This is an optimization exercise on Yosys and OpenROAD, whose aim is small area and a short achievable clock period, not a production implementation.
RTL that was checked went through simulation tests only; none was proved equivalent to the original.
Not every run is shown, and edits may drop behaviour that the tests do not exercise.
Function not checked in runs 2 to 13: the RTL went through the layout flow alone.

$ cat design/flow/design.v
`timescale 1ns / 1ps
module ALU(
    output [15:0] s,
    output C,
	 output N,
	 output Z,
	 output V,
    input [15:0] a,
    input [15:0] b,
    input cin,
	 input [2:0] op
    );
wire [16:0] r;
assign r =
  op == 0 ? b :
  op == 1 ? a & b :
  op == 2 ? ~b :
  op == 3 ? a ^ b :
  op == 4 ? a + b :
  op == 5 ? a + b + cin :
  op == 6 ? a + (~b) + 1 :
  op == 7 ? a + (~b) + cin : 0;
assign s = r[15:0];
assign C = r[16];
assign N = r[15];
assign Z = r[15:0] == 0;
assign V = (~a[15])&((~b[15])^op[1])&r[15] | a[15]&(b[15]^op[1])&(~r[15]);
endmodule
`timescale 1ns / 1ps
module register(
    output reg [15:0] q,
    input clk,
    input load,
    input [15:0] d
    );
always @ (posedge clk) begin
  if (load == 1)
    q <= d;
  else
    q <= q;
end
endmodule
`timescale 1ns / 1ps
module programcounter(
    output reg [15:0] q,
    input clk,
    input load,
    input [15:0] d,
    input count
    );
always @ (posedge clk) begin
  if (load == 1)
    q <= d;
  else
    if (count == 1)
      q <= q + 16'h2;
    else
	   q <= q;
end
endmodule
`timescale 1ns / 1ps
module arm16_core(
    input clk,
    input rst,
    output [15:0] mem_addr,
    input [15:0] mem_rdata,
    input [3:0] dbg_sel,
    output [15:0] dbg,
    output exec
    );
wire clock = clk;
wire [15:0] ir_reg;
wire [15:0] ir_data;
wire ir_load;
register ir_(ir_reg, clock, ir_load | rst, rst ? 16'h0 : ir_data);
wire r0_load, r1_load, r2_load, r3_load, r4_load, r5_load, r6_load, r7_load;
wire r7_count;
wire [15:0] out_reg;
wire [15:0] wr_data = rst ? 16'h0 : out_reg;
wire [15:0] r0_reg;
register r0_(r0_reg, clock, r0_load | rst, wr_data);
wire [15:0] r1_reg;
register r1_(r1_reg, clock, r1_load | rst, wr_data);
wire [15:0] r2_reg;
register r2_(r2_reg, clock, r2_load | rst, wr_data);
wire [15:0] r3_reg;
register r3_(r3_reg, clock, r3_load | rst, wr_data);
wire [15:0] r4_reg;
register r4_(r4_reg, clock, r4_load | rst, wr_data);
wire [15:0] r5_reg;
register r5_(r5_reg, clock, r5_load | rst, wr_data);
wire [15:0] r6_reg;
register r6_(r6_reg, clock, r6_load | rst, wr_data);
wire [15:0] r7_reg;
programcounter r7_(r7_reg, clock, r7_load | rst, wr_data, r7_count);
wire [15:0] in1_reg;
wire [2:0] in1_select;
assign in1_reg =
  in1_select == 0 ? r0_reg :
  in1_select == 1 ? r1_reg :
  in1_select == 2 ? r2_reg :
  in1_select == 3 ? r3_reg :
  in1_select == 4 ? r4_reg :
  in1_select == 5 ? r5_reg :
  in1_select == 6 ? r6_reg :
  in1_select == 7 ? r7_reg :
  0;
wire [15:0] in2_reg;
wire [2:0] in2_select;
assign in2_reg =
  in2_select == 0 ? r0_reg :
  in2_select == 1 ? r1_reg :
  in2_select == 2 ? r2_reg :
  in2_select == 3 ? r3_reg :
  in2_select == 4 ? r4_reg :
  in2_select == 5 ? r5_reg :
  in2_select == 6 ? r6_reg :
  in2_select == 7 ? r7_reg :
  0;
wire [15:0] in3_reg;
wire [15:0] alu_out;
wire [2:0] alu_op;
wire C, N, Z, V;
ALU alu_(alu_out, C, N, Z, V, in1_reg, in3_reg, 1'b0, alu_op);
wire [15:0] ram_out = mem_rdata;
assign mem_addr = alu_out;
wire out_ramnotalu;
assign out_reg = out_ramnotalu ? ram_out : alu_out;
assign ir_data = out_reg;
microcode microcode_(exec, clock, rst);
assign r7_count = ~exec;
assign in1_select
  = ~exec
  || ir_reg[15:13] == 3'b110
  || ir_reg[15:11] == 5'b11100 && ir_reg[7:4] == 4'b1111
  ? 3'd7  
  : ir_reg[10:8];
assign in2_select
  = ir_reg[15:14] == 2'b01
  ? ir_reg[13:11]  
  : ir_reg[2:0];  
assign in3_reg
  = ~exec
  ? 16'h0  
  : ir_reg[15:14] != 2'b11
  ? {8'b00000000, ir_reg[7:0]}  
  : ir_reg[15:13] == 3'b110
  ? { ir_reg[8], ir_reg[8], ir_reg[8], ir_reg[8], ir_reg[8], ir_reg[8], ir_reg[8], ir_reg[8:0] }  
  : ir_reg[15:11] == 5'b11100
  ? { 12'b000000000000, ir_reg[3:0] }  
  : in2_reg;  
assign alu_op =
	~exec ? 3'b100 :  
	ir_reg[15:14] == 2'b10 ? ir_reg[13:11] :  
	ir_reg[15:13] == 3'b110 ? 3'b100 :  
	ir_reg[6:4];  
assign out_ramnotalu = ~exec ? 1 : 0;
assign ir_load = ~exec;
wire [2:0] temp_load;
assign temp_load =
  ir_reg[15:14] == 2'b10 ? ir_reg[10:8] :  
  3'd7;  
assign r0_load = exec && temp_load == 3'b000;
assign r1_load = exec && temp_load == 3'b001;
assign r2_load = exec && temp_load == 3'b010;
assign r3_load = exec && temp_load == 3'b011;
assign r4_load = exec && temp_load == 3'b100;
assign r5_load = exec && temp_load == 3'b101;
assign r6_load = exec && temp_load == 3'b110;
assign r7_load = exec && temp_load == 3'b111;
wire [3:0] switches = dbg_sel;
assign dbg =
  switches == 0 ? r0_reg :
  switches == 1 ? r1_reg :
  switches == 2 ? r2_reg :
  switches == 3 ? r3_reg :
  switches == 4 ? r4_reg :
  switches == 5 ? r5_reg :
  switches == 6 ? r6_reg :
  switches == 7 ? r7_reg :
  switches == 8 ? ir_reg : 0;
endmodule
module microcode(
  output reg exec,
  input clk,
  input rst
  );
always @ (posedge clk) begin
 if (rst)
   exec <= 1'b0;
 else
   exec <= ~exec;
end
endmodule
$ cat design/flow/run.sh
#!/bin/bash
# synth_recipe.tcl (not shown) runs the flow's synth.tcl, then flattens the netlist and writes it again
# the make line also repeats each setting of config.mk as NAME=value (left out here)
make -C /OpenROAD-flow-scripts/flow DESIGN_CONFIG=/design/flow/config.mk WORK_HOME=/design/flow/orfs CLKGATE_MAP_FILE= SYNTH_SCRIPT=/design/flow/synth_recipe.tcl finish
$ cat design/flow/config.mk
export PLATFORM = sky130hd
export DESIGN_NAME = arm16_core
export DESIGN_NICKNAME = arm16_core
export VERILOG_FILES = /design/flow/design.v
export SDC_FILE = /design/flow/constraint.sdc
export NUM_CORES = 4
export LEC_CHECK = 0
export CAP_MARGIN = 20
export CORE_MARGIN = 2
export CORE_UTILIZATION = 40
export SLEW_MARGIN = 20
$ cat design/flow/constraint.sdc
create_clock -name core_clock -period 8.5 [get_ports {clk}]
set_input_delay 1.7000 -clock core_clock [delete_from_list [all_inputs] [get_ports {clk}]]
set_output_delay 1.7000 -clock core_clock [all_outputs]
set_load 0.01 [all_outputs]
==> metrics.md, run 1 <==
| Metric | Value |
|---|---|
| CP max stage cell | `or4b_4` |
| Final setup TNS | `0 ns` |
| Commonest non-fill, non-tap cell in the layout | `edfxtp_1` |
| GR Overflow Total | `0` |
| Top Ports | `55` |
| CTS Hold Bufs | `0` |
| CP Capture Type | `output port` |
| CTS H-Tree Depth | `4` |
| Simple-gate share of the synthesized area | `0.170` |
| XOR/XNOR Fraction of Synth Area | `0.0254` |
| Antenna Cells | `0` |
| Final setup fails | `0` |
| Initial antenna violation count | `0` |
| Skew final | `0.0154 ns` |
| Layout Nets | `around 1400` |
| Data buffer area share | `0.0842` |
| Worst Setup SP | `ir_.q[15]$_DFFE_PP_` |
| Max incr delay on CP | `just over 0.6 ns` |
| Final period util | `0.971` |
| Worst-skew pair later-pin latency | `0.45 ns` |
| CP required | `about 6.8 ns` |
| Largest family of logic cells by synthesized area | `compound AO/OA/AOI/OAI gates` |
| Antenna viol nets, final | `0` |
| Syn Nets | `approximately 1300` |
| First-pass GRT wire length | `73200 um` |
| Via-per-instance ratio | `6.79` |
| Hold Crit Start | `r7_.q[15]$_DFFE_PN_` |
| FP Rows | `61` |
| Ys async rst share | `0` |
| Relative max-transition margin | `0.228` |
| Area of the multi-input gates | `6650 sq um` |
| Worst EP arrival | `between 6 and 7 ns` |
| Synth Area per Inst | `around 8.9 sq um` |
| Buffers excl. clock | `130` |
| Vias | `between 10000 and 15000` |
| Area of the die | `29800 sq um` |
| Critical path depth | `18` |
| Distinct cells, synth | `87` |
| Worst-path clk slew | `~0.070 ns` |
| Port Buffer Count | `54` |
| Post-place setup slack | `0.365 ns` |
| Hold Path Cell Cnt | `3` |
| Slew @ Worst Pin | `1.16 ns` |
| Vias in the first global route | `11010` |
| Hold slack final | `0.942 ns` |
| Synthesis-to-finish area growth | `17.4%` |
| Critical Path Source Type | `flip-flop` |
| RSZ-0062 raised after global routing | `no` |
| Seq cells post-synth | `145` |
| HPWL after detailed placement | `roughly 37000 um` |
| CP bufs+invs | `3` |
| # DRC | `0` |
| Share of cells above drive strength 1 | `0.121` |
| Post-DR wirelength/cell | `28.9 um` |
| Cell family with most CP delay | `compound AO/OA/AOI/OAI gates` |
| Post-synthesis adder-cell area fraction | `0.0399` |
| Clock-cell share | `0.0418` |
| Maximum Capacitance Violations | `0` |
| Number of iterations in the first detailed-routing pass | `12` |
| Synth Area in Compound Gates | `0.304` |
| # fillers | `~2600` |
| Minimum clock period | `8.25 ns` |
| Non-clk invs | `52` |
| Hold Path Class | `reg -> reg` |
| Area leader, netlist | `edfxtp_1` |
| CP Cell Sequence | `buf_4 > nor4bb_1 > a31o_4 > a221oi_1 > a2111oi_1 > a311oi_2 > nand2b_1 > ha_1 > a211oi_1 > o21bai_1 > a21oi_1 > xnor2_1 > o2111ai_4 > or4b_4 > o311a_1 > a211oi_2 > inv_1 > clkdlybuf4s50_1` |
| Die Ht | `~170 um` |
| Fraction of area in multi-input gates | `0.498` |
| Seq. cell area | `about 4300 sq um` |
| Most common cell in the synthesized netlist | `edfxtp_1` |
| Worst setup path class | `reg -> out` |
| Slew Limit Fails | `0` |
| Multiplexer area fraction after synthesis | `0.0314` |
| Starting Density | `0.408` |
| Final WL | `between 50000 and 60000 um` |
| Final hold vios | `0` |
| Fin worst setup slack | `0.249 ns` |
| Pin count of the biggest net entering global routing | `34` |
| Mapped Area | `11400 sq um` |
| Gpl congestion | `1.02` |
| Post-synth top area share | `0.380` |
| Ranking of synthesized cells by area | `edfxtp_1 (38%), a21oi_1 (4.9%), nand2_1 (4.5%)` |
| Status | `finished clean` |
| Number of multi-input logic gates | `1000` |
| Die W | `173 um` |
| Post-synth EDFFs | `144` |
## run 1: worst paths after layout
| kind | to | slack [ns] |
|---|---|---|
| min | r7_.q[15]$_DFFE_PN_ | 0.94 |
| max reg2reg | r6_.q[11]$_DFFE_PP_ | 2.25 |
| min reg2reg | r7_.q[15]$_DFFE_PN_ | 0.94 |
| max | mem_addr[15] | 0.25 |
## run 1: stage by stage
stage	area [sq um]	instances
CTS	13200	1737
floorplan	11400	1281
detailed placement	12700	1705
global placement	12700	1705
global route	13300	1737
finish	13300	1737
## run 1: per-layer routing
metal / wire (um) / global-route usage / vias up
li1: - / - / 5123
met1: 20300 / 0.446 / 5693
met2: 22400 / 0.511 / 809
met3: 5410 / 0.0717 / 163
met4: 2140 / 0.136 / 0
met5: 0 / 0 / -
## run 1: what timing repair did
item                                    in CTS  in global routing
pin swaps                                    0                  0
gates resized for setup                      2                 17
setup buffers                                0                  0
endpoints found under the setup margin       2                  9
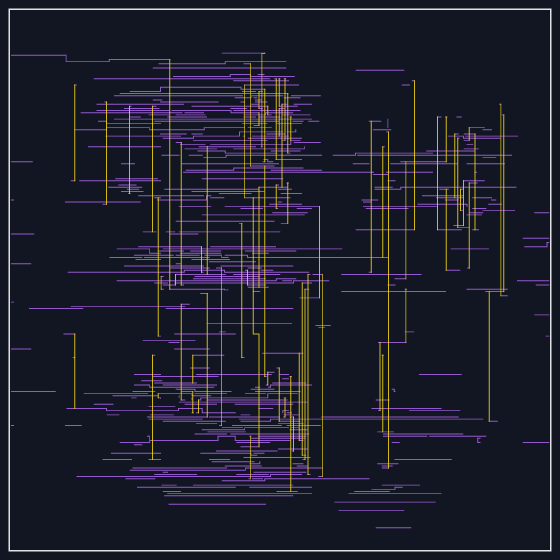
Run 1: routed metal, one colour a layer
Two of the layers only.
Purple shows M3, wire length 5410 um. Yellow shows M4, wire length 2140 um.

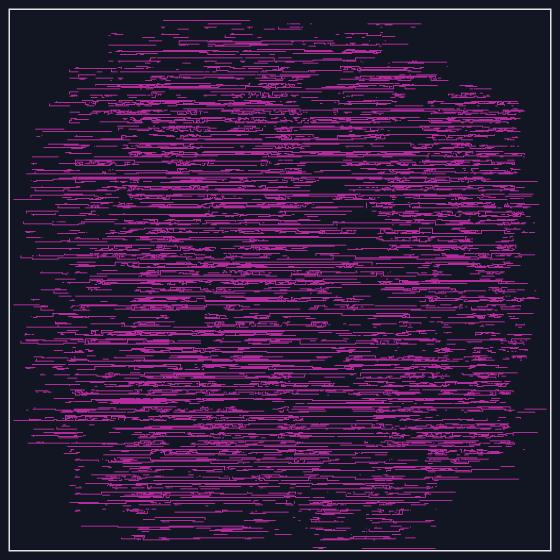
Run 1: the metal 1 layer
The longest straight run is 60.3 um. The wires run mostly horizontal. 1316 nets have wire on it.

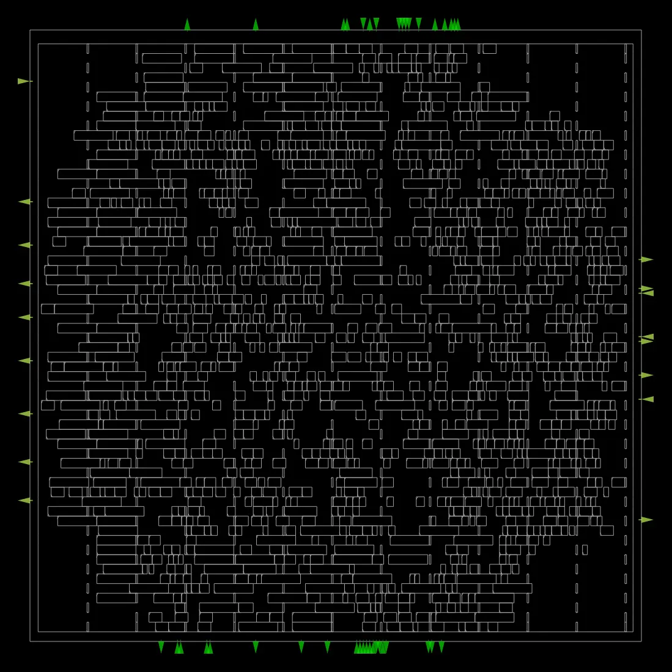
Run 1: placed standard cells
tap cells: 378
fraction of area in registers: 0.326
core area: 27900 sq um

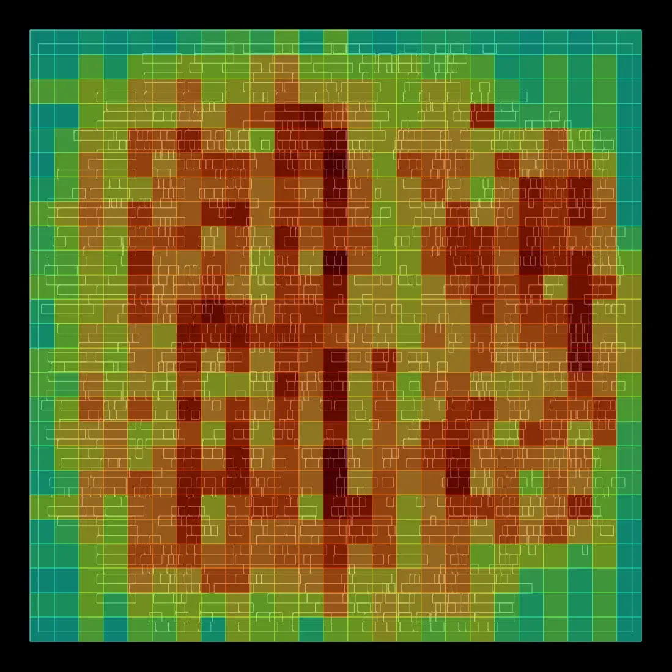
Run 1: congestion heat map
met1 Track Usage GR: 0.446
layer with the highest usage: met2
Layout Utilization: 0.479

==> inputs of run 2 (changes only) <==
==> design/flow/design.v (replaced) <==
module ALU(
    output [15:0] s,
    input [15:0] a,
    input [15:0] b,
    input [2:0] op
    );
wire inv = op[2] & op[1];            
wire cin = op[2] & op[1] & ~op[0];   
wire [15:0] bx = b ^ {16{inv}};
wire [15:0] sum = a + bx + {15'd0, cin};
assign s =
  op[2]          ? sum :
  op[1:0] == 2'd0 ? b :
  op[1:0] == 2'd1 ? a & b :
  op[1:0] == 2'd2 ? ~b :
                    a ^ b;
endmodule
module arm16_core(
    input clk,
    input rst,
    output [15:0] mem_addr,
    input [15:0] mem_rdata,
    input [3:0] dbg_sel,
    output [15:0] dbg,
    output exec
    );
reg ex;
reg [15:0] ir;
reg [15:0] r0, r1, r2, r3, r4, r5, r6, r7;
assign exec = ex;
assign mem_addr = r7;
wire a_pc = ~ex | ir[15:13] == 3'b110 | (ir[15:11] == 5'b11100 & ir[7:4] == 4'b1111);
wire [2:0] a_sel = a_pc ? 3'd7 : ir[10:8];
reg [15:0] a;
always @* begin
  case (a_sel)
    3'd0: a = r0;
    3'd1: a = r1;
    3'd2: a = r2;
    3'd3: a = r3;
    3'd4: a = r4;
    3'd5: a = r5;
    3'd6: a = r6;
    default: a = r7;
  endcase
end
reg [15:0] rb;
always @* begin
  case (ir[2:0])
    3'd0: rb = r0;
    3'd1: rb = r1;
    3'd2: rb = r2;
    3'd3: rb = r3;
    3'd4: rb = r4;
    3'd5: rb = r5;
    3'd6: rb = r6;
    default: rb = r7;
  endcase
end
wire [15:0] b =
  ~ex                   ? 16'd2 :
  ir[15:14] != 2'b11    ? {8'h00, ir[7:0]} :
  ~ir[13]               ? {{7{ir[8]}}, ir[8:0]} :
  ir[12:11] == 2'b00    ? {12'h000, ir[3:0]} :
                          rb;
wire [2:0] op =
  ~ex                   ? 3'd4 :
  ir[15:14] == 2'b10    ? ir[13:11] :
  ir[15:13] == 3'b110   ? 3'd4 :
                          ir[6:4];
wire [15:0] y;
ALU alu_(y, a, b, op);
wire [15:0] wd = rst ? 16'h0 : y;
wire [2:0] dst = ir[15:14] == 2'b10 ? ir[10:8] : 3'd7;
wire we = ex & ~rst;
always @(posedge clk) begin
  ex <= ~rst & ~ex;
  if (rst | ~ex) ir <= rst ? 16'h0 : mem_rdata;
  if (rst | we & dst == 3'd0) r0 <= wd;
  if (rst | we & dst == 3'd1) r1 <= wd;
  if (rst | we & dst == 3'd2) r2 <= wd;
  if (rst | we & dst == 3'd3) r3 <= wd;
  if (rst | we & dst == 3'd4) r4 <= wd;
  if (rst | we & dst == 3'd5) r5 <= wd;
  if (rst | we & dst == 3'd6) r6 <= wd;
  if (rst | ~ex | we & dst == 3'd7) r7 <= wd;
end
reg [15:0] d;
always @* begin
  case (dbg_sel)
    4'd0: d = r0;
    4'd1: d = r1;
    4'd2: d = r2;
    4'd3: d = r3;
    4'd4: d = r4;
    4'd5: d = r5;
    4'd6: d = r6;
    4'd7: d = r7;
    4'd8: d = ir;
    default: d = 16'h0;
  endcase
end
assign dbg = d;
endmodule
==> run 2 against run 1 <==
Fmax rose by 23%. Area after synthesis fell by 19%. Synthesized cell count is 33% lower. Highest routed layer unchanged. Critical endpoint is now dbg[8]. Critical path type is now in -> out. Via count is 31% lower. Final area decreased by 19%. Worst hold slack worse by 0.18 ns.
==> metrics.md, run 2 <==
| Metric | Value |
|---|---|
| Post-CTS setup buffer count | `0` |
| Synth Area in Compound Gates | `0.253` |
| Multiplexer area fraction after synthesis | `0.0523` |
| Via-per-instance ratio | `just under 7` |
| CP required | `about 7 ns` |
| Layout Nets | `around 960` |
| Maximum clock rate | `0.149 GHz` |
| GR Overflow Total | `0` |
| CP bufs+invs | `4` |
| Distinct cells, synth | `72` |
| Most frequent cells after synthesis | `edfxtp_1 (144), a22oi_1 (65), nand2_1 (55), o21ai_0 (51), nor2_1 (43)` |
| Worst setup path class | `in -> out` |
| Synth Instances | `860` |
| CP Capture Point | `dbg[8]` |
| Synthesis-to-finish area growth | `16.9%` |
| Worst-skew pair later-pin latency | `0.43 ns` |
| CTS Hold Bufs | `0` |
| Dpl cells | `between 1000 and 1500` |
| Simple-gate share of the synthesized area | `0.118` |
| All-Layer GR Usage | `0.269` |
| Origin of the critical flop-to-flop path | `ir[11]$_SDFFCE_PP0N_` |
| Share of cells above drive strength 1 | `0.119` |
| Critical Path Source Type | `input pin` |
| Hold Path Class | `reg -> reg` |
| First-pass GRT wire length | `around 48000 um` |
| Initial antenna violation count | `0` |
| CP Capture Type | `output port` |
| Relative max-transition margin | `0.261` |
| Vias | `8111` |
| Critical path depth | `11` |
| Ys async rst share | `0` |
| Most common cell in the synthesized netlist | `edfxtp_1` |
| Mapped Area | `9240 sq um` |
| Post-synth top area share | `0.468` |
| Port Buffer Count | `54` |
| Commonest non-fill, non-tap cell in the layout | `edfxtp_1` |
| HPWL after detailed placement | `22300 um` |
| Seq cells post-synth | `145` |
| Area of the die | `24300 sq um` |
| Status | `finished clean` |
| Cell family with most CP delay | `buffers and inverters` |
| Maximum Capacitance Violations | `0` |
| Largest family of logic cells by synthesized area | `compound AO/OA/AOI/OAI gates` |
| Max incr delay on CP | `0.60 ns` |
| Antenna Cells | `0` |
| Number of iterations in the first detailed-routing pass | `8` |
| Final hold vios | `0` |
| Slew @ Worst Pin | `1.08 ns` |
| Top Ports | `55` |
| Final setup TNS | `0 ns` |
| Slew Limit Fails | `0` |
| Synth Area per Inst | `about 11 sq um` |
| CP Cell Sequence | `clkdlybuf4s50_1 > buf_4 > nand2b_1 > nor2_1 > buf_4 > a22o_1 > a221oi_1 > and3_1 > a21boi_0 > o22ai_1 > clkdlybuf4s50_1` |
| Minimum clock period | `6.69 ns` |
| Skew final | `around 0.007 ns` |
| Area leader, netlist | `edfxtp_1` |
| Post-DR wirelength/cell | `27.2 um` |
| Gpl congestion | `0.968` |
| Syn Nets | `914` |
| Finished Layout Cells | `1203` |
| XOR/XNOR Fraction of Synth Area | `0.0246` |
| Synth warnings | `1` |
| Pin count of the biggest net entering global routing | `47` |
| Final setup fails | `0` |
| Post-CTS sizing | `0` |
| CP max stage cell | `clkdlybuf4s50_1` |
| Die Ht | `156 um` |
| Clock root buffer | `clkbuf_16` |
| # DRC | `0` |
| R2r endpoint | `r6[14]$_DFFE_PP_` |
| 1st-iter DRT viols | `1183` |
| Starting Density | `0.408` |
| Clk sink count | `145` |
| RSZ-0062 raised after global routing | `no` |
| Hold Path Sink | `ex$_DFF_P_` |
| Vias in the first global route | `7531` |
| Ys flop type | `edfxtp_1` |
| Post-synthesis adder-cell area fraction | `0.0449` |
| Worst R2R Setup Slack | `2.08 ns` |
| Hold Path Cell Cnt | `1` |
| Worst Setup SP | `dbg_sel[3]` |
| CTS H-Tree Depth | `4` |
| Hold Crit Start | `ex$_DFF_P_` |
| Post-synthesis sequential area ratio | `0.470` |
| Ranking of synthesized cells by area | `edfxtp_1 (47%), a22oi_1 (5.3%), ha_1 (4.1%)` |
| Final WL | `around 33000 um` |
| Clk buf depth | `2` |
| Worst-path clk slew | `~0.06 ns` |
| Antenna viol nets, final | `0` |
| Num CTS Buffers | `17` |
| FP Rows | `55` |
| Worst EP arrival | `4.99 ns` |
| Final period util | `0.788` |
| Most frequent cells in the layout | `edfxtp_1 (144), a22oi_1 (65), nand2_1 (55), clkdlybuf4s50_1 (54), o21ai_0 (49)` |
| Post-synth EDFFs | `about 140` |
| Die W | `about 160 um` |
## run 2: cell type report
type,instances,area (sq um)
fill,2074,11800
tap,285,357
multi-input combinational,639,4640
inverter,17,63.8
sequential,145,4340
timing repair buffer,85,773
clock buffer,18,429
clock inverter,14,203
## run 2: through the flow
step	area [sq um]	util	hold WS, ns	setup WS (ns)
final	10800	0.477	0.761	1.81
after global routing	10800	0.477	0.799	1.72
after CTS	10800	0.477	0.749	1.90
after detailed placement	10200	0.449	0.732	1.90
after global placement	10200	0.449	0.720	1.94
after floorplan	9240	-	0.798	3.47
## run 2: cell families after synthesis
kind of cell               count (synthesis)
AOI/OAI and AO/OA                        326
and+or+nand+nor                          220
DFF                                      145
buffers and inverters                     76
muxes                                     35
adders and majority gates                 32
xor gates and xnor gates                  26
## run 2: per-layer routing
metal | vias up | global-route usage | part of all wire
li1 | 3548 | - | -
met3 | 94 | 0.0700 | 0.12
met1 | 3884 | 0.384 | 0.41
met4 | 0 | 0.0957 | 0.034
met5 | - | 0 | 0
met2 | 585 | 0.397 | 0.43
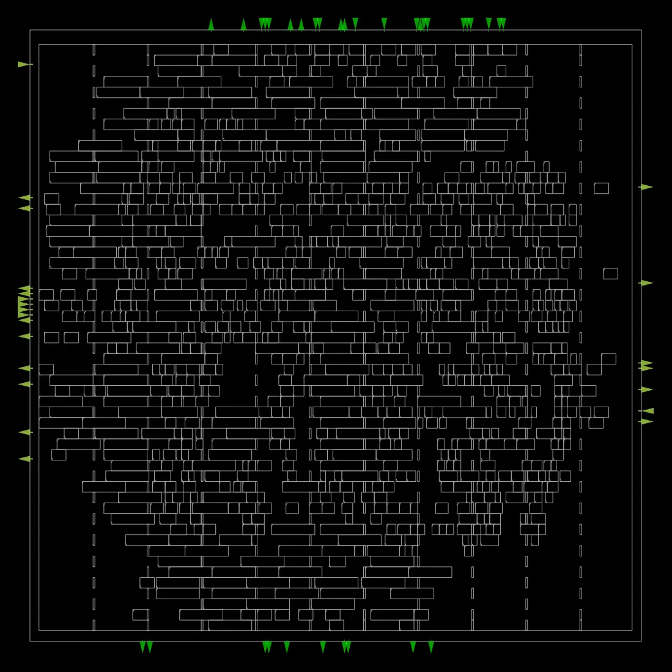
Run 2: placed standard cells
sequential cell count: 145
core area: 22600 sq um

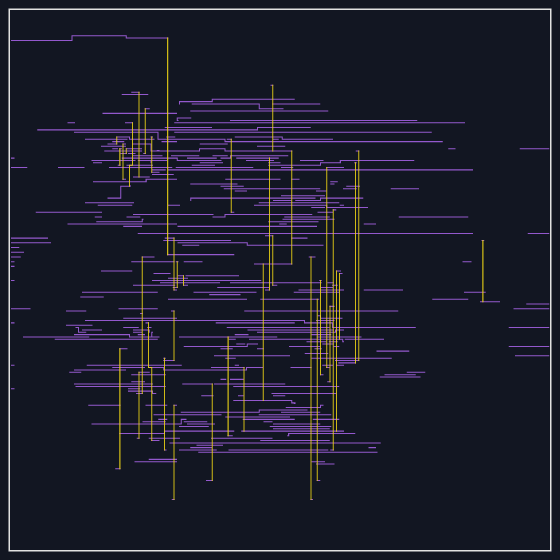
Run 2: routed metal, one colour a layer
Two of the layers only.
Yellow shows M4, wire length 1110 um. Purple shows M3, wire length 3830 um.

==> inputs of run 3 (changes only) <==
--- a/design/flow/config.mk
+++ b/design/flow/config.mk
@@ -8,4 +8,5 @@
 export CAP_MARGIN = 20
 export CORE_MARGIN = 2
 export CORE_UTILIZATION = 40
+export SETUP_SLACK_MARGIN = 4
 export SLEW_MARGIN = 20
==> run 3 against run 2 <==
Critical path depth unchanged. Global-route usage up 0.95 points. Largest cell class unchanged. Wire length up 6.9%.
==> metrics.md, run 3 <==
| Metric | Value |
|---|---|
| # fillers | `1903` |
| Synthesis-to-finish area growth | `31.1%` |
| Layout Utilization | `0.535` |
| Distinct cells, synth | `72` |
| Cell family with most CP delay | `compound AO/OA/AOI/OAI gates` |
| Relative max-transition margin | `0.272` |
| Ys flop type | `edfxtp_1` |
| Worst setup path class | `in -> out` |
| Clk sink count | `145` |
| Initial antenna violation count | `0` |
| Critical Path Source Type | `input pin` |
| Ys async rst share | `0` |
| Skew final | `slightly below 0.008 ns` |
| CP max stage cell | `a22o_1` |
| Post-CTS sizing | `163` |
| CP Cell Sequence | `buf_12 > nand2b_4 > nor3_4 > buf_12 > buf_12 > a22o_1 > a221oi_2 > and3_1 > a21boi_2 > o22ai_2 > buf_2` |
| Final period util | `0.582` |
| Num CTS Buffers | `17` |
| Top Ports | `55` |
| Commonest non-fill, non-tap cell in the layout | `edfxtp_1` |
| Clk buf depth | `2` |
| Area of the multi-input gates | `5310 sq um` |
| Share of cells above drive strength 1 | `0.302` |
| RSZ-0062 raised after global routing | `yes` |
| HPWL after detailed placement | `22200 um` |
| Via-per-instance ratio | `6.74` |
| Minimum clock period | `4.95 ns` |
| All-Layer GR Usage | `0.279` |
| Area leader, netlist | `edfxtp_1` |
| Max incr delay on CP | `0.20 ns` |
| Slew @ Worst Pin | `1.08 ns` |
| Vias | `8551` |
| Hold Path Class | `reg -> reg` |
| Pin count of the biggest net entering global routing | `47` |
| Final hold vios | `0` |
| Maximum Capacitance Violations | `0` |
| Final instance area | `around 12000 sq um` |
| Most frequent cells in the layout | `edfxtp_1 (144), buf_4 (69), a22oi_1 (61), nand2_1 (50)` |
| Post-place setup slack | `1.99 ns` |
| Seq. cell area | `4340 sq um` |
| # DRC | `0` |
| Synth Area per Inst | `about 11 sq um` |
| Post-DR wirelength/cell | `27.6 um` |
| CTS H-Tree Depth | `4` |
| Status | `finished clean` |
| Vias in the first global route | `8100` |
| Post-synth EDFFs | `~140` |
| Final setup fails | `0` |
| Most common cell in the synthesized netlist | `edfxtp_1` |
| Maximum clock rate | `0.202 GHz` |
| Port Buffer Count | `54` |
| Die Ht | `156 um` |
| Die W | `156 um` |
| Core area | `22600 sq um` |
| Post-synth top area share | `0.468` |
| Final setup TNS | `0 ns` |
| Most frequent cells after synthesis | `edfxtp_1 (144), a22oi_1 (65), nand2_1 (55), o21ai_0 (51), nor2_1 (43)` |
| Finished Layout Cells | `1269` |
| Synth warnings | `1` |
| CP required | `approximately 6.8 ns` |
| Fin worst setup slack | `3.55 ns` |
| Antenna Cells | `0` |
| Starting Density | `0.408` |
| GR Overflow Total | `0` |
| Syn Nets | `914` |
| Clock root buffer | `clkbuf_16` |
| Gpl congestion | `a little under 1` |
| Number of iterations in the first detailed-routing pass | `6` |
| Mapped Area | `just over 9000 sq um` |
| Worst-skew pair later-pin latency | `0.43 ns` |
| CP bufs+invs | `4` |
| Antenna viol nets, final | `0` |
| Dpl cells | `1165` |
| Area of the die | `24300 sq um` |
| Worst EP arrival | `roughly 3.3 ns` |
| Final WL | `35000 um` |
| Post-synthesis sequential area ratio | `0.470` |
| 1st-iter DRT viols | `1023` |
| Seq cells post-synth | `145` |
| FP Rows | `55` |
| Ranking of synthesized cells by area | `edfxtp_1 (47%), a22oi_1 (5.3%), ha_1 (4.1%)` |
-- run 3: routing by layer --
layer,vias to the layer above,GRT usage,share of wire
met2,624,0.427,0.45
met4,0,0.136,0.046
met5,-,0,0
li1,3673,-,-
met1,4114,0.360,0.38
met3,140,0.0856,0.12
-- run 3: cell families after synthesis --
kind of cell             Yosys count  share of synthesized area
AND/OR/NAND/NOR                  220                      0.118
multiplexers                      35                     0.0523
buffers and inverters             76                     0.0371
XOR/XNOR                          26                     0.0246
adder cells (fa/ha/maj)           32                     0.0449
AO/OA/AOI/OAI                    326                      0.253
flip-flops                       145                      0.470
-- run 3: final timing paths --
path                             from               end  slack (ns)  depth (start not counted)
hold reg to reg            ex$_DFF_P_        ex$_DFF_P_        0.60                          2
setup reg to reg  ir[4]$_SDFFCE_PP0N_  r6[13]$_DFFE_PP_        3.96                         17
hold / removal             ex$_DFF_P_        ex$_DFF_P_        0.60                          2
setup / recovery           dbg_sel[0]            dbg[2]        3.55                         11
-- run 3: final cells by class --
class                      instances  share of cell area
multi-input combinational        639               0.438
sequential                       145               0.358
timing repair buffer             151               0.120
clock buffer                      17              0.0351
tap                              285              0.0294
clock inverter                    15              0.0132
inverter                          17             0.00558
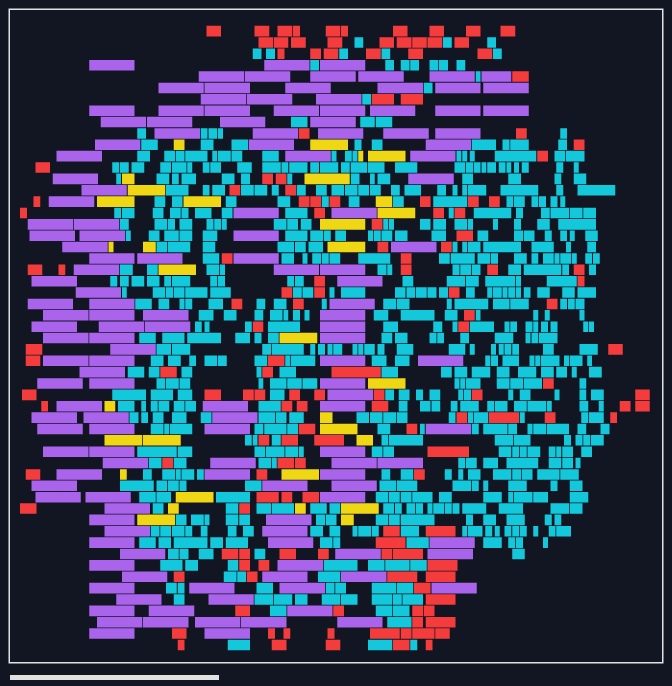
Run 3: cell classes on the final placement
The bar under the picture is 50 um long.
Red shows remaining buffers and delay cells, cells 151, share of their area 12%. Purple shows sequential cells, cells 145, share of their area 37%. Cyan shows remaining logic cells, cells 656, share of their area 46%. Yellow shows clock drivers and dummy loads, cells 32, share of their area 5.0%.

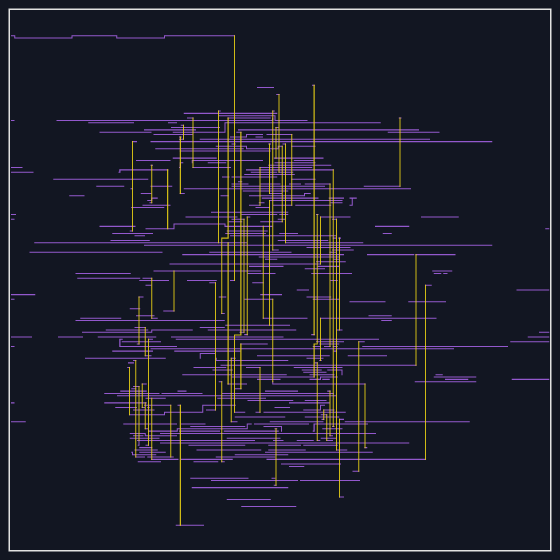
Run 3: routed metal, one colour a layer
Two of the layers only.
Purple shows M3, wire length 4170 um. Yellow shows M4, wire length 1620 um.

==> inputs of run 4 (changes only) <==
--- a/design/flow/config.mk
+++ b/design/flow/config.mk
@@ -8,5 +8,5 @@
 export CAP_MARGIN = 20
 export CORE_MARGIN = 2
 export CORE_UTILIZATION = 40
-export SETUP_SLACK_MARGIN = 4
+export SETUP_SLACK_MARGIN = 3
 export SLEW_MARGIN = 20
==> run 4 against run 3 <==
Flip-flop and latch count unchanged. Utilization down 4.7 points. Register-to-register slack lost 0.71 ns. Final cell count down 4.0%. Worst hold slack better by 0.0072 ns. Sequential share of layout area up 3.5 points. Fmax fell by 8.4%. Wire length shrank 5.0%. Die area unchanged.
==> metrics.md, run 4 <==
| Metric | Value |
|---|---|
| Critical path depth | `11` |
| Met2 wire len | `14200 um` |
| R2r endpoint | `r1[11]$_DFFE_PP_` |
| Area leader, netlist | `edfxtp_1` |
| Synthesis-to-finish area growth | `19.6%` |
| Sequential cell count | `about 150` |
| Worst Setup SP | `dbg_sel[3]` |
| Hold Crit Start | `ex$_DFF_P_` |
| Post-synth EDFFs | `about 140` |
| Share of cells above drive strength 1 | `0.159` |
| Top Ports | `55` |
| CTS Hold Bufs | `0` |
| Synth Area per Inst | `10.7 sq um` |
| Hold Path Sink | `ex$_DFF_P_` |
| Maximum clock rate | `0.185 GHz` |
| Antenna Cells | `0` |
| Area of the multi-input gates | `4730 sq um` |
| Relative max-transition margin | `0.318` |
| Clock-cell share | `0.0572` |
| Starting Density | `0.408` |
| Clock root buffer | `clkbuf_16` |
| Final period util | `0.636` |
| Initial antenna violation count | `0` |
| Final WL | `33200 um` |
| # DRC | `0` |
| Hold Path Class | `reg -> reg` |
| Most frequent cells after synthesis | `edfxtp_1 (144), a22oi_1 (65), nand2_1 (55), o21ai_0 (51), nor2_1 (43)` |
| Number of iterations in the first detailed-routing pass | `8` |
| Gpl congestion | `about 0.97` |
| Status | `finished clean` |
| Hold Path Cell Cnt | `1` |
| Mapped Area | `9240 sq um` |
| Synth Instances | `860` |
| CP max stage cell | `dlygate4sd2_1` |
| Layer with the highest usage | `met2` |
| Vias in the first global route | `7643` |
| Distinct cells, synth | `72` |
| Post-CTS sizing | `37` |
run 4: changes by cell type in the layout (fill, tap and decap cells not counted), moves of 7 or more:
cell | previous run | this run
nand3_2 | 10 | 1
buf_6 | 17 | 2
ha_1 | 23 | 30
buf_2 | 14 | 1
buf_4 | 69 | 41
o21ai_0 | 37 | 47
buf_12 | 11 | 2
a221oi_2 | 17 | 1
clkdlybuf4s50_1 | 34 | 41
a21boi_2 | 7 | 0
nand3_1 | 28 | 37
a221oi_1 | 22 | 39
run 4: per-stage QoR:
step / setup WS [ns] / cell area, sq um / std cells / util
after global placement: 1.94 / 10200 / 1171 / 0.449
after global routing: 3.00 / 11100 / 1218 / 0.488
final: 3.10 / 11100 / 1218 / 0.488
after CTS: 2.93 / 11000 / 1217 / 0.486
after detailed placement: 1.90 / 10200 / 1171 / 0.449
after floorplan: 3.47 / 9240 / 860 / -
run 4: logic make-up after synthesis:
group	share of synthesized area
AOI/OAI and AO/OA	0.253
and+or+nand+nor	0.118
buffers and inverters	0.0371
xor gates and xnor gates	0.0246
adders and majority gates	0.0449
DFF	0.470
muxes	0.0523
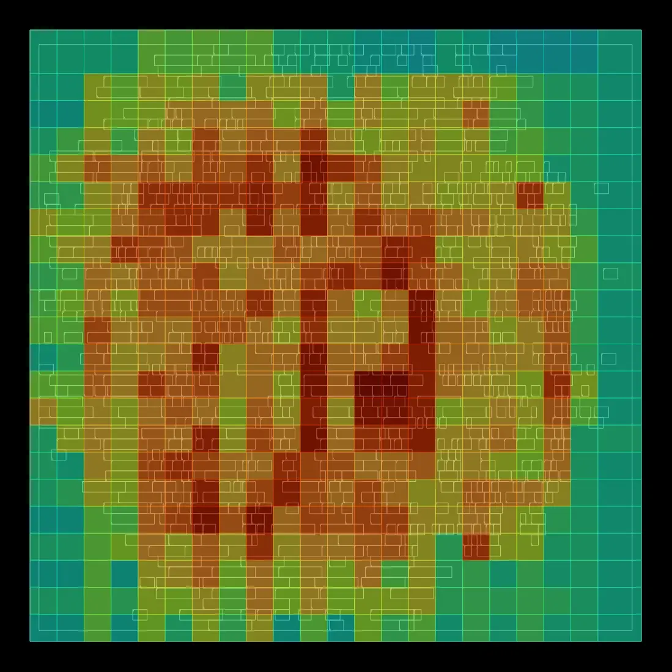
Run 4: congestion heat map
met3 Use GR: 0.0758
met1 Track Usage GR: 0.388
met2 usage: 0.400

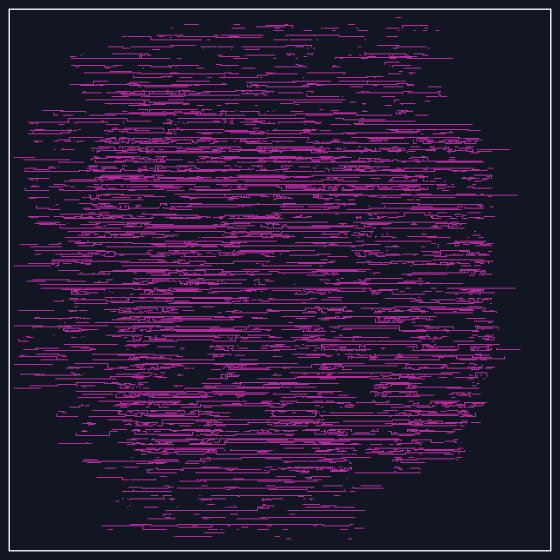
Run 4: the metal 1 layer
The longest straight run is 63.0 um. The wires run mostly horizontal. 917 nets have wire on it. The layer carries 13200 um of wire.

==> inputs of run 5 (changes only) <==
--- a/design/flow/config.mk
+++ b/design/flow/config.mk
@@ -7,6 +7,6 @@
 export LEC_CHECK = 0
 export CAP_MARGIN = 20
 export CORE_MARGIN = 2
-export CORE_UTILIZATION = 40
-export SETUP_SLACK_MARGIN = 3
+export CORE_UTILIZATION = 60
+export SETUP_SLACK_MARGIN = 4
 export SLEW_MARGIN = 20
==> run 5 against run 4 <==
Highest routed layer unchanged. Final area up 12%. Fmax up 8.1%. Clock skew up 0.011 ns. Largest cell class unchanged. Still clean. Die area down 33%. Worst hold slack worse by 0.027 ns. Utilization up 33 points.
==> metrics.md, run 5 <==
| Metric | Value |
|---|---|
| First-pass GRT wire length | `52900 um` |
| Synth Instances | `between 800 and 900` |
| Worst setup path class | `in -> out` |
| XOR/XNOR Fraction of Synth Area | `0.0246` |
| Fin worst setup slack | `3.50 ns` |
| Pin count of the biggest net entering global routing | `between 40 and 50` |
| Synthesis-to-finish area growth | `34.1%` |
| GR Overflow Total | `0` |
| Num CTS Buffers | `17` |
| CP required | `6.80 ns` |
| CP Capture Type | `output port` |
| Worst-path clk slew | `0.06 ns` |
| Clock root buffer | `clkbuf_16` |
| Final setup fails | `0` |
| Antenna viol nets, final | `0` |
| Syn Nets | `slightly above 900` |
| Post-synthesis adder-cell area fraction | `0.0449` |
| Largest family of logic cells by synthesized area | `compound AO/OA/AOI/OAI gates` |
| Post-CTS setup buffer count | `78` |
| Core area | `15100 sq um` |
| Placed Instance Area | `10100 sq um` |
| Area leader, netlist | `edfxtp_1` |
| Met1 Track Usage GR | `0.558` |
| Slew @ Worst Pin | `1.20 ns` |
| Port Buffer Count | `54` |
| Hold slack final | `0.575 ns` |
| Synth Area per Inst | `10.7 sq um` |
| Clk buf depth | `2` |
| Die W | `around 130 um` |
| Simple-gate share of the synthesized area | `0.118` |
| Finished Layout Cells | `1212` |
| Antenna Cells | `0` |
| Relative max-transition margin | `0.195` |
| Commonest non-fill, non-tap cell in the layout | `edfxtp_1` |
| Ys flop type | `edfxtp_1` |
| Vias in the first global route | `8661` |
| Multiplexer area fraction after synthesis | `0.0523` |
| Layer with the highest usage | `met2` |
| Maximum clock rate | `0.200 GHz` |
| Most frequent cells in the layout | `edfxtp_1 (144), buf_4 (98), a22oi_1 (64), nand2_1 (50), o21ai_0 (39)` |
| Slew Limit Fails | `0` |
| Met3 wire len | `5540 um` |
| Share of cells above drive strength 1 | `0.321` |
| Status | `finished clean` |
| Skew final | `approximately 0.018 ns` |
| # DRC | `0` |
| Mapped Area | `9240 sq um` |
| Number of iterations in the first detailed-routing pass | `6` |
| CTS Hold Bufs | `0` |
| Final setup TNS | `0 ns` |
| Die Ht | `128 um` |
| Met1 wire length | `12500 um` |
| Ranking of synthesized cells by area | `edfxtp_1 (47%), a22oi_1 (5.3%), ha_1 (4.1%)` |
| Post-CTS sizing | `209` |
| 1st-iter DRT viols | `~1800` |
| All-Layer GR Usage | `0.444` |
| Hold Path Class | `reg -> reg` |
| FP Rows | `45` |
| Post-synthesis sequential area ratio | `0.470` |
| Layout Nets | `about 1100` |
| Maximum Capacitance Violations | `0` |
| Seq cells post-synth | `between 100 and 150` |
| Final period util | `0.588` |
| CTS H-Tree Depth | `4` |
| HPWL after detailed placement | `between 20000 and 25000 um` |
| RSZ-0062 raised after global routing | `yes` |
| Starting Density | `0.610` |
| Clk sink count | `145` |
| Most frequent cells after synthesis | `edfxtp_1 (144), a22oi_1 (65), nand2_1 (55), o21ai_0 (51), nor2_1 (43)` |
| Area of the die | `16400 sq um` |
| Gpl congestion | `0.989` |
| Post-place setup slack | `between 1.5 and 2 ns` |
-- run 5: cell counts after synthesis --
Identical to the previous run, type by type.
-- run 5: cell type report --
| type | count | area [sq um] |
|---|---|---|
| Timing Repair Buffer | 191 | 1850 |
| Sequential cell | 145 | 4350 |
| Clock buffer | 17 | 425 |
| Inverter | 17 | 63.8 |
| Fill cell | 857 | 2750 |
| Multi-Input combinational cell | 639 | 5290 |
| Clock inverter | 15 | 184 |
| Tap cell | 188 | 235 |
-- run 5: final timing paths --
path                                           start               end  slack [ns]  depth (start not counted)
worst max-delay path                      dbg_sel[3]            dbg[8]        3.50                         10
worst min-delay path                      ex$_DFF_P_        ex$_DFF_P_        0.58                          1
worst max register to register  ir[12]$_SDFFCE_PP0N_  r5[15]$_DFFE_PP_        3.72                         19
worst min register to register            ex$_DFF_P_        ex$_DFF_P_        0.58                          1
-- run 5: critical path: stages --
cell      delay, ns
buf_16         0.11
nand2b_4       0.18
buf_12         0.14
nor2_4         0.13
buf_12         0.15
a22oi_1        0.09
and3_1         0.23
a21boi_2       0.15
o22ai_1        0.21
buf_2          0.19
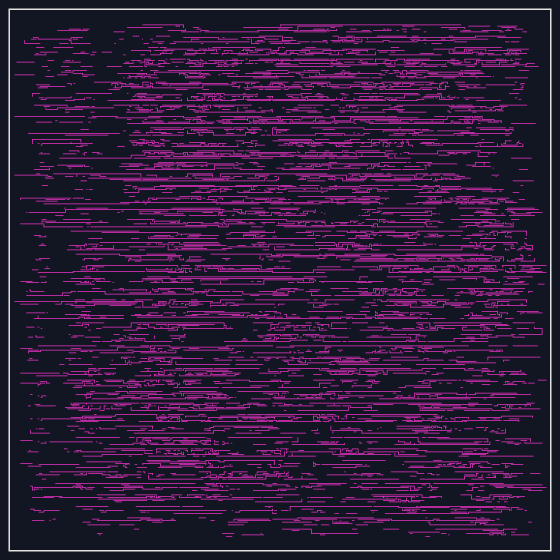
Run 5: the metal 1 layer
992 nets have wire on it. The longest straight run is 45.8 um.

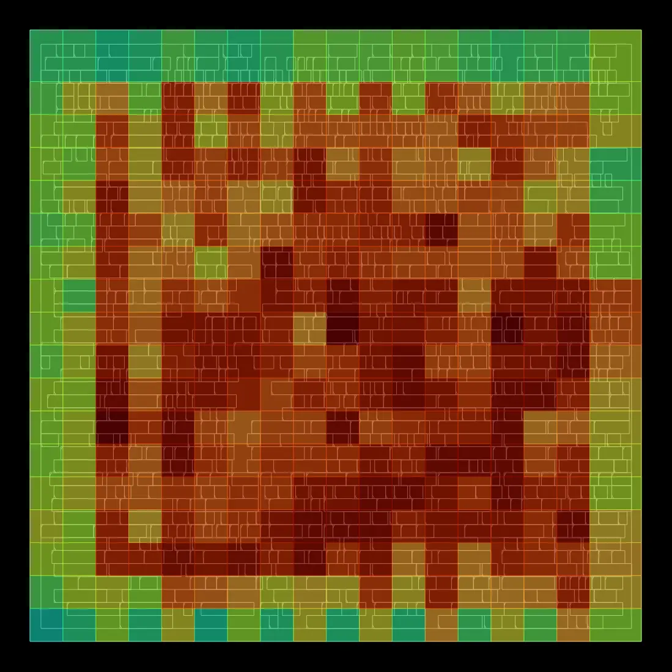
Run 5: congestion heat map
Layout Utilization: 0.818
post-DR wirelength/cell: 31.1 um
met3 Use GR: 0.119

==> inputs of run 6 (changes only) <==
--- a/design/flow/config.mk
+++ b/design/flow/config.mk
@@ -7,6 +7,9 @@
 export LEC_CHECK = 0
 export CAP_MARGIN = 20
 export CORE_MARGIN = 2
-export CORE_UTILIZATION = 60
+export CORE_UTILIZATION = 40
+export CTS_BUF_LIST = sky130_fd_sc_hd__clkbuf_8
+export CTS_CLUSTER_DIAMETER = 100
+export CTS_CLUSTER_SIZE = 40
 export SETUP_SLACK_MARGIN = 4
 export SLEW_MARGIN = 20
==> run 6 against run 5 <==
Clock skew shrank 0.0066 ns. Final area down 2.2%. Non-clock buffer count fell by 26. Critical path type unchanged. Largest cell class unchanged. Highest routed layer unchanged.
==> metrics.md, run 6 <==
| Metric | Value |
|---|---|
| R2r endpoint | `r4[13]$_DFFE_PP_` |
| Layout Nets | `1039` |
| Reg2reg path depth | `19` |
| Die Ht | `between 150 and 200 um` |
| Met3 wire len | `4270 um` |
| Top Ports | `55` |
| Synth Area per Inst | `approximately 11 sq um` |
| Starting Density | `0.408` |
| Pin count of the biggest net entering global routing | `47` |
| GR Overflow Total | `0` |
| Status | `finished clean` |
| Clk buf depth | `2` |
| CP required | `6.80 ns` |
| Simple-gate share of the synthesized area | `0.118` |
| HPWL after detailed placement | `22200 um` |
| Most common cell in the synthesized netlist | `edfxtp_1` |
| CP Cell Sequence | `buf_16 > nand2b_4 > buf_6 > nor3_4 > buf_12 > buf_8 > a22oi_2 > and3_4 > buf_4 > o22ai_2 > buf_2` |
| Worst Setup SP | `dbg_sel[3]` |
| Worst EP arrival | `3.26 ns` |
| Max incr delay on CP | `roughly 0.2 ns` |
| Ranking of synthesized cells by area | `edfxtp_1 (47%), a22oi_1 (5.3%), ha_1 (4.1%)` |
| Final period util | `0.584` |
| First-pass GRT wire length | `50300 um` |
| Minimum clock period | `4.96 ns` |
| Skew final | `0.0117 ns` |
| Distinct cells, synth | `72` |
| Maximum Capacitance Violations | `0` |
| Synth Area in Compound Gates | `0.253` |
| Synth warnings | `1` |
| Hold Path Sink | `ex$_DFF_P_` |
| Ys flop type | `edfxtp_1` |
| Final setup TNS | `0 ns` |
| Met1 wire length | `13500 um` |
| Clock root buffer | `clkbuf_8` |
| Largest family of logic cells by synthesized area | `compound AO/OA/AOI/OAI gates` |
| Layout Utilization | `0.535` |
| Seq cells post-synth | `approximately 150` |
| Post-place setup slack | `1.99 ns` |
| Hold Crit Start | `ex$_DFF_P_` |
| CP Capture Point | `dbg[0]` |
| Area leader, netlist | `edfxtp_1` |
| Die W | `between 150 and 200 um` |
| Final WL | `35400 um` |
| Top routing layer used | `met4` |
| Most frequent cells after synthesis | `edfxtp_1 (144), a22oi_1 (65), nand2_1 (55), o21ai_0 (51), nor2_1 (43)` |
| Relative max-transition margin | `0.288` |
| # fillers | `1904` |
| CP Capture Type | `output port` |
| # DRC | `0` |
| Syn Nets | `914` |
| Commonest non-fill, non-tap cell in the layout | `edfxtp_1` |
| Hold Path Class | `reg -> reg` |
| Post-DR wirelength/cell | `27.6 um` |
| Met1 Track Usage GR | `0.372` |
| Core area | `22600 sq um` |
[run 6: cell type report]
type                            count  share of cell area
Multi-Input combinational cell    639               0.441
Sequential cell                   145               0.358
Timing Repair Buffer              165               0.133
Tap cell                          285              0.0294
Clock buffer                       17              0.0193
Clock inverter                     15              0.0132
Inverter                           17             0.00557
[run 6: metrics by stage]
stage                     cell area (sq um)  hold slack (ns)
after floorplan                        9430            0.798
after detailed placement              10200            0.607
final                                 12100            0.646
after CTS                             11600            0.645
after global routing                  12100            0.673
after global placement                10200            0.607
[run 6: critical path: cells and delay by family]
family,cells,cell delay (ns)
buffers and inverters,6,0.82
and+or+nand+nor,3,0.55
AOI/OAI and AO/OA,2,0.18
[run 6: timing repair]
action / in CTS / in global routing
endpoints found under the setup margin: 136 / 88
resized for setup: 197 / 70
setup buffers: 63 / 22
gates cloned: 1 / 0
pin swaps: 57 / 46
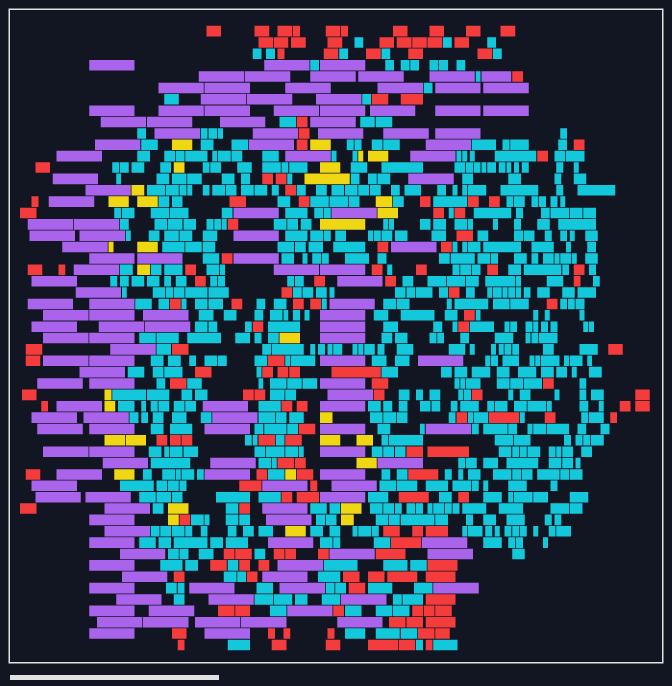
Run 6: cell classes on the final placement
The bar under the picture is 50 um long.
Cyan shows remaining logic cells, cells 656, share of their area 46%. Yellow shows clock drivers and dummy loads, cells 32, share of their area 3.3%. Purple shows sequential cells, cells 145, share of their area 37%. Red shows remaining buffers and delay cells, cells 165, share of their area 14%.

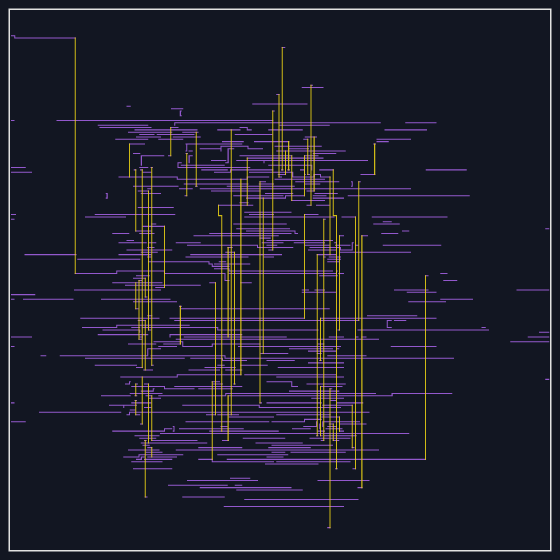
Run 6: routed metal, one colour a layer
Two of the layers only.
Purple shows M3, wire length 4270 um. Yellow shows M4, wire length 1710 um.

## Run 7: files that changed since run 6, shown whole
==> design/flow/design.v <==
module ALU(
    output [15:0] s,
    input [15:0] a,
    input [15:0] b,
    input inv,
    input cin,
    input ar,
    input la
    );
wire [15:0] bx = b ^ {16{inv}};
wire [15:0] p = a ^ bx;
wire [15:0] g = a & bx;
wire [15:0] g1, p1, g2, p2, g3, p3, g4;
genvar i;
generate for (i = 0; i < 16; i = i + 1) begin : pf
  if (i == 0) begin
    assign g1[i] = g[0] | p[0] & cin; assign p1[i] = 1'b0;
  end else if (i == 1) begin
    assign g1[i] = g[1] | p[1] & g1[0]; assign p1[i] = 1'b0;
  end else if (i % 2 == 1) begin
    assign g1[i] = g[i] | p[i] & g[i-1]; assign p1[i] = p[i] & p[i-1];
  end else begin
    assign g1[i] = g[i]; assign p1[i] = p[i];
  end
  if (i % 4 >= 2) begin
    assign g2[i] = g1[i] | p1[i] & g1[(i/4)*4+1]; assign p2[i] = p1[i] & p1[(i/4)*4+1];
  end else begin
    assign g2[i] = g1[i]; assign p2[i] = p1[i];
  end
  if (i % 8 >= 4) begin
    assign g3[i] = g2[i] | p2[i] & g2[(i/8)*8+3]; assign p3[i] = p2[i] & p2[(i/8)*8+3];
  end else begin
    assign g3[i] = g2[i]; assign p3[i] = p2[i];
  end
  if (i >= 8) begin
    assign g4[i] = g3[i] | p3[i] & g3[7];
  end else begin
    assign g4[i] = g3[i];
  end
end endgenerate
wire [15:0] c = {g4[14:0], cin};   
assign s = la ? g : p ^ (c & {16{ar}});
endmodule
module regmux8(
    output [15:0] q,
    input [7:0] sel,
    input [15:0] r0, r1, r2, r3, r4, r5, r6, r7
    );
assign q =
  {16{sel[0]}} & r0 | {16{sel[1]}} & r1 | {16{sel[2]}} & r2 | {16{sel[3]}} & r3 |
  {16{sel[4]}} & r4 | {16{sel[5]}} & r5 | {16{sel[6]}} & r6 | {16{sel[7]}} & r7;
endmodule
module dbgmux(
    output [15:0] q,
    input [3:0] s,
    input [15:0] r0, r1, r2, r3, r4, r5, r6, r7, ir
    );
wire [8:0] h;
dbgdec dec_(h, s);
dbgsel sel_(q, h, r0, r1, r2, r3, r4, r5, r6, r7, ir);
endmodule
module dbgdec(
    output [8:0] h,
    input [3:0] s
    );
assign h[0] = s == 4'd0;
assign h[1] = s == 4'd1;
assign h[2] = s == 4'd2;
assign h[3] = s == 4'd3;
assign h[4] = s == 4'd4;
assign h[5] = s == 4'd5;
assign h[6] = s == 4'd6;
assign h[7] = s == 4'd7;
assign h[8] = s == 4'd8;
endmodule
module dbgsel(
    output [15:0] q,
    input [8:0] h,
    input [15:0] r0, r1, r2, r3, r4, r5, r6, r7, ir
    );
assign q =
  {16{h[0]}} & r0 | {16{h[1]}} & r1 | {16{h[2]}} & r2 | {16{h[3]}} & r3 |
  {16{h[4]}} & r4 | {16{h[5]}} & r5 | {16{h[6]}} & r6 | {16{h[7]}} & r7 |
  {16{h[8]}} & ir;
endmodule
module arm16_core(
    input clk,
    input rst,
    output [15:0] mem_addr,
    input [15:0] mem_rdata,
    input [3:0] dbg_sel,
    output [15:0] dbg,
    output exec
    );
reg ex;
reg [15:0] ir;
reg [15:0] r0, r1, r2, r3, r4, r5, r6, r7;
assign exec = ex;
assign mem_addr = r7;
wire i_b = ir[15:13] == 3'b110;
wire i_alui = ir[15:14] == 2'b10;
wire i_a7 = i_b | (ir[15:11] == 5'b11100 & ir[7:4] == 4'b1111);
wire [2:0] i_op = i_alui ? ir[13:11] : i_b ? 3'd4 : ir[6:4];
wire i_anone = i_op == 3'd0 | i_op == 3'd2;   
wire i_breg = ir[15:13] == 3'b111 & ir[12:11] != 2'b00;
wire [7:0] asel = ~ex | i_a7 & ~i_anone ? 8'h80 : i_anone ? 8'h00 : 8'h01 << ir[10:8];
wire [7:0] bsel = ex & i_breg ? 8'h01 << ir[2:0] : 8'h00;
wire bk_lo = ex & (ir[15:14] != 2'b11 | i_b | ir[15:11] == 5'b11100);
wire bk_mid = ex & (ir[15:14] != 2'b11 | i_b);
wire bk_hi = ex & i_b;
wire inv = ex & (i_op == 3'd2 | i_op == 3'd6 | i_op == 3'd7);
wire cin = ex & i_op == 3'd6;
wire ar = ~ex | i_op[2];
wire la = ex & i_op == 3'd1;
wire [15:0] a, rb;
regmux8 amux_(a, asel, r0, r1, r2, r3, r4, r5, r6, r7);
regmux8 bmux_(rb, bsel, r0, r1, r2, r3, r4, r5, r6, r7);
wire [15:0] imm = {{7{bk_hi & ir[8]}}, bk_hi & ir[8], {4{bk_mid}} & ir[7:4], {4{bk_lo}} & ir[3:0]};
wire [15:0] b = rb | imm | {14'd0, ~ex, 1'b0};
wire [15:0] y;
ALU alu_(y, a, b, inv, cin, ar, la);
wire [15:0] wd = rst ? 16'h0 : y;
wire [2:0] dst = i_alui ? ir[10:8] : 3'd7;
wire we = ex & ~rst;
always @(posedge clk) begin
  ex <= ~rst & ~ex;
  if (rst | ~ex) ir <= rst ? 16'h0 : mem_rdata;
  if (rst | we & dst == 3'd0) r0 <= wd;
  if (rst | we & dst == 3'd1) r1 <= wd;
  if (rst | we & dst == 3'd2) r2 <= wd;
  if (rst | we & dst == 3'd3) r3 <= wd;
  if (rst | we & dst == 3'd4) r4 <= wd;
  if (rst | we & dst == 3'd5) r5 <= wd;
  if (rst | we & dst == 3'd6) r6 <= wd;
  if (rst | ~ex | we & dst == 3'd7) r7 <= wd;
end
dbgmux dbg_(dbg, dbg_sel, r0, r1, r2, r3, r4, r5, r6, r7, ir);
endmodule
==> design/flow/config.mk <==
export PLATFORM = sky130hd
export DESIGN_NAME = arm16_core
export DESIGN_NICKNAME = arm16_core
export VERILOG_FILES = /design/flow/design.v
export SDC_FILE = /design/flow/constraint.sdc
export NUM_CORES = 4
export LEC_CHECK = 0
export CAP_MARGIN = 20
export CORE_MARGIN = 2
export CORE_UTILIZATION = 40
export CTS_BUF_LIST = sky130_fd_sc_hd__clkbuf_4 sky130_fd_sc_hd__clkbuf_8
export SETUP_SLACK_MARGIN = 4
export SLEW_MARGIN = 20
export SYNTH_HIERARCHICAL = 1
==> run 7 against run 6 <==
Still clean. Synthesized cell count fell by 18%. Wire length fell by 4.5%.
==> metrics.md, run 7 <==
| Metric | Value |
|---|---|
| Status | `finished clean` |
| Most common cell in the synthesized netlist | `edfxtp_1` |
| Critical path depth | `7` |
| Most frequent cells after synthesis | `edfxtp_1 (144), a22oi_1 (140), nor2b_1 (36), nand4_1 (35), buf_6 (34)` |
| Post-synthesis sequential area ratio | `0.506` |
| Worst-skew pair later-pin latency | `0.47 ns` |
| Port Buffer Count | `between 50 and 60` |
| Starting Density | `0.408` |
| Post-DR wirelength/cell | `29.8 um` |
| Final setup fails | `0` |
| CP bufs+invs | `3` |
| RSZ-0062 raised after global routing | `yes` |
| Final WL | `33800 um` |
| CP Capture Point | `dbg[6]` |
| Clk buf depth | `2` |
| HPWL after detailed placement | `18100 um` |
| Antenna Cells | `0` |
| Layer with the highest usage | `met2` |
| Pin count of the biggest net entering global routing | `44` |
| Final hold vios | `0` |
| Final period util | `0.552` |
| First-pass GRT wire length | `47500 um` |
| Vias in the first global route | `7707` |
| Worst R2R Setup Slack | `4.04 ns` |
| Die Ht | `about 150 um` |
| Met2 wire len | `14800 um` |
| Ys flop type | `edfxtp_1` |
| Syn Nets | `~750` |
| Cell family with most CP delay | `compound AO/OA/AOI/OAI gates` |
| Post-place setup slack | `~2.3 ns` |
| Gpl congestion | `0.907` |
| Slew Limit Fails | `0` |
| Hold Path Class | `reg -> reg` |
| Synth warnings | `7` |
| Top Ports | `55` |
| Area leader, netlist | `edfxtp_1` |
| Ys async rst share | `0` |
| Met1 Track Usage GR | `0.373` |
| Worst Setup SP | `dbg_sel[0]` |
| CP Capture Type | `output port` |
| Share of cells above drive strength 1 | `0.311` |
| Critical Path Source Type | `input pin` |
| Met1 wire length | `11800 um` |
| Slew @ Worst Pin | `1.08 ns` |
| Worst setup path class | `in -> out` |
| Minimum clock period | `4.69 ns` |
| Synth Area per Inst | `about 12 sq um` |
| Skew final | `0.0117 ns` |
| Hold Path Cell Cnt | `1` |
| Seq cells post-synth | `approximately 150` |
| Area of the die | `around 23000 sq um` |
| 1st-iter DRT viols | `between 1500 and 2000` |
| Clock root buffer | `clkbuf_8` |
| Final setup TNS | `0 ns` |
| Relative max-transition margin | `0.278` |
| Commonest non-fill, non-tap cell in the layout | `edfxtp_1` |
| Top cell by count, worst path | `buf_12` |
| Final instance area | `between 10000 and 15000 sq um` |
| Met2 usage | `0.435` |
| CP required | `roughly 7 ns` |
[run 7: cell count changes in the layout (fill, tap and decap cells not counted), sizes merged, moves of 12 or more]
cell and delta:
a21oi -27, o21ai -33, nand3 -16, a221oi -22
a22oi +81, ha -14, mux2 -16, and3 -12
nand4 +32, o22ai -16, a222oi +16, nor2 -23
nand2 -27
[run 7: cell type report]
class / count / area [sq um]
multi-input combinational: 499 / 4150
inverter: 5 / 18.8
tap: 275 / 344
clock inverter: 15 / 206
fill: 1738 / 9990
clock buffer: 17 / 234
sequential: 145 / 4350
timing repair buffer: 175 / 1740
[run 7: repair_timing]
item                                    CTS  global route
hold endpoints to repair                  0             0
resized for setup                       152            56
pin swaps                                47            34
setup buffers                            69            22
cloned                                    4             3
endpoints found under the setup margin  128           115
[run 7: kinds of logic (layout without fill, tap and decap cells)]
group / Yosys count / count (layout) / share of synthesized area
AO/OA/AOI/OAI: 264 / 264 / 0.247
AND/OR/NAND/NOR: 188 / 188 / 0.130
flip-flops: 145 / 145 / 0.506
buffers and inverters: 65 / 212 / 0.0629
XOR/XNOR: 31 / 31 / 0.0316
adder cells (fa/ha/maj): 16 / 16 / 0.0233
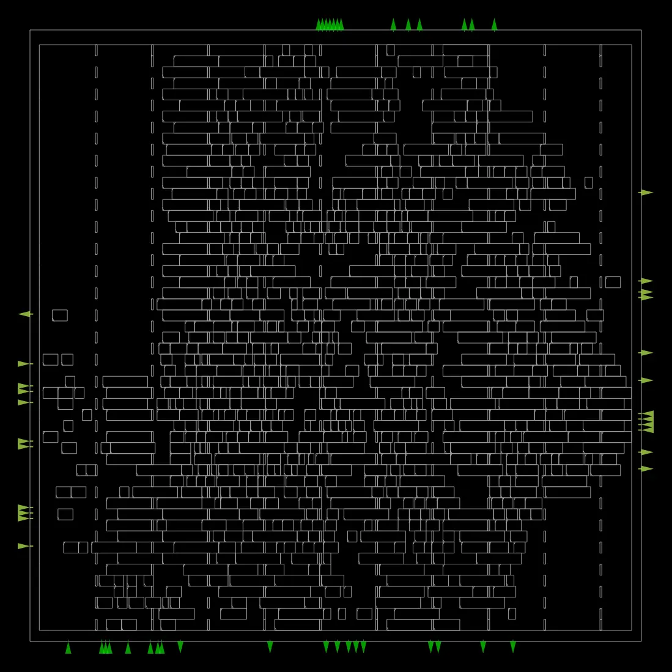
Run 7: placed standard cells
FP Rows: 53
core area: 21000 sq um
tap cells: 275
fraction of area in registers: 0.394

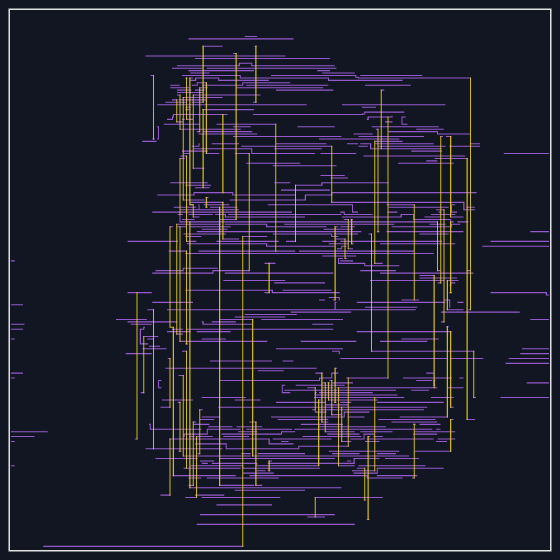
Run 7: routed metal, one colour a layer
Two of the layers only.
Yellow shows M4, wire length 1960 um. Purple shows M3, wire length 5130 um.

==> inputs of run 8 (changes only) <==
--- a/design/flow/design.v
+++ b/design/flow/design.v
@@ -95,23 +95,47 @@
 reg ex;
 reg [15:0] ir;
 reg [15:0] r0, r1, r2, r3, r4, r5, r6, r7;
+reg [7:0] asel;             
+reg [7:0] bsel;             
+reg bk_lo, bk_mid, bk_hi;   
+reg inv, cin, ar, la;       
 assign exec = ex;
 assign mem_addr = r7;
-wire i_b = ir[15:13] == 3'b110;
-wire i_alui = ir[15:14] == 2'b10;
-wire i_a7 = i_b | (ir[15:11] == 5'b11100 & ir[7:4] == 4'b1111);
-wire [2:0] i_op = i_alui ? ir[13:11] : i_b ? 3'd4 : ir[6:4];
-wire i_anone = i_op == 3'd0 | i_op == 3'd2;   
-wire i_breg = ir[15:13] == 3'b111 & ir[12:11] != 2'b00;
-wire [7:0] asel = ~ex | i_a7 & ~i_anone ? 8'h80 : i_anone ? 8'h00 : 8'h01 << ir[10:8];
-wire [7:0] bsel = ex & i_breg ? 8'h01 << ir[2:0] : 8'h00;
-wire bk_lo = ex & (ir[15:14] != 2'b11 | i_b | ir[15:11] == 5'b11100);
-wire bk_mid = ex & (ir[15:14] != 2'b11 | i_b);
-wire bk_hi = ex & i_b;
-wire inv = ex & (i_op == 3'd2 | i_op == 3'd6 | i_op == 3'd7);
-wire cin = ex & i_op == 3'd6;
-wire ar = ~ex | i_op[2];
-wire la = ex & i_op == 3'd1;
+wire [15:0] m = mem_rdata;
+wire m_b = m[15:13] == 3'b110;
+wire m_alui = m[15:14] == 2'b10;
+wire m_a7 = m_b | (m[15:11] == 5'b11100 & m[7:4] == 4'b1111);
+wire [2:0] m_asel = m_a7 ? 3'd7 : m[10:8];
+wire m_breg = m[15:13] == 3'b111 & m[12:11] != 2'b00;
+wire m_bk8 = m[15:14] != 2'b11;
+wire m_bk4 = m[15:11] == 5'b11100;
+wire [2:0] m_op = m_alui ? m[13:11] : m_b ? 3'd4 : m[6:4];
+wire m_anone = m_op == 3'd0 | m_op == 3'd2;   
+wire fetch_next = rst | ex;   
+always @(posedge clk) begin
+  ex <= ~rst & ~ex;
+  if (fetch_next) begin
+    asel <= 8'h80;            
+    bsel <= 8'h00;
+    bk_lo <= 1'b0;
+    bk_mid <= 1'b0;
+    bk_hi <= 1'b0;
+    inv <= 1'b0;
+    cin <= 1'b0;
+    ar <= 1'b1;
+    la <= 1'b0;
+  end else begin
+    asel <= m_anone ? 8'h00 : 8'h01 << m_asel;
+    bsel <= m_breg ? 8'h01 << m[2:0] : 8'h00;
+    bk_lo <= m_bk8 | m_b | m_bk4;
+    bk_mid <= m_bk8 | m_b;
+    bk_hi <= m_b;
+    inv <= m_op == 3'd2 | m_op == 3'd6 | m_op == 3'd7;
+    cin <= m_op == 3'd6;
+    ar <= m_op[2];
+    la <= m_op == 3'd1;
+  end
+end
 wire [15:0] a, rb;
 regmux8 amux_(a, asel, r0, r1, r2, r3, r4, r5, r6, r7);
 regmux8 bmux_(rb, bsel, r0, r1, r2, r3, r4, r5, r6, r7);
@@ -120,10 +144,9 @@
 wire [15:0] y;
 ALU alu_(y, a, b, inv, cin, ar, la);
 wire [15:0] wd = rst ? 16'h0 : y;
-wire [2:0] dst = i_alui ? ir[10:8] : 3'd7;
+wire [2:0] dst = ir[15:14] == 2'b10 ? ir[10:8] : 3'd7;
 wire we = ex & ~rst;
 always @(posedge clk) begin
-  ex <= ~rst & ~ex;
   if (rst | ~ex) ir <= rst ? 16'h0 : mem_rdata;
   if (rst | we & dst == 3'd0) r0 <= wd;
   if (rst | we & dst == 3'd1) r1 <= wd;
==> run 8 against run 7 <==
Area after synthesis grew 4.9%. Clock skew grew 0.0081 ns. Fmax shrank 1.2%. Utilization shrank 3.8 points. First-iteration DRC count shrank 28%. Highest routed layer unchanged. Global-route usage shrank 2.1 points. Critical endpoint is now dbg[2]. Worst hold slack gained 0.40 ns. Flip-flop and latch count grew 23. Critical path type unchanged. Die area grew 4.8%.
==> metrics.md, run 8 <==
| Metric | Value |
|---|---|
| CTS Hold Bufs | `0` |
| Slew @ Worst Pin | `1.07 ns` |
| Pin count of the biggest net entering global routing | `40` |
| First-pass GRT wire length | `47400 um` |
| Distinct cells, synth | `56` |
| Final WL | `32200 um` |
| XOR/XNOR Fraction of Synth Area | `0.0301` |
| Share of cells above drive strength 1 | `0.208` |
| Final hold vios | `0` |
| Most frequent cells after synthesis | `edfxtp_1 (144), a22oi_1 (139), nand2_1 (38), nand4_1 (35), buf_6 (34)` |
| Maximum Capacitance Violations | `0` |
| CP Capture Type | `output port` |
| Non-clk invs | `9` |
| Initial antenna violation count | `0` |
| Hold Path Class | `reg -> reg` |
| Post-synthesis sequential area ratio | `0.533` |
| Most frequent cells in the layout | `edfxtp_1 (144), a22oi_1 (139), nand2_1 (37), nand4_1 (35), clkdlybuf4s50_1 (34)` |
| Via-per-instance ratio | `6.91` |
| CP bufs+invs | `6` |
| Antenna Cells | `0` |
| All-Layer GR Usage | `0.271` |
| Clk sink count | `168` |
| Gpl congestion | `0.933` |
| Slew Limit Fails | `0` |
| Maximum clock rate | `0.211 GHz` |
| Synth Area per Inst | `around 12 sq um` |
| # DRC | `0` |
| Area leader, netlist | `edfxtp_1` |
| Seq. cell area | `4810 sq um` |
| Worst-path clk slew | `0.10 ns` |
| Simple-gate share of the synthesized area | `0.119` |
| Post-place setup slack | `2.81 ns` |
| Largest family of logic cells by synthesized area | `compound AO/OA/AOI/OAI gates` |
| Leading cell kind | `registers` |
| Status | `finished clean` |
| Clock root buffer | `clkbuf_8` |
| GR Overflow Total | `0` |
| Skew final | `slightly below 0.02 ns` |
| Starting Density | `0.410` |
| CP Cell Sequence | `buf_12 > nor4_4 > buf_4 > buf_6 > buf_4 > buf_6 > a22o_4 > a221oi_2 > nand3_1 > buf_2` |
| Die W | `154 um` |
| Die Ht | `154 um` |
| CP max stage cell | `a22o_4` |
| Critical Path Source Type | `input pin` |
| Seq cells post-synth | `168` |
| Antenna viol nets, final | `0` |
| CTS H-Tree Depth | `4` |
[run 8: cell count changes after synthesis, sizes merged, moves of 3 or more]
cell | previous run | this run
dfxtp | 1 | 24
nand2 | 29 | 38
inv | 5 | 9
nand2b | 15 | 11
nand3b | 2 | 6
nor2b | 36 | 32
clkbuf | 16 | 13
nor2 | 20 | 17
o31ai | 0 | 3
xnor2 | 10 | 13
xor2 | 21 | 18
[run 8: path summary, 6_finish.rpt]
kind	start	depth (start not counted)	slack, ns	end
setup / recovery	dbg_sel[1]	10	3.76	dbg[2]
hold reg to reg	ex$_DFF_P_	2	0.94	inv$_SDFF_PN0_
hold / removal	ex$_DFF_P_	2	0.94	inv$_SDFF_PN0_
setup reg to reg	bsel[2]$_SDFF_PP0_	12	4.27	r2[15]$_DFFE_PP_
[run 8: per-layer routing]
layer	track usage	up-vias	routed length, um
met1	0.346	3601	11800
met4	0.144	0	1850
met2	0.410	690	14100
met5	0	-	0
li1	-	3169	-
met3	0.0862	197	4350
[run 8: logic make-up after synthesis]
logic type,Yosys count
AND/OR/NAND/NOR,190
multiplexers,1
buffers and inverters,66
flip-flops,168
XOR/XNOR,31
adder cells (fa/ha/maj),16
AO/OA/AOI/OAI,261
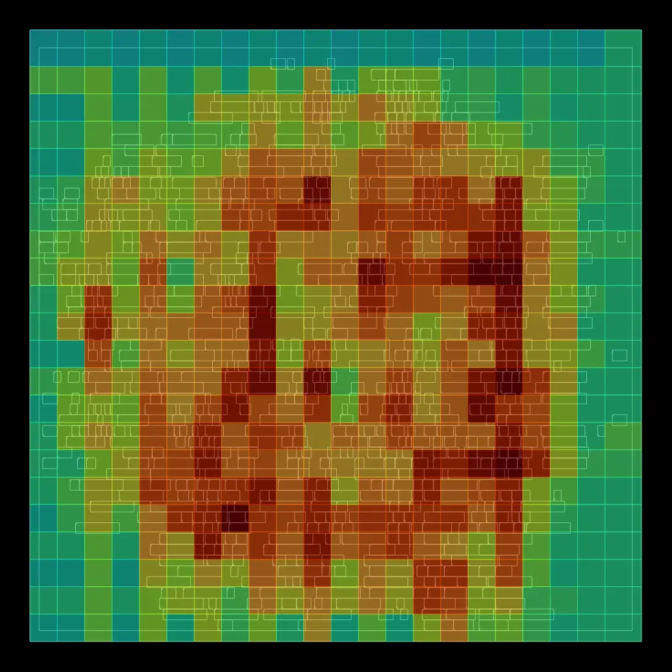
Run 8: congestion heat map
met3 Use GR: 0.0862
met1 Track Usage GR: 0.346
post-DR wirelength/cell: 29.0 um

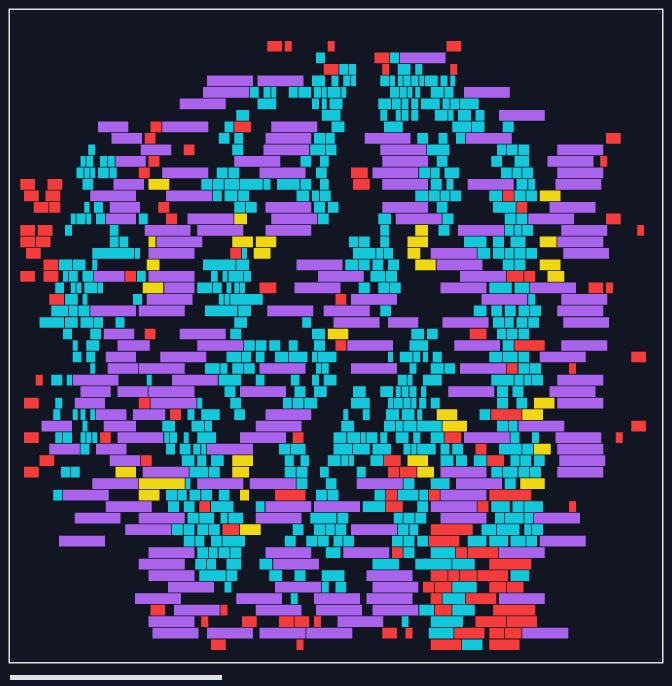
Run 8: cell classes on the final placement
The bar under the picture is 50 um long.
Yellow shows clock drivers and dummy loads, cells 32, share of their area 4.0%. Purple shows sequential cells, cells 168, share of their area 46%. Red shows remaining buffers and delay cells, cells 118, share of their area 12%. Cyan shows remaining logic cells, cells 510, share of their area 38%.

==> inputs of run 9 (changes only) <==
--- a/design/flow/config.mk
+++ b/design/flow/config.mk
@@ -8,7 +8,7 @@
 export CAP_MARGIN = 20
 export CORE_MARGIN = 2
 export CORE_UTILIZATION = 40
-export CTS_BUF_LIST = sky130_fd_sc_hd__clkbuf_4 sky130_fd_sc_hd__clkbuf_8
-export SETUP_SLACK_MARGIN = 4
+export CTS_BUF_LIST = sky130_fd_sc_hd__clkbuf_8
+export SETUP_SLACK_MARGIN = 4.3
 export SLEW_MARGIN = 20
 export SYNTH_HIERARCHICAL = 1
==> run 9 against run 8 <==
Sequential share of layout area about the same. Via count decreased by 1.6%. Clock-buffer cell count increased by 1. Wire length increased by 1.3%. Register-to-register slack improved by 0.31 ns. Critical path depth decreased by 3.
==> metrics.md, run 9 <==
| Metric | Value |
|---|---|
| Status | `finished clean` |
| Skew final | `0.0142 ns` |
| Worst Setup SP | `dbg_sel[2]` |
| Hold Path Cell Cnt | `2` |
| Ranking of synthesized cells by area | `edfxtp_1 (48%), a22oi_1 (12%), dfxtp_1 (5.3%)` |
| Seq cells post-synth | `168` |
| Mapped Area | `9010 sq um` |
| CP max stage cell | `a221oi_4` |
| CP Cell Sequence | `buf_12 > and4bb_4 > buf_12 > buf_8 > a221oi_4 > nand3_2 > buf_6` |
| Slew Limit Fails | `0` |
| Final hold vios | `0` |
| Top routing layer used | `met4` |
| Final instance area | `approximately 11000 sq um` |
| First-pass GRT wire length | `around 48000 um` |
| Via-per-instance ratio | `between 6 and 7` |
| CP required | `6.80 ns` |
| Area leader, netlist | `edfxtp_1` |
| Layout Nets | `842` |
| Final setup fails | `0` |
| Dpl cells | `1027` |
| Met2 wire len | `14600 um` |
| Clock root buffer | `clkbuf_8` |
| CTS H-Tree Depth | `4` |
| Most common cell in the synthesized netlist | `edfxtp_1` |
| Worst-path clk slew | `0.09 ns` |
| Most frequent cells after synthesis | `edfxtp_1 (144), a22oi_1 (139), nand2_1 (38), nand4_1 (35), buf_6 (34)` |
| Synth Instances | `733` |
| 1st-iter DRT viols | `1242` |
| Worst-skew pair later-pin latency | `0.48 ns` |
| Multiplexer area fraction after synthesis | `0.00125` |
| Starting Density | `0.410` |
| Ys async rst share | `0` |
| Reg2reg path depth | `10` |
| Maximum Capacitance Violations | `0` |
| Pin count of the biggest net entering global routing | `40` |
| Hold Crit Start | `ex$_DFF_P_` |
| RSZ-0062 raised after global routing | `yes` |
| Initial antenna violation count | `0` |
| CP Capture Point | `dbg[6]` |
| Antenna viol nets, final | `0` |
| Commonest non-fill, non-tap cell in the layout | `edfxtp_1` |
| Number of iterations in the first detailed-routing pass | `8` |
| Post-place setup slack | `approximately 2.4 ns` |
| R2r endpoint | `r2[15]$_DFFE_PP_` |
| Vias | `around 7500` |
| Post-synth top area share | `0.480` |
| Critical Path Source Type | `input pin` |
| Post-synthesis sequential area ratio | `0.533` |
| Relative max-transition margin | `0.244` |
| Fin worst setup slack | `roughly 3.9 ns` |
| Slew @ Worst Pin | `about 1.1 ns` |
| # DRC | `0` |
-- run 9: cell counts after synthesis --
No cell type changed its count.
-- run 9: cells by family after synthesis --
kind of cell             count (synthesis)
AO/OA/AOI/OAI                          261
AND/OR/NAND/NOR                        190
adder cells (fa/ha/maj)                 16
flip-flops                             168
buffers and inverters                   66
XOR/XNOR                                31
multiplexers                             1
-- run 9: what timing repair did --
item,CTS,global route
pin swaps,27,13
setup endpoints to repair,16,96
gates cloned,10,0
gates resized for setup,142,22
setup buffers,27,1
-- run 9: area by class of cell --
type | instances | area (sq um) | share of cell area
repair buffers | 108 | 1170 | 0.110
inverters | 9 | 33.8 | 0.00315
clock inverters | 14 | 143 | 0.0133
multi-input cells | 500 | 3950 | 0.369
well taps | 280 | 350 | 0.0327
flip-flops and latches | 168 | 4810 | 0.449
clock buffers | 18 | 248 | 0.0231
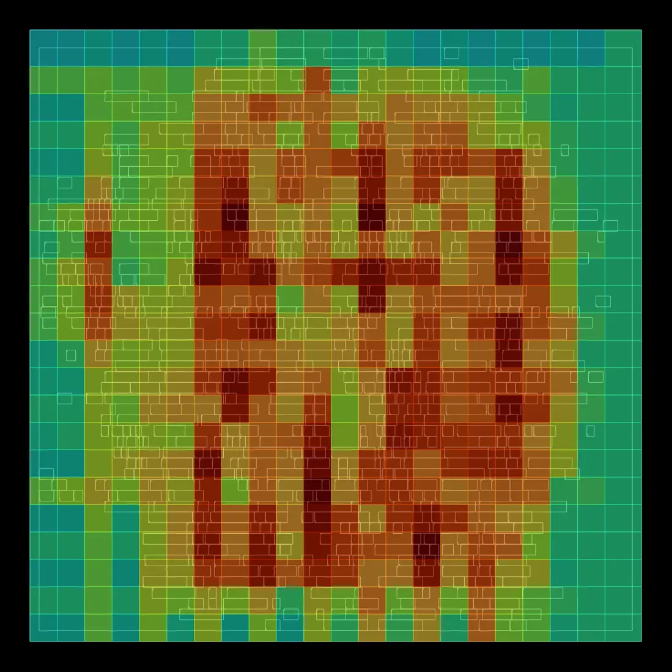
Run 9: congestion heat map
met1 Track Usage GR: 0.354
Layout Utilization: 0.488
met2 usage: 0.427
met3 Use GR: 0.0784
post-DR wirelength/cell: 29.7 um

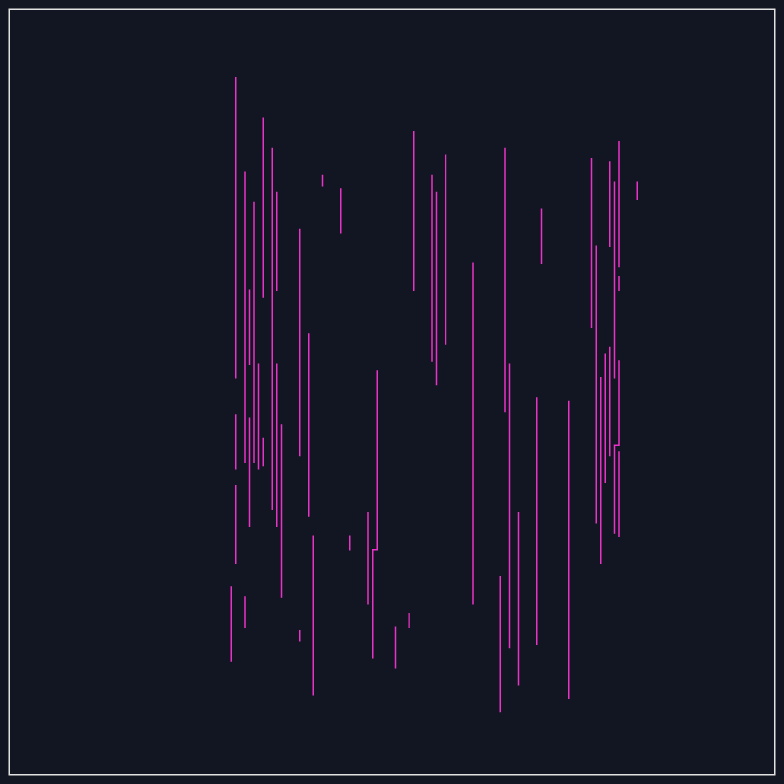
Run 9: the metal 4 layer
The layer carries 1520 um of wire. The wires run mostly vertical. The layer holds 4.7% of the routed length.

==> inputs of run 10 (changes only) <==
--- a/design/flow/design.v
+++ b/design/flow/design.v
@@ -41,14 +41,52 @@
 wire [15:0] c = {g4[14:0], cin};   
 assign s = la ? g : p ^ (c & {16{ar}});
 endmodule
+module c_aoi222(output y, input a1, a2, b1, b2, c1, c2);
+assign y = ~(a1 & a2 | b1 & b2 | c1 & c2);
+endmodule
+module c_aoi22(output y, input a1, a2, b1, b2);
+assign y = ~(a1 & a2 | b1 & b2);
+endmodule
+module c_nand3(output y, input a, b, c);
+assign y = ~(a & b & c);
+endmodule
+module c_nand4(output y, input a, b, c, d);
+assign y = ~(a & b & c & d);
+endmodule
 module regmux8(
     output [15:0] q,
     input [7:0] sel,
     input [15:0] r0, r1, r2, r3, r4, r5, r6, r7
     );
-assign q =
-  {16{sel[0]}} & r0 | {16{sel[1]}} & r1 | {16{sel[2]}} & r2 | {16{sel[3]}} & r3 |
-  {16{sel[4]}} & r4 | {16{sel[5]}} & r5 | {16{sel[6]}} & r6 | {16{sel[7]}} & r7;
+wire [15:0] t0, t1, t2;
+genvar i;
+generate for (i = 0; i < 16; i = i + 1) begin : sl
+  c_aoi222 u0(t0[i], sel[0], r0[i], sel[1], r1[i], sel[2], r2[i]);
+  c_aoi222 u1(t1[i], sel[3], r3[i], sel[4], r4[i], sel[5], r5[i]);
+  c_aoi22 u2(t2[i], sel[6], r6[i], sel[7], r7[i]);
+  c_nand3 u3(q[i], t0[i], t1[i], t2[i]);
+end endgenerate
+endmodule
+module bmux(
+    output [15:0] q,
+    input [7:0] sel,
+    input [15:0] r0, r1, r2, r3, r4, r5, r6, r7,
+    input [15:0] k,
+    input [15:0] x,
+    input two_n
+    );
+wire [15:0] t0, t1, t2;
+genvar i;
+generate for (i = 0; i < 16; i = i + 1) begin : sl
+  c_aoi222 u0(t0[i], sel[0], r0[i], sel[1], r1[i], sel[2], r2[i]);
+  c_aoi222 u1(t1[i], sel[3], r3[i], sel[4], r4[i], sel[5], r5[i]);
+  c_aoi222 u2(t2[i], sel[6], r6[i], sel[7], r7[i], k[i], x[i]);
+  if (i == 1) begin : two
+    c_nand4 u3(q[i], t0[i], t1[i], t2[i], two_n);
+  end else begin : one
+    c_nand3 u3(q[i], t0[i], t1[i], t2[i]);
+  end
+end endgenerate
 endmodule
 module dbgmux(
     output [15:0] q,
@@ -136,11 +174,11 @@
     la <= m_op == 3'd1;
   end
 end
-wire [15:0] a, rb;
+wire [15:0] a;
 regmux8 amux_(a, asel, r0, r1, r2, r3, r4, r5, r6, r7);
-regmux8 bmux_(rb, bsel, r0, r1, r2, r3, r4, r5, r6, r7);
-wire [15:0] imm = {{7{bk_hi & ir[8]}}, bk_hi & ir[8], {4{bk_mid}} & ir[7:4], {4{bk_lo}} & ir[3:0]};
-wire [15:0] b = rb | imm | {14'd0, ~ex, 1'b0};
+wire [15:0] b;
+bmux bmux_(b, bsel, r0, r1, r2, r3, r4, r5, r6, r7,
+  {{8{bk_hi}}, {4{bk_mid}}, {4{bk_lo}}}, {{8{ir[8]}}, ir[7:0]}, ex);
 wire [15:0] y;
 ALU alu_(y, a, b, inv, cin, ar, la);
 wire [15:0] wd = rst ? 16'h0 : y;
==> run 10 against run 9 <==
Still clean on timing, DRC and antenna. Critical path depth up 1. Non-clock buffer count up 8. Clock skew up 0.0010 ns. Clock-buffer cell count unchanged. Worst hold slack worse by 0.013 ns. Die area down 5.4%. Register-to-register slack worse by 0.17 ns. Final area down 1.8%. Utilization up 1.4 points. Largest cell class unchanged.
==> metrics.md, run 10 <==
| Metric | Value |
|---|---|
| GR Overflow Total | `0` |
| Mapped Area | `8510 sq um` |
| XOR/XNOR Fraction of Synth Area | `0.0319` |
| Area leader, netlist | `edfxtp_1` |
| Final period util | `0.554` |
| CP required | `6.80 ns` |
| Hold slack final | `0.895 ns` |
| Synth Area in Compound Gates | `0.244` |
| CTS H-Tree Depth | `4` |
| Vias in the first global route | `7284` |
| Top Ports | `55` |
| Final WL | `around 32000 um` |
| Final hold vios | `0` |
| Met2 wire len | `13800 um` |
| Number of iterations in the first detailed-routing pass | `10` |
| Final setup TNS | `0 ns` |
| Reg2reg path depth | `10` |
| Final instance area | `10500 sq um` |
| Synth warnings | `7` |
| FP Rows | `53` |
| HPWL after detailed placement | `roughly 18000 um` |
| CP Cell Sequence | `buf_12 > buf_4 > nor4b_4 > buf_6 > buf_4 > a22oi_1 > nand3_1 > buf_2` |
| Top routing layer used | `met4` |
| Ranking of synthesized cells by area | `edfxtp_1 (51%), a222oi_1 (11%), dfxtp_1 (5.6%)` |
| Maximum clock rate | `0.212 GHz` |
| Clock root buffer | `clkbuf_8` |
| Fin worst setup slack | `3.79 ns` |
| Met3 wire len | `4450 um` |
| Worst R2R Setup Slack | `4.41 ns` |
| Worst-path clk slew | `0.10 ns` |
| Gpl congestion | `0.930` |
| Status | `finished clean` |
| # DRC | `0` |
| R2r endpoint | `r7[15]$_DFFE_PP_` |
| Pin count of the biggest net entering global routing | `40` |
| Synthesis-to-finish area growth | `23.6%` |
| Most frequent cells after synthesis | `edfxtp_1 (144), a222oi_1 (96), nand3_1 (56), nand2_1 (35), nor2b_1 (32)` |
| Max incr delay on CP | `0.29 ns` |
| Distinct cells, synth | `56` |
| Clk sink count | `168` |
| Dpl cells | `around 970` |
| Ys async rst share | `0` |
| Clkbuf count | `18` |
| Tap cells | `approximately 280` |
| Syn Nets | `687` |
| Post-synthesis adder-cell area fraction | `0.0235` |
| Die W | `150 um` |
| Commonest non-fill, non-tap cell in the layout | `edfxtp_1` |
| Ys flop type | `edfxtp_1` |
-- run 10: what timing repair did --
item,CTS,global route
resized for setup,125,24
cloned,4,2
endpoints found under the setup margin,32,86
setup buffers,35,9
hold buffers,0,0
pin swaps,14,14
-- run 10: how the worst max path moves through the flow --
stage | cells past startpoint | endpoint | slack, ns | start
6_report | 8 | dbg[5] | 3.79 | dbg_sel[0]
5_1_grt | 8 | dbg[8] | 3.74 | dbg_sel[1]
4_1_cts | 9 | dbg[2] | 3.82 | dbg_sel[2]
3_5_place_dp | 6 | dbg[14] | 2.56 | dbg_sel[1]
3_3_place_gp | 6 | dbg[14] | 2.66 | dbg_sel[1]
2_1_floorplan | 6 | dbg[10] | 4.16 | dbg_sel[1]
-- run 10: per-layer routing --
layer / track usage / up-vias
met5: 0 / -
met4: 0.132 / 0
met3: 0.0787 / 152
met2: 0.425 / 657
met1: 0.393 / 3622
li1: - / 3065
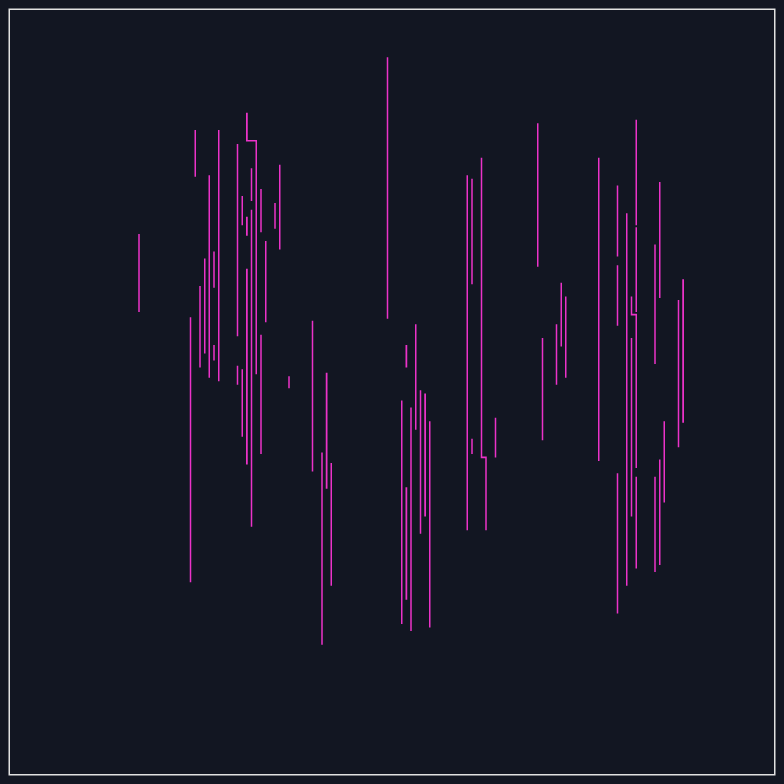
Run 10: the metal 4 layer
43 nets have wire on it. The layer carries 1610 um of wire. The wires run mostly vertical.

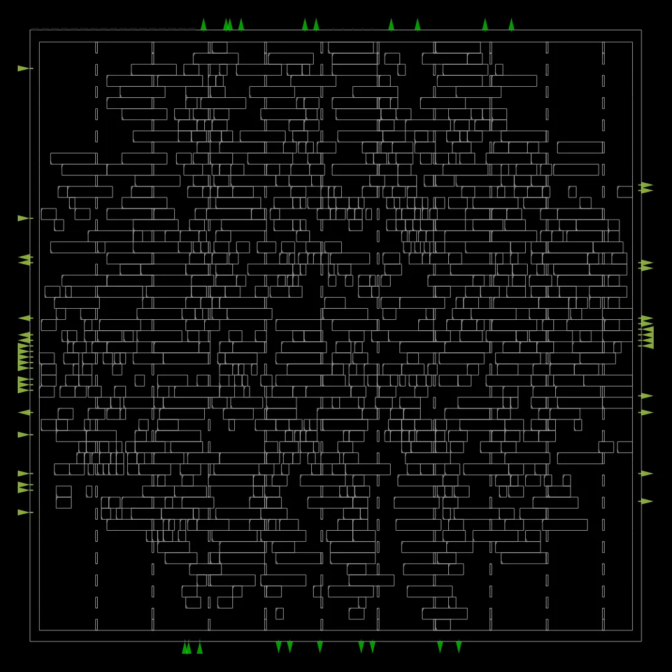
Run 10: placed standard cells
Layout Utilization: 0.502
# fillers: 1829
sequential cell count: 168
core area: 21000 sq um

==> inputs of run 11 (changes only) <==
==> design/flow/flow/run.sh (new file) <==
#!/bin/bash
# Own layout flow: the standard flow (standard synthesis, ORFS steps), with
#  - port buffers of the smallest buffer cell (every port still gets one),
#  - CTS without dummy clock loads.
# Each ORFS step writes its own log under orfs/logs/; make's output goes to make_finish.log.
set -euo pipefail
cd "$(dirname "$0")/.."
export BUFFER_PORTS_ARGS="-buffer_cell sky130_fd_sc_hd__buf_1"
export CTS_ARGS="-sink_clustering_enable -repair_clock_nets -buf_list sky130_fd_sc_hd__clkbuf_8 -dont_use_dummy_load"
bash standard.sh finish > make_finish.log 2>&1
==> design/flow/standard.sh (new file) <==
#!/bin/bash
# synth_recipe.tcl (not shown) runs the flow's synth.tcl, then flattens the netlist and writes it again
# the make line also repeats each setting of config.mk as NAME=value (left out here)
make -C /OpenROAD-flow-scripts/flow DESIGN_CONFIG=/design/flow/config.mk WORK_HOME=/design/flow/orfs CLKGATE_MAP_FILE= SYNTH_SCRIPT=/design/flow/synth_recipe.tcl "${@:-finish}"
removed: design/flow/run.sh
==> run 11 against run 10 <==
Synthesized cell count unchanged. Final cell count decreased by 3.9%. Largest cell class unchanged. Flip-flop and latch count unchanged. First-iteration DRC count increased by 14%. Clock skew increased by 0.0061 ns. Highest routed layer unchanged. Fmax increased by 0.91%. Critical path depth decreased by 1.
==> metrics.md, run 11 <==
| Metric | Value |
|---|---|
| CP bufs+invs | `4` |
| Mapped Area | `8510 sq um` |
| Status | `finished clean` |
| Port Buffer Count | `54` |
| Gpl congestion | `0.898` |
| Maximum Capacitance Violations | `0` |
| Synth Instances | `649` |
| Worst EP arrival | `2.96 ns` |
| Ys flop type | `edfxtp_1` |
| Final WL | `about 32000 um` |
| Area leader, netlist | `edfxtp_1` |
| CP Capture Type | `output port` |
| Final setup TNS | `0 ns` |
| CP required | `6.80 ns` |
| Multiplexer area fraction after synthesis | `0.00132` |
| Ranking of synthesized cells by area | `edfxtp_1 (51%), a222oi_1 (11%), dfxtp_1 (5.6%)` |
| Post-synthesis adder-cell area fraction | `0.0235` |
| RSZ-0062 raised after global routing | `yes` |
| Origin of the critical flop-to-flop path | `bsel[4]$_SDFF_PP0_` |
| Post-synthesis sequential area ratio | `0.565` |
| Post-place setup slack | `3.31 ns` |
| GR Overflow Total | `0` |
| Critical Path Source Type | `input pin` |
| Most frequent cells after synthesis | `edfxtp_1 (144), a222oi_1 (96), nand3_1 (56), nand2_1 (35), nor2b_1 (32)` |
| Area of the die | `22500 sq um` |
| Syn Nets | `687` |
| Via-per-instance ratio | `7.32` |
| Hold Path Sink | `bk_lo$_SDFF_PN0_` |
| Pin count of the biggest net entering global routing | `40` |
| Worst Setup SP | `dbg_sel[3]` |
| Final hold vios | `0` |
| Placed Instance Area | `9170 sq um` |
| Largest family of logic cells by synthesized area | `compound AO/OA/AOI/OAI gates` |
| Top Ports | `55` |
| Vias in the first global route | `7108` |
| First-pass GRT wire length | `45800 um` |
| Worst-skew pair later-pin latency | `0.46 ns` |
| Post-synth top area share | `0.508` |
| Die Ht | `150 um` |
| Maximum clock rate | `between 0.2 and 0.25 GHz` |
| Synth warnings | `7` |
| R2r endpoint | `r1[12]$_DFFE_PP_` |
| Post-DR wirelength/cell | `31.8 um` |
| Simple-gate share of the synthesized area | `0.114` |
| Distinct cells, synth | `56` |
| CP Capture Point | `dbg[4]` |
| CP Cell Sequence | `clkbuf_16 > buf_4 > nor4b_4 > buf_6 > a222oi_1 > nand3_1 > buf_2` |
| Synth Area per Inst | `13.1 sq um` |
| Num CTS Buffers | `17` |
| Synth Area in Compound Gates | `0.244` |
| Clock root buffer | `clkbuf_8` |
| Initial antenna violation count | `0` |
| FP Rows | `53` |
| Vias | `7372` |
| Layout Nets | `772` |
| Hold Path Cell Cnt | `2` |
| Post-CTS setup buffer count | `15` |
| Starting Density | `0.406` |
| Cell family with most CP delay | `buffers and inverters` |
| Skew final | `0.0213 ns` |
| Final period util | `0.549` |
| Finished Layout Cells | `1007` |
| Hold slack final | `0.894 ns` |
| Critical path depth | `7` |
| 1st-iter DRT viols | `1775` |
| Minimum clock period | `4.66 ns` |
[run 11: area by class of cell]
| class | instances | area, sq um |
|---|---|---|
| well taps | 275 | 344 |
| multi-input cells | 448 | 3760 |
| clock buffers | 17 | 234 |
| flip-flops and latches | 168 | 4810 |
| inverters | 9 | 33.8 |
| repair buffers | 90 | 808 |
| fillers | 1880 | 11000 |
[run 11: Yosys stat by module, one instance, submodules excluded, excerpt]
module | cell area, sq um | times used | flip-flops and latches | cells
c_aoi22 | 12.5 | 16 | 0 | 1
c_nand4 | 6.26 | 1 | 0 | 1
c_nand3 | 5.00 | 31 | 0 | 1
arm16_core | 5480 | 1 | 168 | 280
c_aoi222 | 10.0 | 80 | 0 | 1
ALU | 977 | 1 | 0 | 139
dbgdec | 90.1 | 1 | 0 | 9
dbgsel | 801 | 1 | 0 | 93
[run 11: metal layers]
layer	vias up	GRT usage	wire length, um
met1	3509	0.393	12100
met2	705	0.412	13600
met4	0	0.132	1610
met3	162	0.0787	4750
met5	-	0	0
li1	2996	-	-
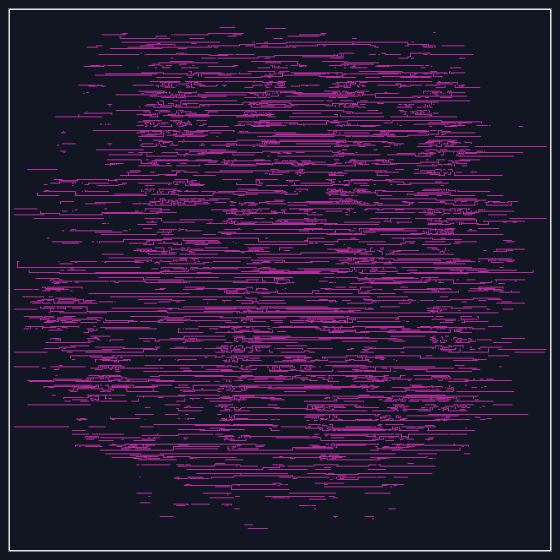
Run 11: the metal 1 layer
The wires run mostly horizontal. The layer holds 38% of the routed length. 731 nets have wire on it. The longest straight run is 65.3 um.

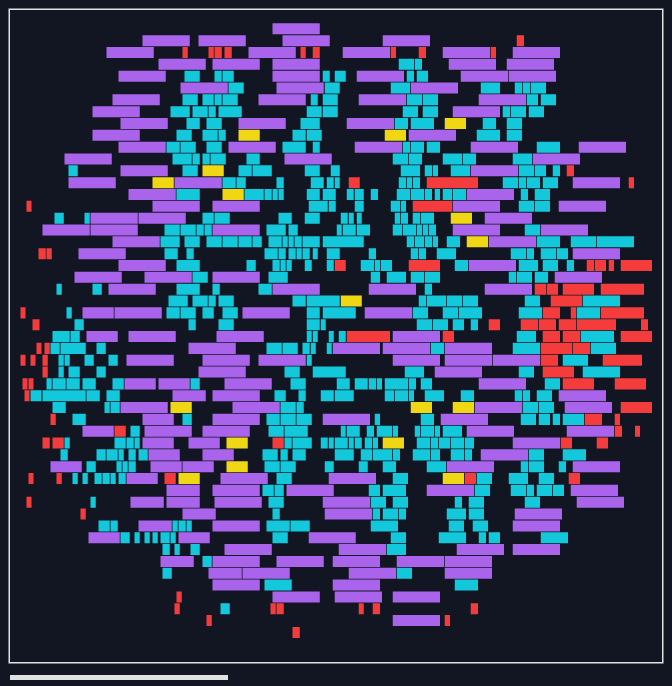
Run 11: cell classes on the final placement
The bar under the picture is 50 um long.
Red shows remaining buffers and delay cells, cells 90, share of their area 8.4%. Cyan shows remaining logic cells, cells 457, share of their area 39%. Yellow shows clock-net drivers, cells 17, share of their area 2.4%. Purple shows sequential cells, cells 168, share of their area 50%.

==> inputs of run 12 (changes only) <==
--- a/design/flow/config.mk
+++ b/design/flow/config.mk
@@ -9,6 +9,6 @@
 export CORE_MARGIN = 2
 export CORE_UTILIZATION = 40
 export CTS_BUF_LIST = sky130_fd_sc_hd__clkbuf_8
-export SETUP_SLACK_MARGIN = 4.3
+export SETUP_SLACK_MARGIN = 3.6
 export SLEW_MARGIN = 20
 export SYNTH_HIERARCHICAL = 1
==> run 12 against run 11 <==
Still clean on timing, DRC and antenna. Worst setup slack got worse by 0.18 ns. Clock-buffer cell count unchanged. Flip-flop and latch count unchanged. Synthesized cell count unchanged. Register-to-register slack got worse by 0.37 ns. Die area unchanged. Final cell count decreased by 2.5%.
==> metrics.md, run 12 <==
| Metric | Value |
|---|---|
| Status | `finished clean` |
| Worst-skew pair later-pin latency | `0.48 ns` |
| CP max stage cell | `buf_4` |
| Die Ht | `150 um` |
| Hold slack final | `0.945 ns` |
| Ys flop type | `edfxtp_1` |
| Seq cells post-synth | `168` |
| Final period util | `0.570` |
| Post-synthesis sequential area ratio | `0.565` |
| Non-clk invs | `9` |
| Reg2reg path depth | `11` |
| Num CTS Buffers | `17` |
| Starting Density | `0.406` |
| Area leader, netlist | `edfxtp_1` |
| Data buffer area share | `0.0320` |
| Hold Path Cell Cnt | `2` |
| Post-CTS sizing | `4` |
| Post-DR wirelength/cell | `30.3 um` |
| Synth warnings | `7` |
| CP bufs+invs | `3` |
| Final setup TNS | `0 ns` |
| Clk buf depth | `2` |
| Sequential cell count | `168` |
| Distinct cells, synth | `56` |
| Pin count of the biggest net entering global routing | `40` |
| Most common cell in the synthesized netlist | `edfxtp_1` |
| Final hold vios | `0` |
| RSZ-0062 raised after global routing | `no` |
| Maximum Capacitance Violations | `0` |
| Vias in the first global route | `between 6000 and 7000` |
| CTS Hold Bufs | `0` |
| Post-synth top area share | `0.508` |
| First-pass GRT wire length | `approximately 43000 um` |
| Clkbuf count | `17` |
| Ranking of synthesized cells by area | `edfxtp_1 (51%), a222oi_1 (11%), dfxtp_1 (5.6%)` |
| Post-CTS setup buffer count | `0` |
| Area of the die | `~22000 sq um` |
| Gpl congestion | `0.895` |
| Post-synth EDFFs | `144` |
| Area of the multi-input gates | `3620 sq um` |
| Dpl cells | `965` |
| Core area | `21000 sq um` |
| Buffers excl. clock | `66` |
| Final WL | `29800 um` |
| Synth Area per Inst | `13.1 sq um` |
| CP Cell Sequence | `clkbuf_2 > nor4_2 > buf_4 > a22o_1 > a221oi_2 > nand3_1 > buf_1` |
| # DRC | `0` |
| Critical Path Source Type | `input pin` |
| All-Layer GR Usage | `0.265` |
| Layout Nets | `747` |
| Via-per-instance ratio | `7.28` |
| Slew @ Worst Pin | `1.17 ns` |
| Number of iterations in the first detailed-routing pass | `10` |
| Antenna Cells | `0` |
| Tap cells | `around 280` |
| GR Overflow Total | `0` |
| HPWL after detailed placement | `17900 um` |
| Most frequent cells in the layout | `edfxtp_1 (144), a222oi_1 (96), nand3_1 (56), buf_1 (49), nand2_1 (34)` |
| Worst-path clk slew | `0.10 ns` |
| Clock-cell share | `0.0251` |
| Vias | `7145` |
| Most frequent cells after synthesis | `edfxtp_1 (144), a222oi_1 (96), nand3_1 (56), nand2_1 (35), nor2b_1 (32)` |
| Final setup fails | `0` |
| Mapped Area | `8510 sq um` |
| Cell family with most CP delay | `buffers and inverters` |
| CTS H-Tree Depth | `4` |
| Syn Nets | `around 690` |
| Antenna viol nets, final | `0` |
| Worst setup path class | `in -> out` |
| Relative max-transition margin | `0.221` |
| Fraction of area in multi-input gates | `0.388` |
| Clock root buffer | `clkbuf_8` |
| Leading cell kind | `registers` |
## run 12: cell counts after synthesis
Identical to the previous run, type by type.
## run 12: worst paths after layout
path / startpoint / endpoint / slack (ns)
max: dbg_sel[0] / dbg[6] / 3.65
min: ex$_DFF_P_ / inv$_SDFF_PN0_ / 0.94
max reg2reg: bsel[0]$_SDFF_PP0_ / r1[15]$_DFFE_PP_ / 4.08
min reg2reg: ex$_DFF_P_ / inv$_SDFF_PN0_ / 0.94
## run 12: per-layer routing
metal,track usage,routed length [um],vias to the layer above
li1,-,-,2930
met3,0.0774,4270,136
met2,0.391,12800,662
met1,0.355,11100,3417
met4,0.135,1640,0
met5,0,0,-
## run 12: kinds of logic (layout without fill, tap and decap cells)
logic type,after synthesis,in the layout,synth area share
AO/OA/AOI/OAI,220,220,0.244
adder cells (fa/ha/maj),16,16,0.0235
XOR/XNOR,31,31,0.0319
multiplexers,1,1,0.00132
buffers and inverters,34,92,0.0206
flip-flops,168,168,0.565
AND/OR/NAND/NOR,179,179,0.114
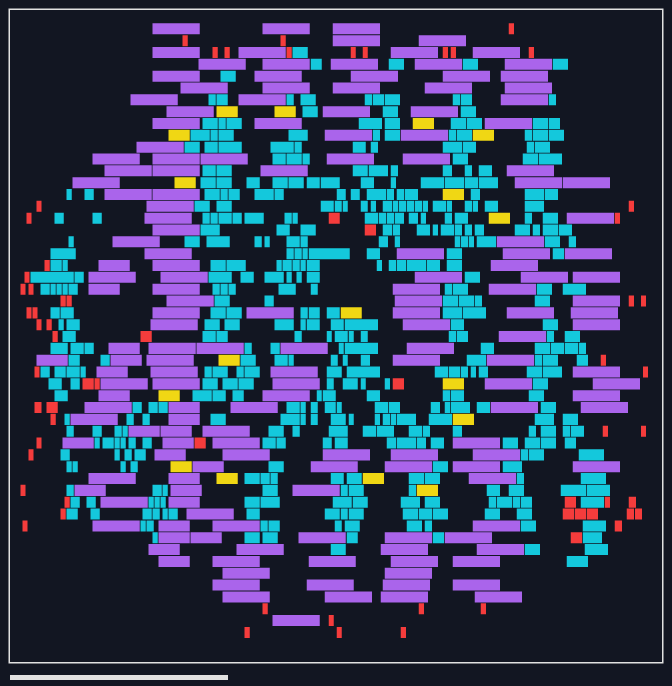
Run 12: cell classes on the final placement
The bar under the picture is 50 um long.
Red shows remaining buffers and delay cells, cells 66, share of their area 3.3%. Cyan shows remaining logic cells, cells 456, share of their area 41%. Purple shows sequential cells, cells 168, share of their area 53%. Yellow shows clock-net drivers, cells 17, share of their area 2.6%.

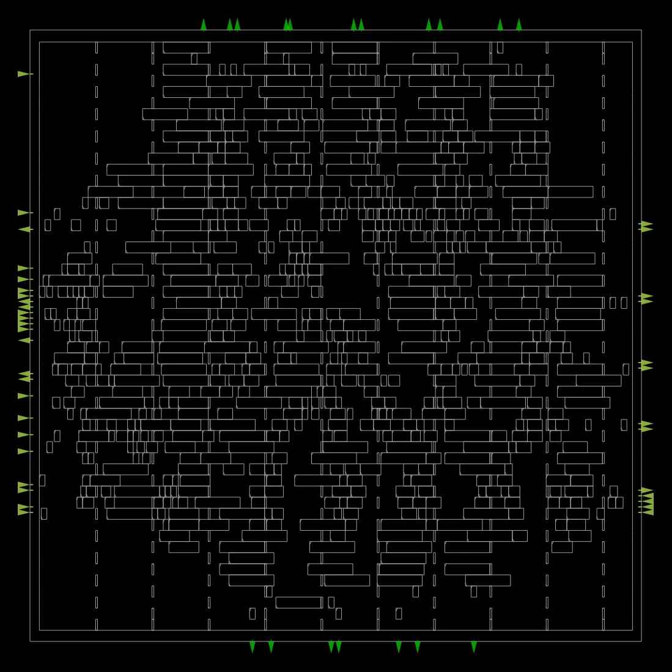
Run 12: placed standard cells
# fillers: 1946
fraction of area in registers: 0.515
Finished Layout Cells: 982
Layout Utilization: 0.445

==> inputs of run 13 (changes only) <==
--- a/design/flow/design.v
+++ b/design/flow/design.v
@@ -93,9 +93,19 @@
     input [3:0] s,
     input [15:0] r0, r1, r2, r3, r4, r5, r6, r7, ir
     );
-wire [8:0] h;
-dbgdec dec_(h, s);
-dbgsel sel_(q, h, r0, r1, r2, r3, r4, r5, r6, r7, ir);
+wire [8:0] hl, hh;
+dbgdec decl_(hl, s);
+dbgdec dech_(hh, s);
+wire [15:0] t0, t1, t2, t3;
+genvar i;
+generate for (i = 0; i < 16; i = i + 1) begin : sl
+  wire [8:0] h = i < 8 ? hl : hh;
+  c_aoi22 u0(t0[i], h[0], r0[i], h[1], r1[i]);
+  c_aoi22 u1(t1[i], h[2], r2[i], h[3], r3[i]);
+  c_aoi22 u2(t2[i], h[4], r4[i], h[5], r5[i]);
+  c_aoi222 u3(t3[i], h[6], r6[i], h[7], r7[i], h[8], ir[i]);
+  c_nand4 u4(q[i], t0[i], t1[i], t2[i], t3[i]);
+end endgenerate
 endmodule
 module dbgdec(
     output [8:0] h,
@@ -110,16 +120,6 @@
 assign h[6] = s == 4'd6;
 assign h[7] = s == 4'd7;
 assign h[8] = s == 4'd8;
-endmodule
-module dbgsel(
-    output [15:0] q,
-    input [8:0] h,
-    input [15:0] r0, r1, r2, r3, r4, r5, r6, r7, ir
-    );
-assign q =
-  {16{h[0]}} & r0 | {16{h[1]}} & r1 | {16{h[2]}} & r2 | {16{h[3]}} & r3 |
-  {16{h[4]}} & r4 | {16{h[5]}} & r5 | {16{h[6]}} & r6 | {16{h[7]}} & r7 |
-  {16{h[8]}} & ir;
 endmodule
 module arm16_core(
     input clk,
==> run 13 against run 12 <==
Still clean on timing, DRC and antenna. Flip-flop and latch count unchanged. Critical path depth down 1. Worst setup slack improved by 0.030 ns. First-iteration DRC count up 3.1%. Final cell count up 1.7%. Worst hold slack lost 0.047 ns. Synthesized cell count shrank 0.92%. Final area is 4.7% higher. Critical path type unchanged.
==> metrics.md, run 13 <==
| Metric | Value |
|---|---|
| Post-synthesis adder-cell area fraction | `0.0230` |
| CP max stage cell | `a222oi_1` |
| # DRC | `0` |
| Hold Crit Start | `ex$_DFF_P_` |
| Synth Area in Compound Gates | `0.260` |
| Final hold vios | `0` |
| Layout Nets | `about 760` |
| Multiplexer area fraction after synthesis | `0` |
| Post-CTS setup buffer count | `3` |
| Fraction of area in multi-input gates | `0.401` |
| Hold Path Sink | `bk_mid$_SDFF_PN0_` |
| Clk buf depth | `2` |
| Commonest non-fill, non-tap cell in the layout | `edfxtp_1` |
| Synth Area per Inst | `13.5 sq um` |
| Maximum clock rate | `0.208 GHz` |
| Mapped Area | `8690 sq um` |
| Clock-cell share | `0.0239` |
| Dpl cells | `978` |
| Status | `finished clean` |
| Syn Nets | `681` |
| Most frequent cells in the layout | `edfxtp_1 (144), a222oi_1 (96), a22oi_2 (67), buf_1 (49), nand3_1 (38)` |
| CP Cell Sequence | `buf_2 > nor4b_1 > buf_4 > a222oi_1 > nand4_1 > buf_1` |
| Antenna Cells | `0` |
| Final setup fails | `0` |
| Clk sink count | `168` |
| FP Rows | `53` |
| Slew Limit Fails | `0` |
| Hold Path Class | `reg -> reg` |
| Post-synth top area share | `0.498` |
| Gpl congestion | `0.904` |
| Worst-path clk slew | `0.08 ns` |
| Relative max-transition margin | `0.257` |
| RSZ-0062 raised after global routing | `no` |
| Simple-gate share of the synthesized area | `0.123` |
| Share of cells above drive strength 1 | `0.200` |
| Buffers excl. clock | `79` |
| Synthesis-to-finish area growth | `12.5%` |
| Worst R2R Setup Slack | `4.21 ns` |
| R2r endpoint | `r6[10]$_DFFE_PP_` |
| Ys async rst share | `0` |
| CTS H-Tree Depth | `4` |
| Final instance area | `around 9800 sq um` |
| Final setup TNS | `0 ns` |
| Met1 wire length | `11700 um` |
| Minimum clock period | `a little under 5 ns` |
| Starting Density | `0.411` |
| Area leader, netlist | `edfxtp_1` |
| Top Ports | `55` |
| Post-synthesis sequential area ratio | `0.553` |
| CTS Hold Bufs | `0` |
| Worst EP arrival | `approximately 3.1 ns` |
| Antenna viol nets, final | `0` |
| Initial antenna violation count | `0` |
| Leading cell kind | `registers` |
| First-pass GRT wire length | `approximately 44000 um` |
| HPWL after detailed placement | `18600 um` |
| Met3 wire len | `about 4300 um` |
| Met2 usage | `0.395` |
| Distinct cells, synth | `54` |
| Seq. cell area | `about 4800 sq um` |
| # fillers | `~1800` |
| Via-per-instance ratio | `7.24` |
run 13: cell count changes after synthesis, moves of 6 or more:
cell,previous run,this run
a221oi_1,8,1
a221oi_2,10,0
a22o_1,13,4
a22o_2,6,0
a22oi_1,17,2
a22oi_2,16,67
nand3_1,56,38
nand4_1,3,18
o21ai_0,16,7
xnor2_1,13,5
xor2_1,18,25
run 13: stage by stage:
stage,setup slack [ns]
2_1_floorplan,3.95
3_3_place_gp,3.12
3_5_place_dp,3.04
4_1_cts,3.62
5_1_grt,3.61
6_report,3.68
run 13: tightest hold or removal path: stages, from the launching register on:
cell and delay [ns]:
dfxtp_1 0.53, or2_2 0.26, a31oi_1 0.07
run 13: worst max path at each step:
stage	start	to	slack (ns)	cells past startpoint
after detailed placement	dbg_sel[2]	dbg[14]	3.04	5
after CTS	dbg_sel[1]	dbg[10]	3.62	5
after global routing	dbg_sel[1]	dbg[1]	3.61	6
after global placement	dbg_sel[2]	dbg[14]	3.12	5
after floorplan	dbg_sel[0]	dbg[0]	3.95	3
final	dbg_sel[1]	dbg[7]	3.68	6
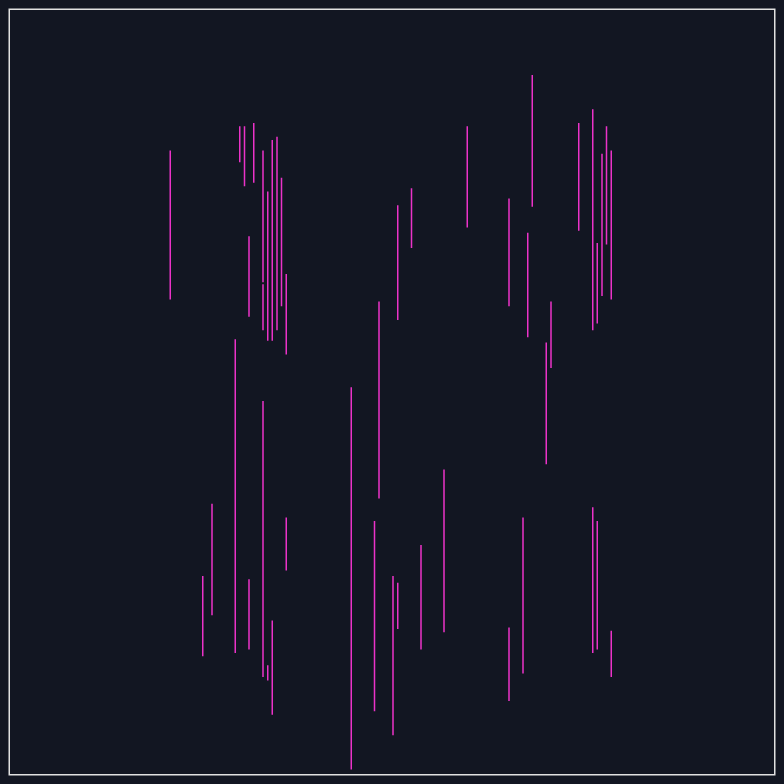
Run 13: the metal 4 layer
The longest straight run is 75.5 um. The layer carries 1130 um of wire. 37 nets have wire on it. The wires run mostly vertical. The layer holds 3.7% of the routed length.

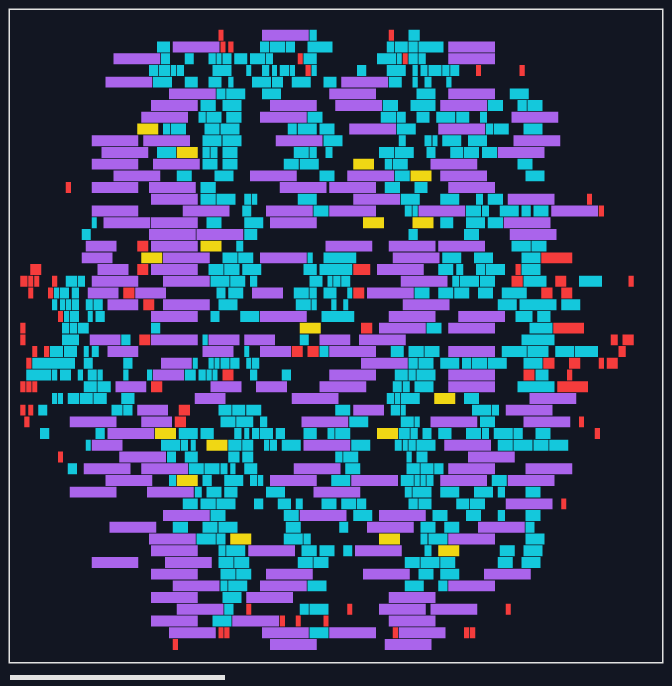
Run 13: cell classes on the final placement
The bar under the picture is 50 um long.
Purple shows sequential cells, cells 168, share of their area 51%. Yellow shows clock-net drivers, cells 17, share of their area 2.5%. Red shows remaining buffers and delay cells, cells 79, share of their area 4.7%. Cyan shows remaining logic cells, cells 460, share of their area 42%.

==> inputs of run 14 (changes only) <==
--- a/design/flow/design.v
+++ b/design/flow/design.v
@@ -96,16 +96,8 @@
 wire [8:0] hl, hh;
 dbgdec decl_(hl, s);
 dbgdec dech_(hh, s);
-wire [15:0] t0, t1, t2, t3;
-genvar i;
-generate for (i = 0; i < 16; i = i + 1) begin : sl
-  wire [8:0] h = i < 8 ? hl : hh;
-  c_aoi22 u0(t0[i], h[0], r0[i], h[1], r1[i]);
-  c_aoi22 u1(t1[i], h[2], r2[i], h[3], r3[i]);
-  c_aoi22 u2(t2[i], h[4], r4[i], h[5], r5[i]);
-  c_aoi222 u3(t3[i], h[6], r6[i], h[7], r7[i], h[8], ir[i]);
-  c_nand4 u4(q[i], t0[i], t1[i], t2[i], t3[i]);
-end endgenerate
+dbgsel sell_(q[7:0], hl, r0[7:0], r1[7:0], r2[7:0], r3[7:0], r4[7:0], r5[7:0], r6[7:0], r7[7:0], ir[7:0]);
+dbgsel selh_(q[15:8], hh, r0[15:8], r1[15:8], r2[15:8], r3[15:8], r4[15:8], r5[15:8], r6[15:8], r7[15:8], ir[15:8]);
 endmodule
 module dbgdec(
     output [8:0] h,
@@ -120,6 +112,16 @@
 assign h[6] = s == 4'd6;
 assign h[7] = s == 4'd7;
 assign h[8] = s == 4'd8;
+endmodule
+module dbgsel(
+    output [7:0] q,
+    input [8:0] h,
+    input [7:0] r0, r1, r2, r3, r4, r5, r6, r7, ir
+    );
+assign q =
+  {8{h[0]}} & r0 | {8{h[1]}} & r1 | {8{h[2]}} & r2 | {8{h[3]}} & r3 |
+  {8{h[4]}} & r4 | {8{h[5]}} & r5 | {8{h[6]}} & r6 | {8{h[7]}} & r7 |
+  {8{h[8]}} & ir;
 endmodule
 module arm16_core(
     input clk,
==> run 14 against run 13 <==
First-iteration DRC count shrank 2.6%. Wire length decreased by 0.22%.
==> metrics.md, run 14 <==
| Metric | Value |
|---|---|
| Post-CTS sizing | `4` |
| Clk sink count | `roughly 170` |
| Layer with the highest usage | `met2` |
| Met1 Track Usage GR | `0.366` |
| Port Buffer Count | `54` |
| First-pass GRT wire length | `between 40000 and 50000 um` |
| Area leader, netlist | `edfxtp_1` |
| Die W | `151 um` |
| Most frequent cells after synthesis | `edfxtp_1 (144), a222oi_1 (96), nand3_1 (54), nand2_1 (38), nor2b_1 (32)` |
| CP required | `just under 7 ns` |
| Syn Nets | `708` |
| Cell family with most CP delay | `simple AND/OR/NAND/NOR gates` |
| Final WL | `30400 um` |
| Dpl cells | `986` |
| Initial antenna violation count | `0` |
| Core area | `approximately 21000 sq um` |
| Met2 wire len | `12900 um` |
| Status | `finished clean` |
| Post-synth EDFFs | `144` |
| Distinct cells, synth | `53` |
| Final hold vios | `0` |
| Minimum clock period | `4.83 ns` |
| Antenna Cells | `0` |
| Num CTS Buffers | `17` |
| Worst setup path class | `in -> out` |
| RSZ-0062 raised after global routing | `no` |
| Final setup TNS | `0 ns` |
| Post-synth top area share | `0.500` |
| Ranking of synthesized cells by area | `edfxtp_1 (50%), a222oi_1 (11%), dfxtp_1 (5.6%)` |
| Placed Instance Area | `9220 sq um` |
| Hold slack final | `about 0.93 ns` |
| Mapped Area | `8650 sq um` |
| Critical Path Source Type | `input pin` |
| Final setup fails | `0` |
| Worst-skew pair later-pin latency | `0.47 ns` |
| XOR/XNOR Fraction of Synth Area | `0.0324` |
| Via-per-instance ratio | `7.30` |
| Synth warnings | `7` |
| Worst Setup SP | `dbg_sel[2]` |
| CTS H-Tree Depth | `4` |
| Max incr delay on CP | `0.40 ns` |
| Hold Path Cell Cnt | `2` |
| CTS Hold Bufs | `0` |
| Final instance area | `9470 sq um` |
| Die Ht | `151 um` |
| Starting Density | `0.409` |
| Share of cells above drive strength 1 | `0.132` |
| 1st-iter DRT viols | `~1700` |
| Final period util | `0.569` |
| Top Ports | `55` |
| Relative max-transition margin | `0.189` |
| Multiplexer area fraction after synthesis | `0` |
| Vias | `7326` |
| Critical path depth | `5` |
| Synth Area in Compound Gates | `0.245` |
## run 14: cell count changes after synthesis, sizes merged, moves of 5 or more
cell / before / now
a221oi: 1 / 17
a22o: 4 / 20
a22oi: 69 / 33
buf: 6 / 15
clkbuf: 9 / 15
inv: 7 / 15
nand2: 33 / 38
nand3: 38 / 54
nand4: 18 / 3
o21ai: 17 / 24
xnor2: 5 / 15
xor2: 25 / 17
## run 14: layout make-up
class | count | area [sq um] | area share
well taps | 275 | 344 | 0.0364
multi-input cells | 457 | 3690 | 0.390
clock buffers | 17 | 234 | 0.0247
inverters | 15 | 56.3 | 0.00595
repair buffers | 71 | 337 | 0.0356
flip-flops and latches | 168 | 4800 | 0.508
## run 14: cell families after synthesis
group,count (synthesis)
simple gates,184
buf+inv,45
flops,168
xor+xnor,32
fa+ha+maj,16
compound gates,225
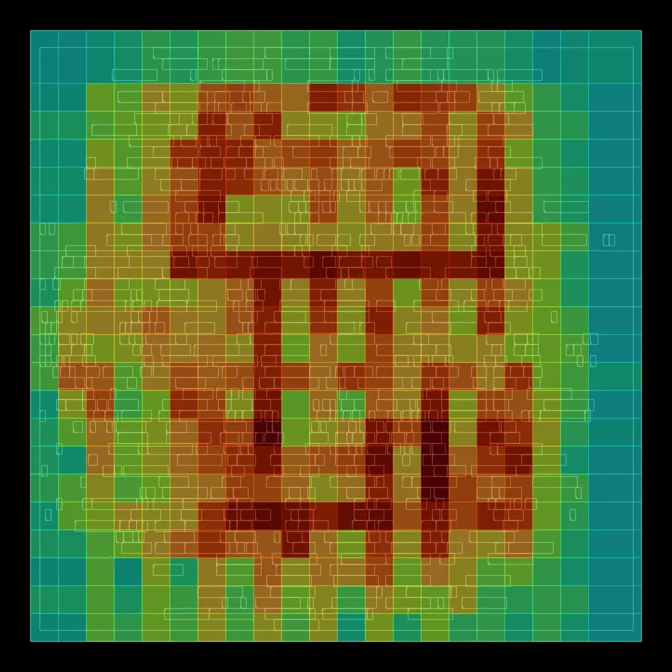
Run 14: congestion heat map
Layout Utilization: 0.447
met2 usage: 0.390
met3 Use GR: 0.0892
post-DR wirelength/cell: 30.3 um
All-Layer GR Usage: 0.268

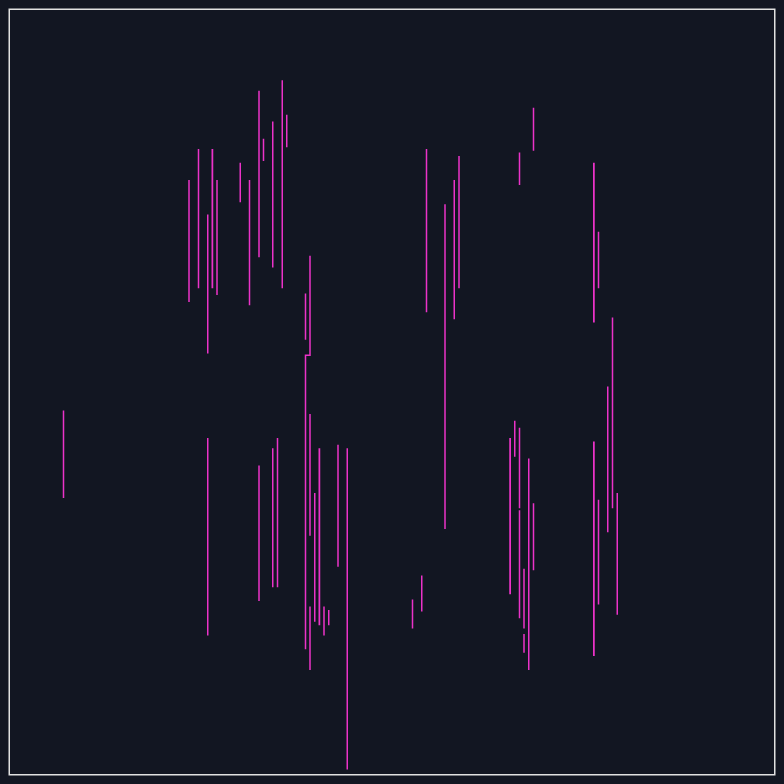
Run 14: the metal 4 layer
The layer holds 4.0% of the routed length. The layer carries 1200 um of wire. The wires run mostly vertical. 34 nets have wire on it. The longest straight run is 63.9 um.

==> re-timing with driven ports <==
No port has a modelled driver above. Below, the same layouts with a new extraction and two added sets of constraints.
Step 1, drivers: a clkbuf_16 drives clk and a buf_2 each remaining input, both assumed.
Step 2 also shifts input and output timing later by t, the mid clock arrival at the registers, as if the neighbouring blocks saw the same clock.
a / b / c = ideal ports / drivers / drivers and shift; a / b = the first two.
run	shift t [ns]	setup slack, ns	worst data-port slew with drivers (ns)
run 1	0.487	0.249 / 0.200 / 0.687	0.05
run 2	0.472	1.806 / 1.784 / 1.784	0.04
run 3	0.468	3.552 / 3.384 / 3.384	0.18
run 4	0.474	3.098 / 3.074 / 3.074	0.04
run 5	0.475	3.505 / 3.420 / 3.420	0.13
run 6	0.491	3.539 / 3.384 / 3.384	0.17
run 7	0.508	3.810 / 3.714 / 3.714	0.14
run 8	0.515	3.755 / 3.602 / 3.602	0.16
run 9	0.516	3.877 / 3.737 / 3.737	0.14
run 10	0.518	3.793 / 3.693 / 3.693	0.12
run 11	0.489	3.835 / 3.758 / 3.758	0.14
run 12	0.500	3.655 / 3.631 / 3.631	0.03
run 13	0.486	3.684 / 3.657 / 3.657	0.03
run 14	0.486	3.667 / 3.636 / 3.636	0.04
After both steps every run listed still meets setup and hold. For run 3, which loses most, drivers alone change the setup slack by -0.168 ns; drivers and shift together by -0.168 ns.
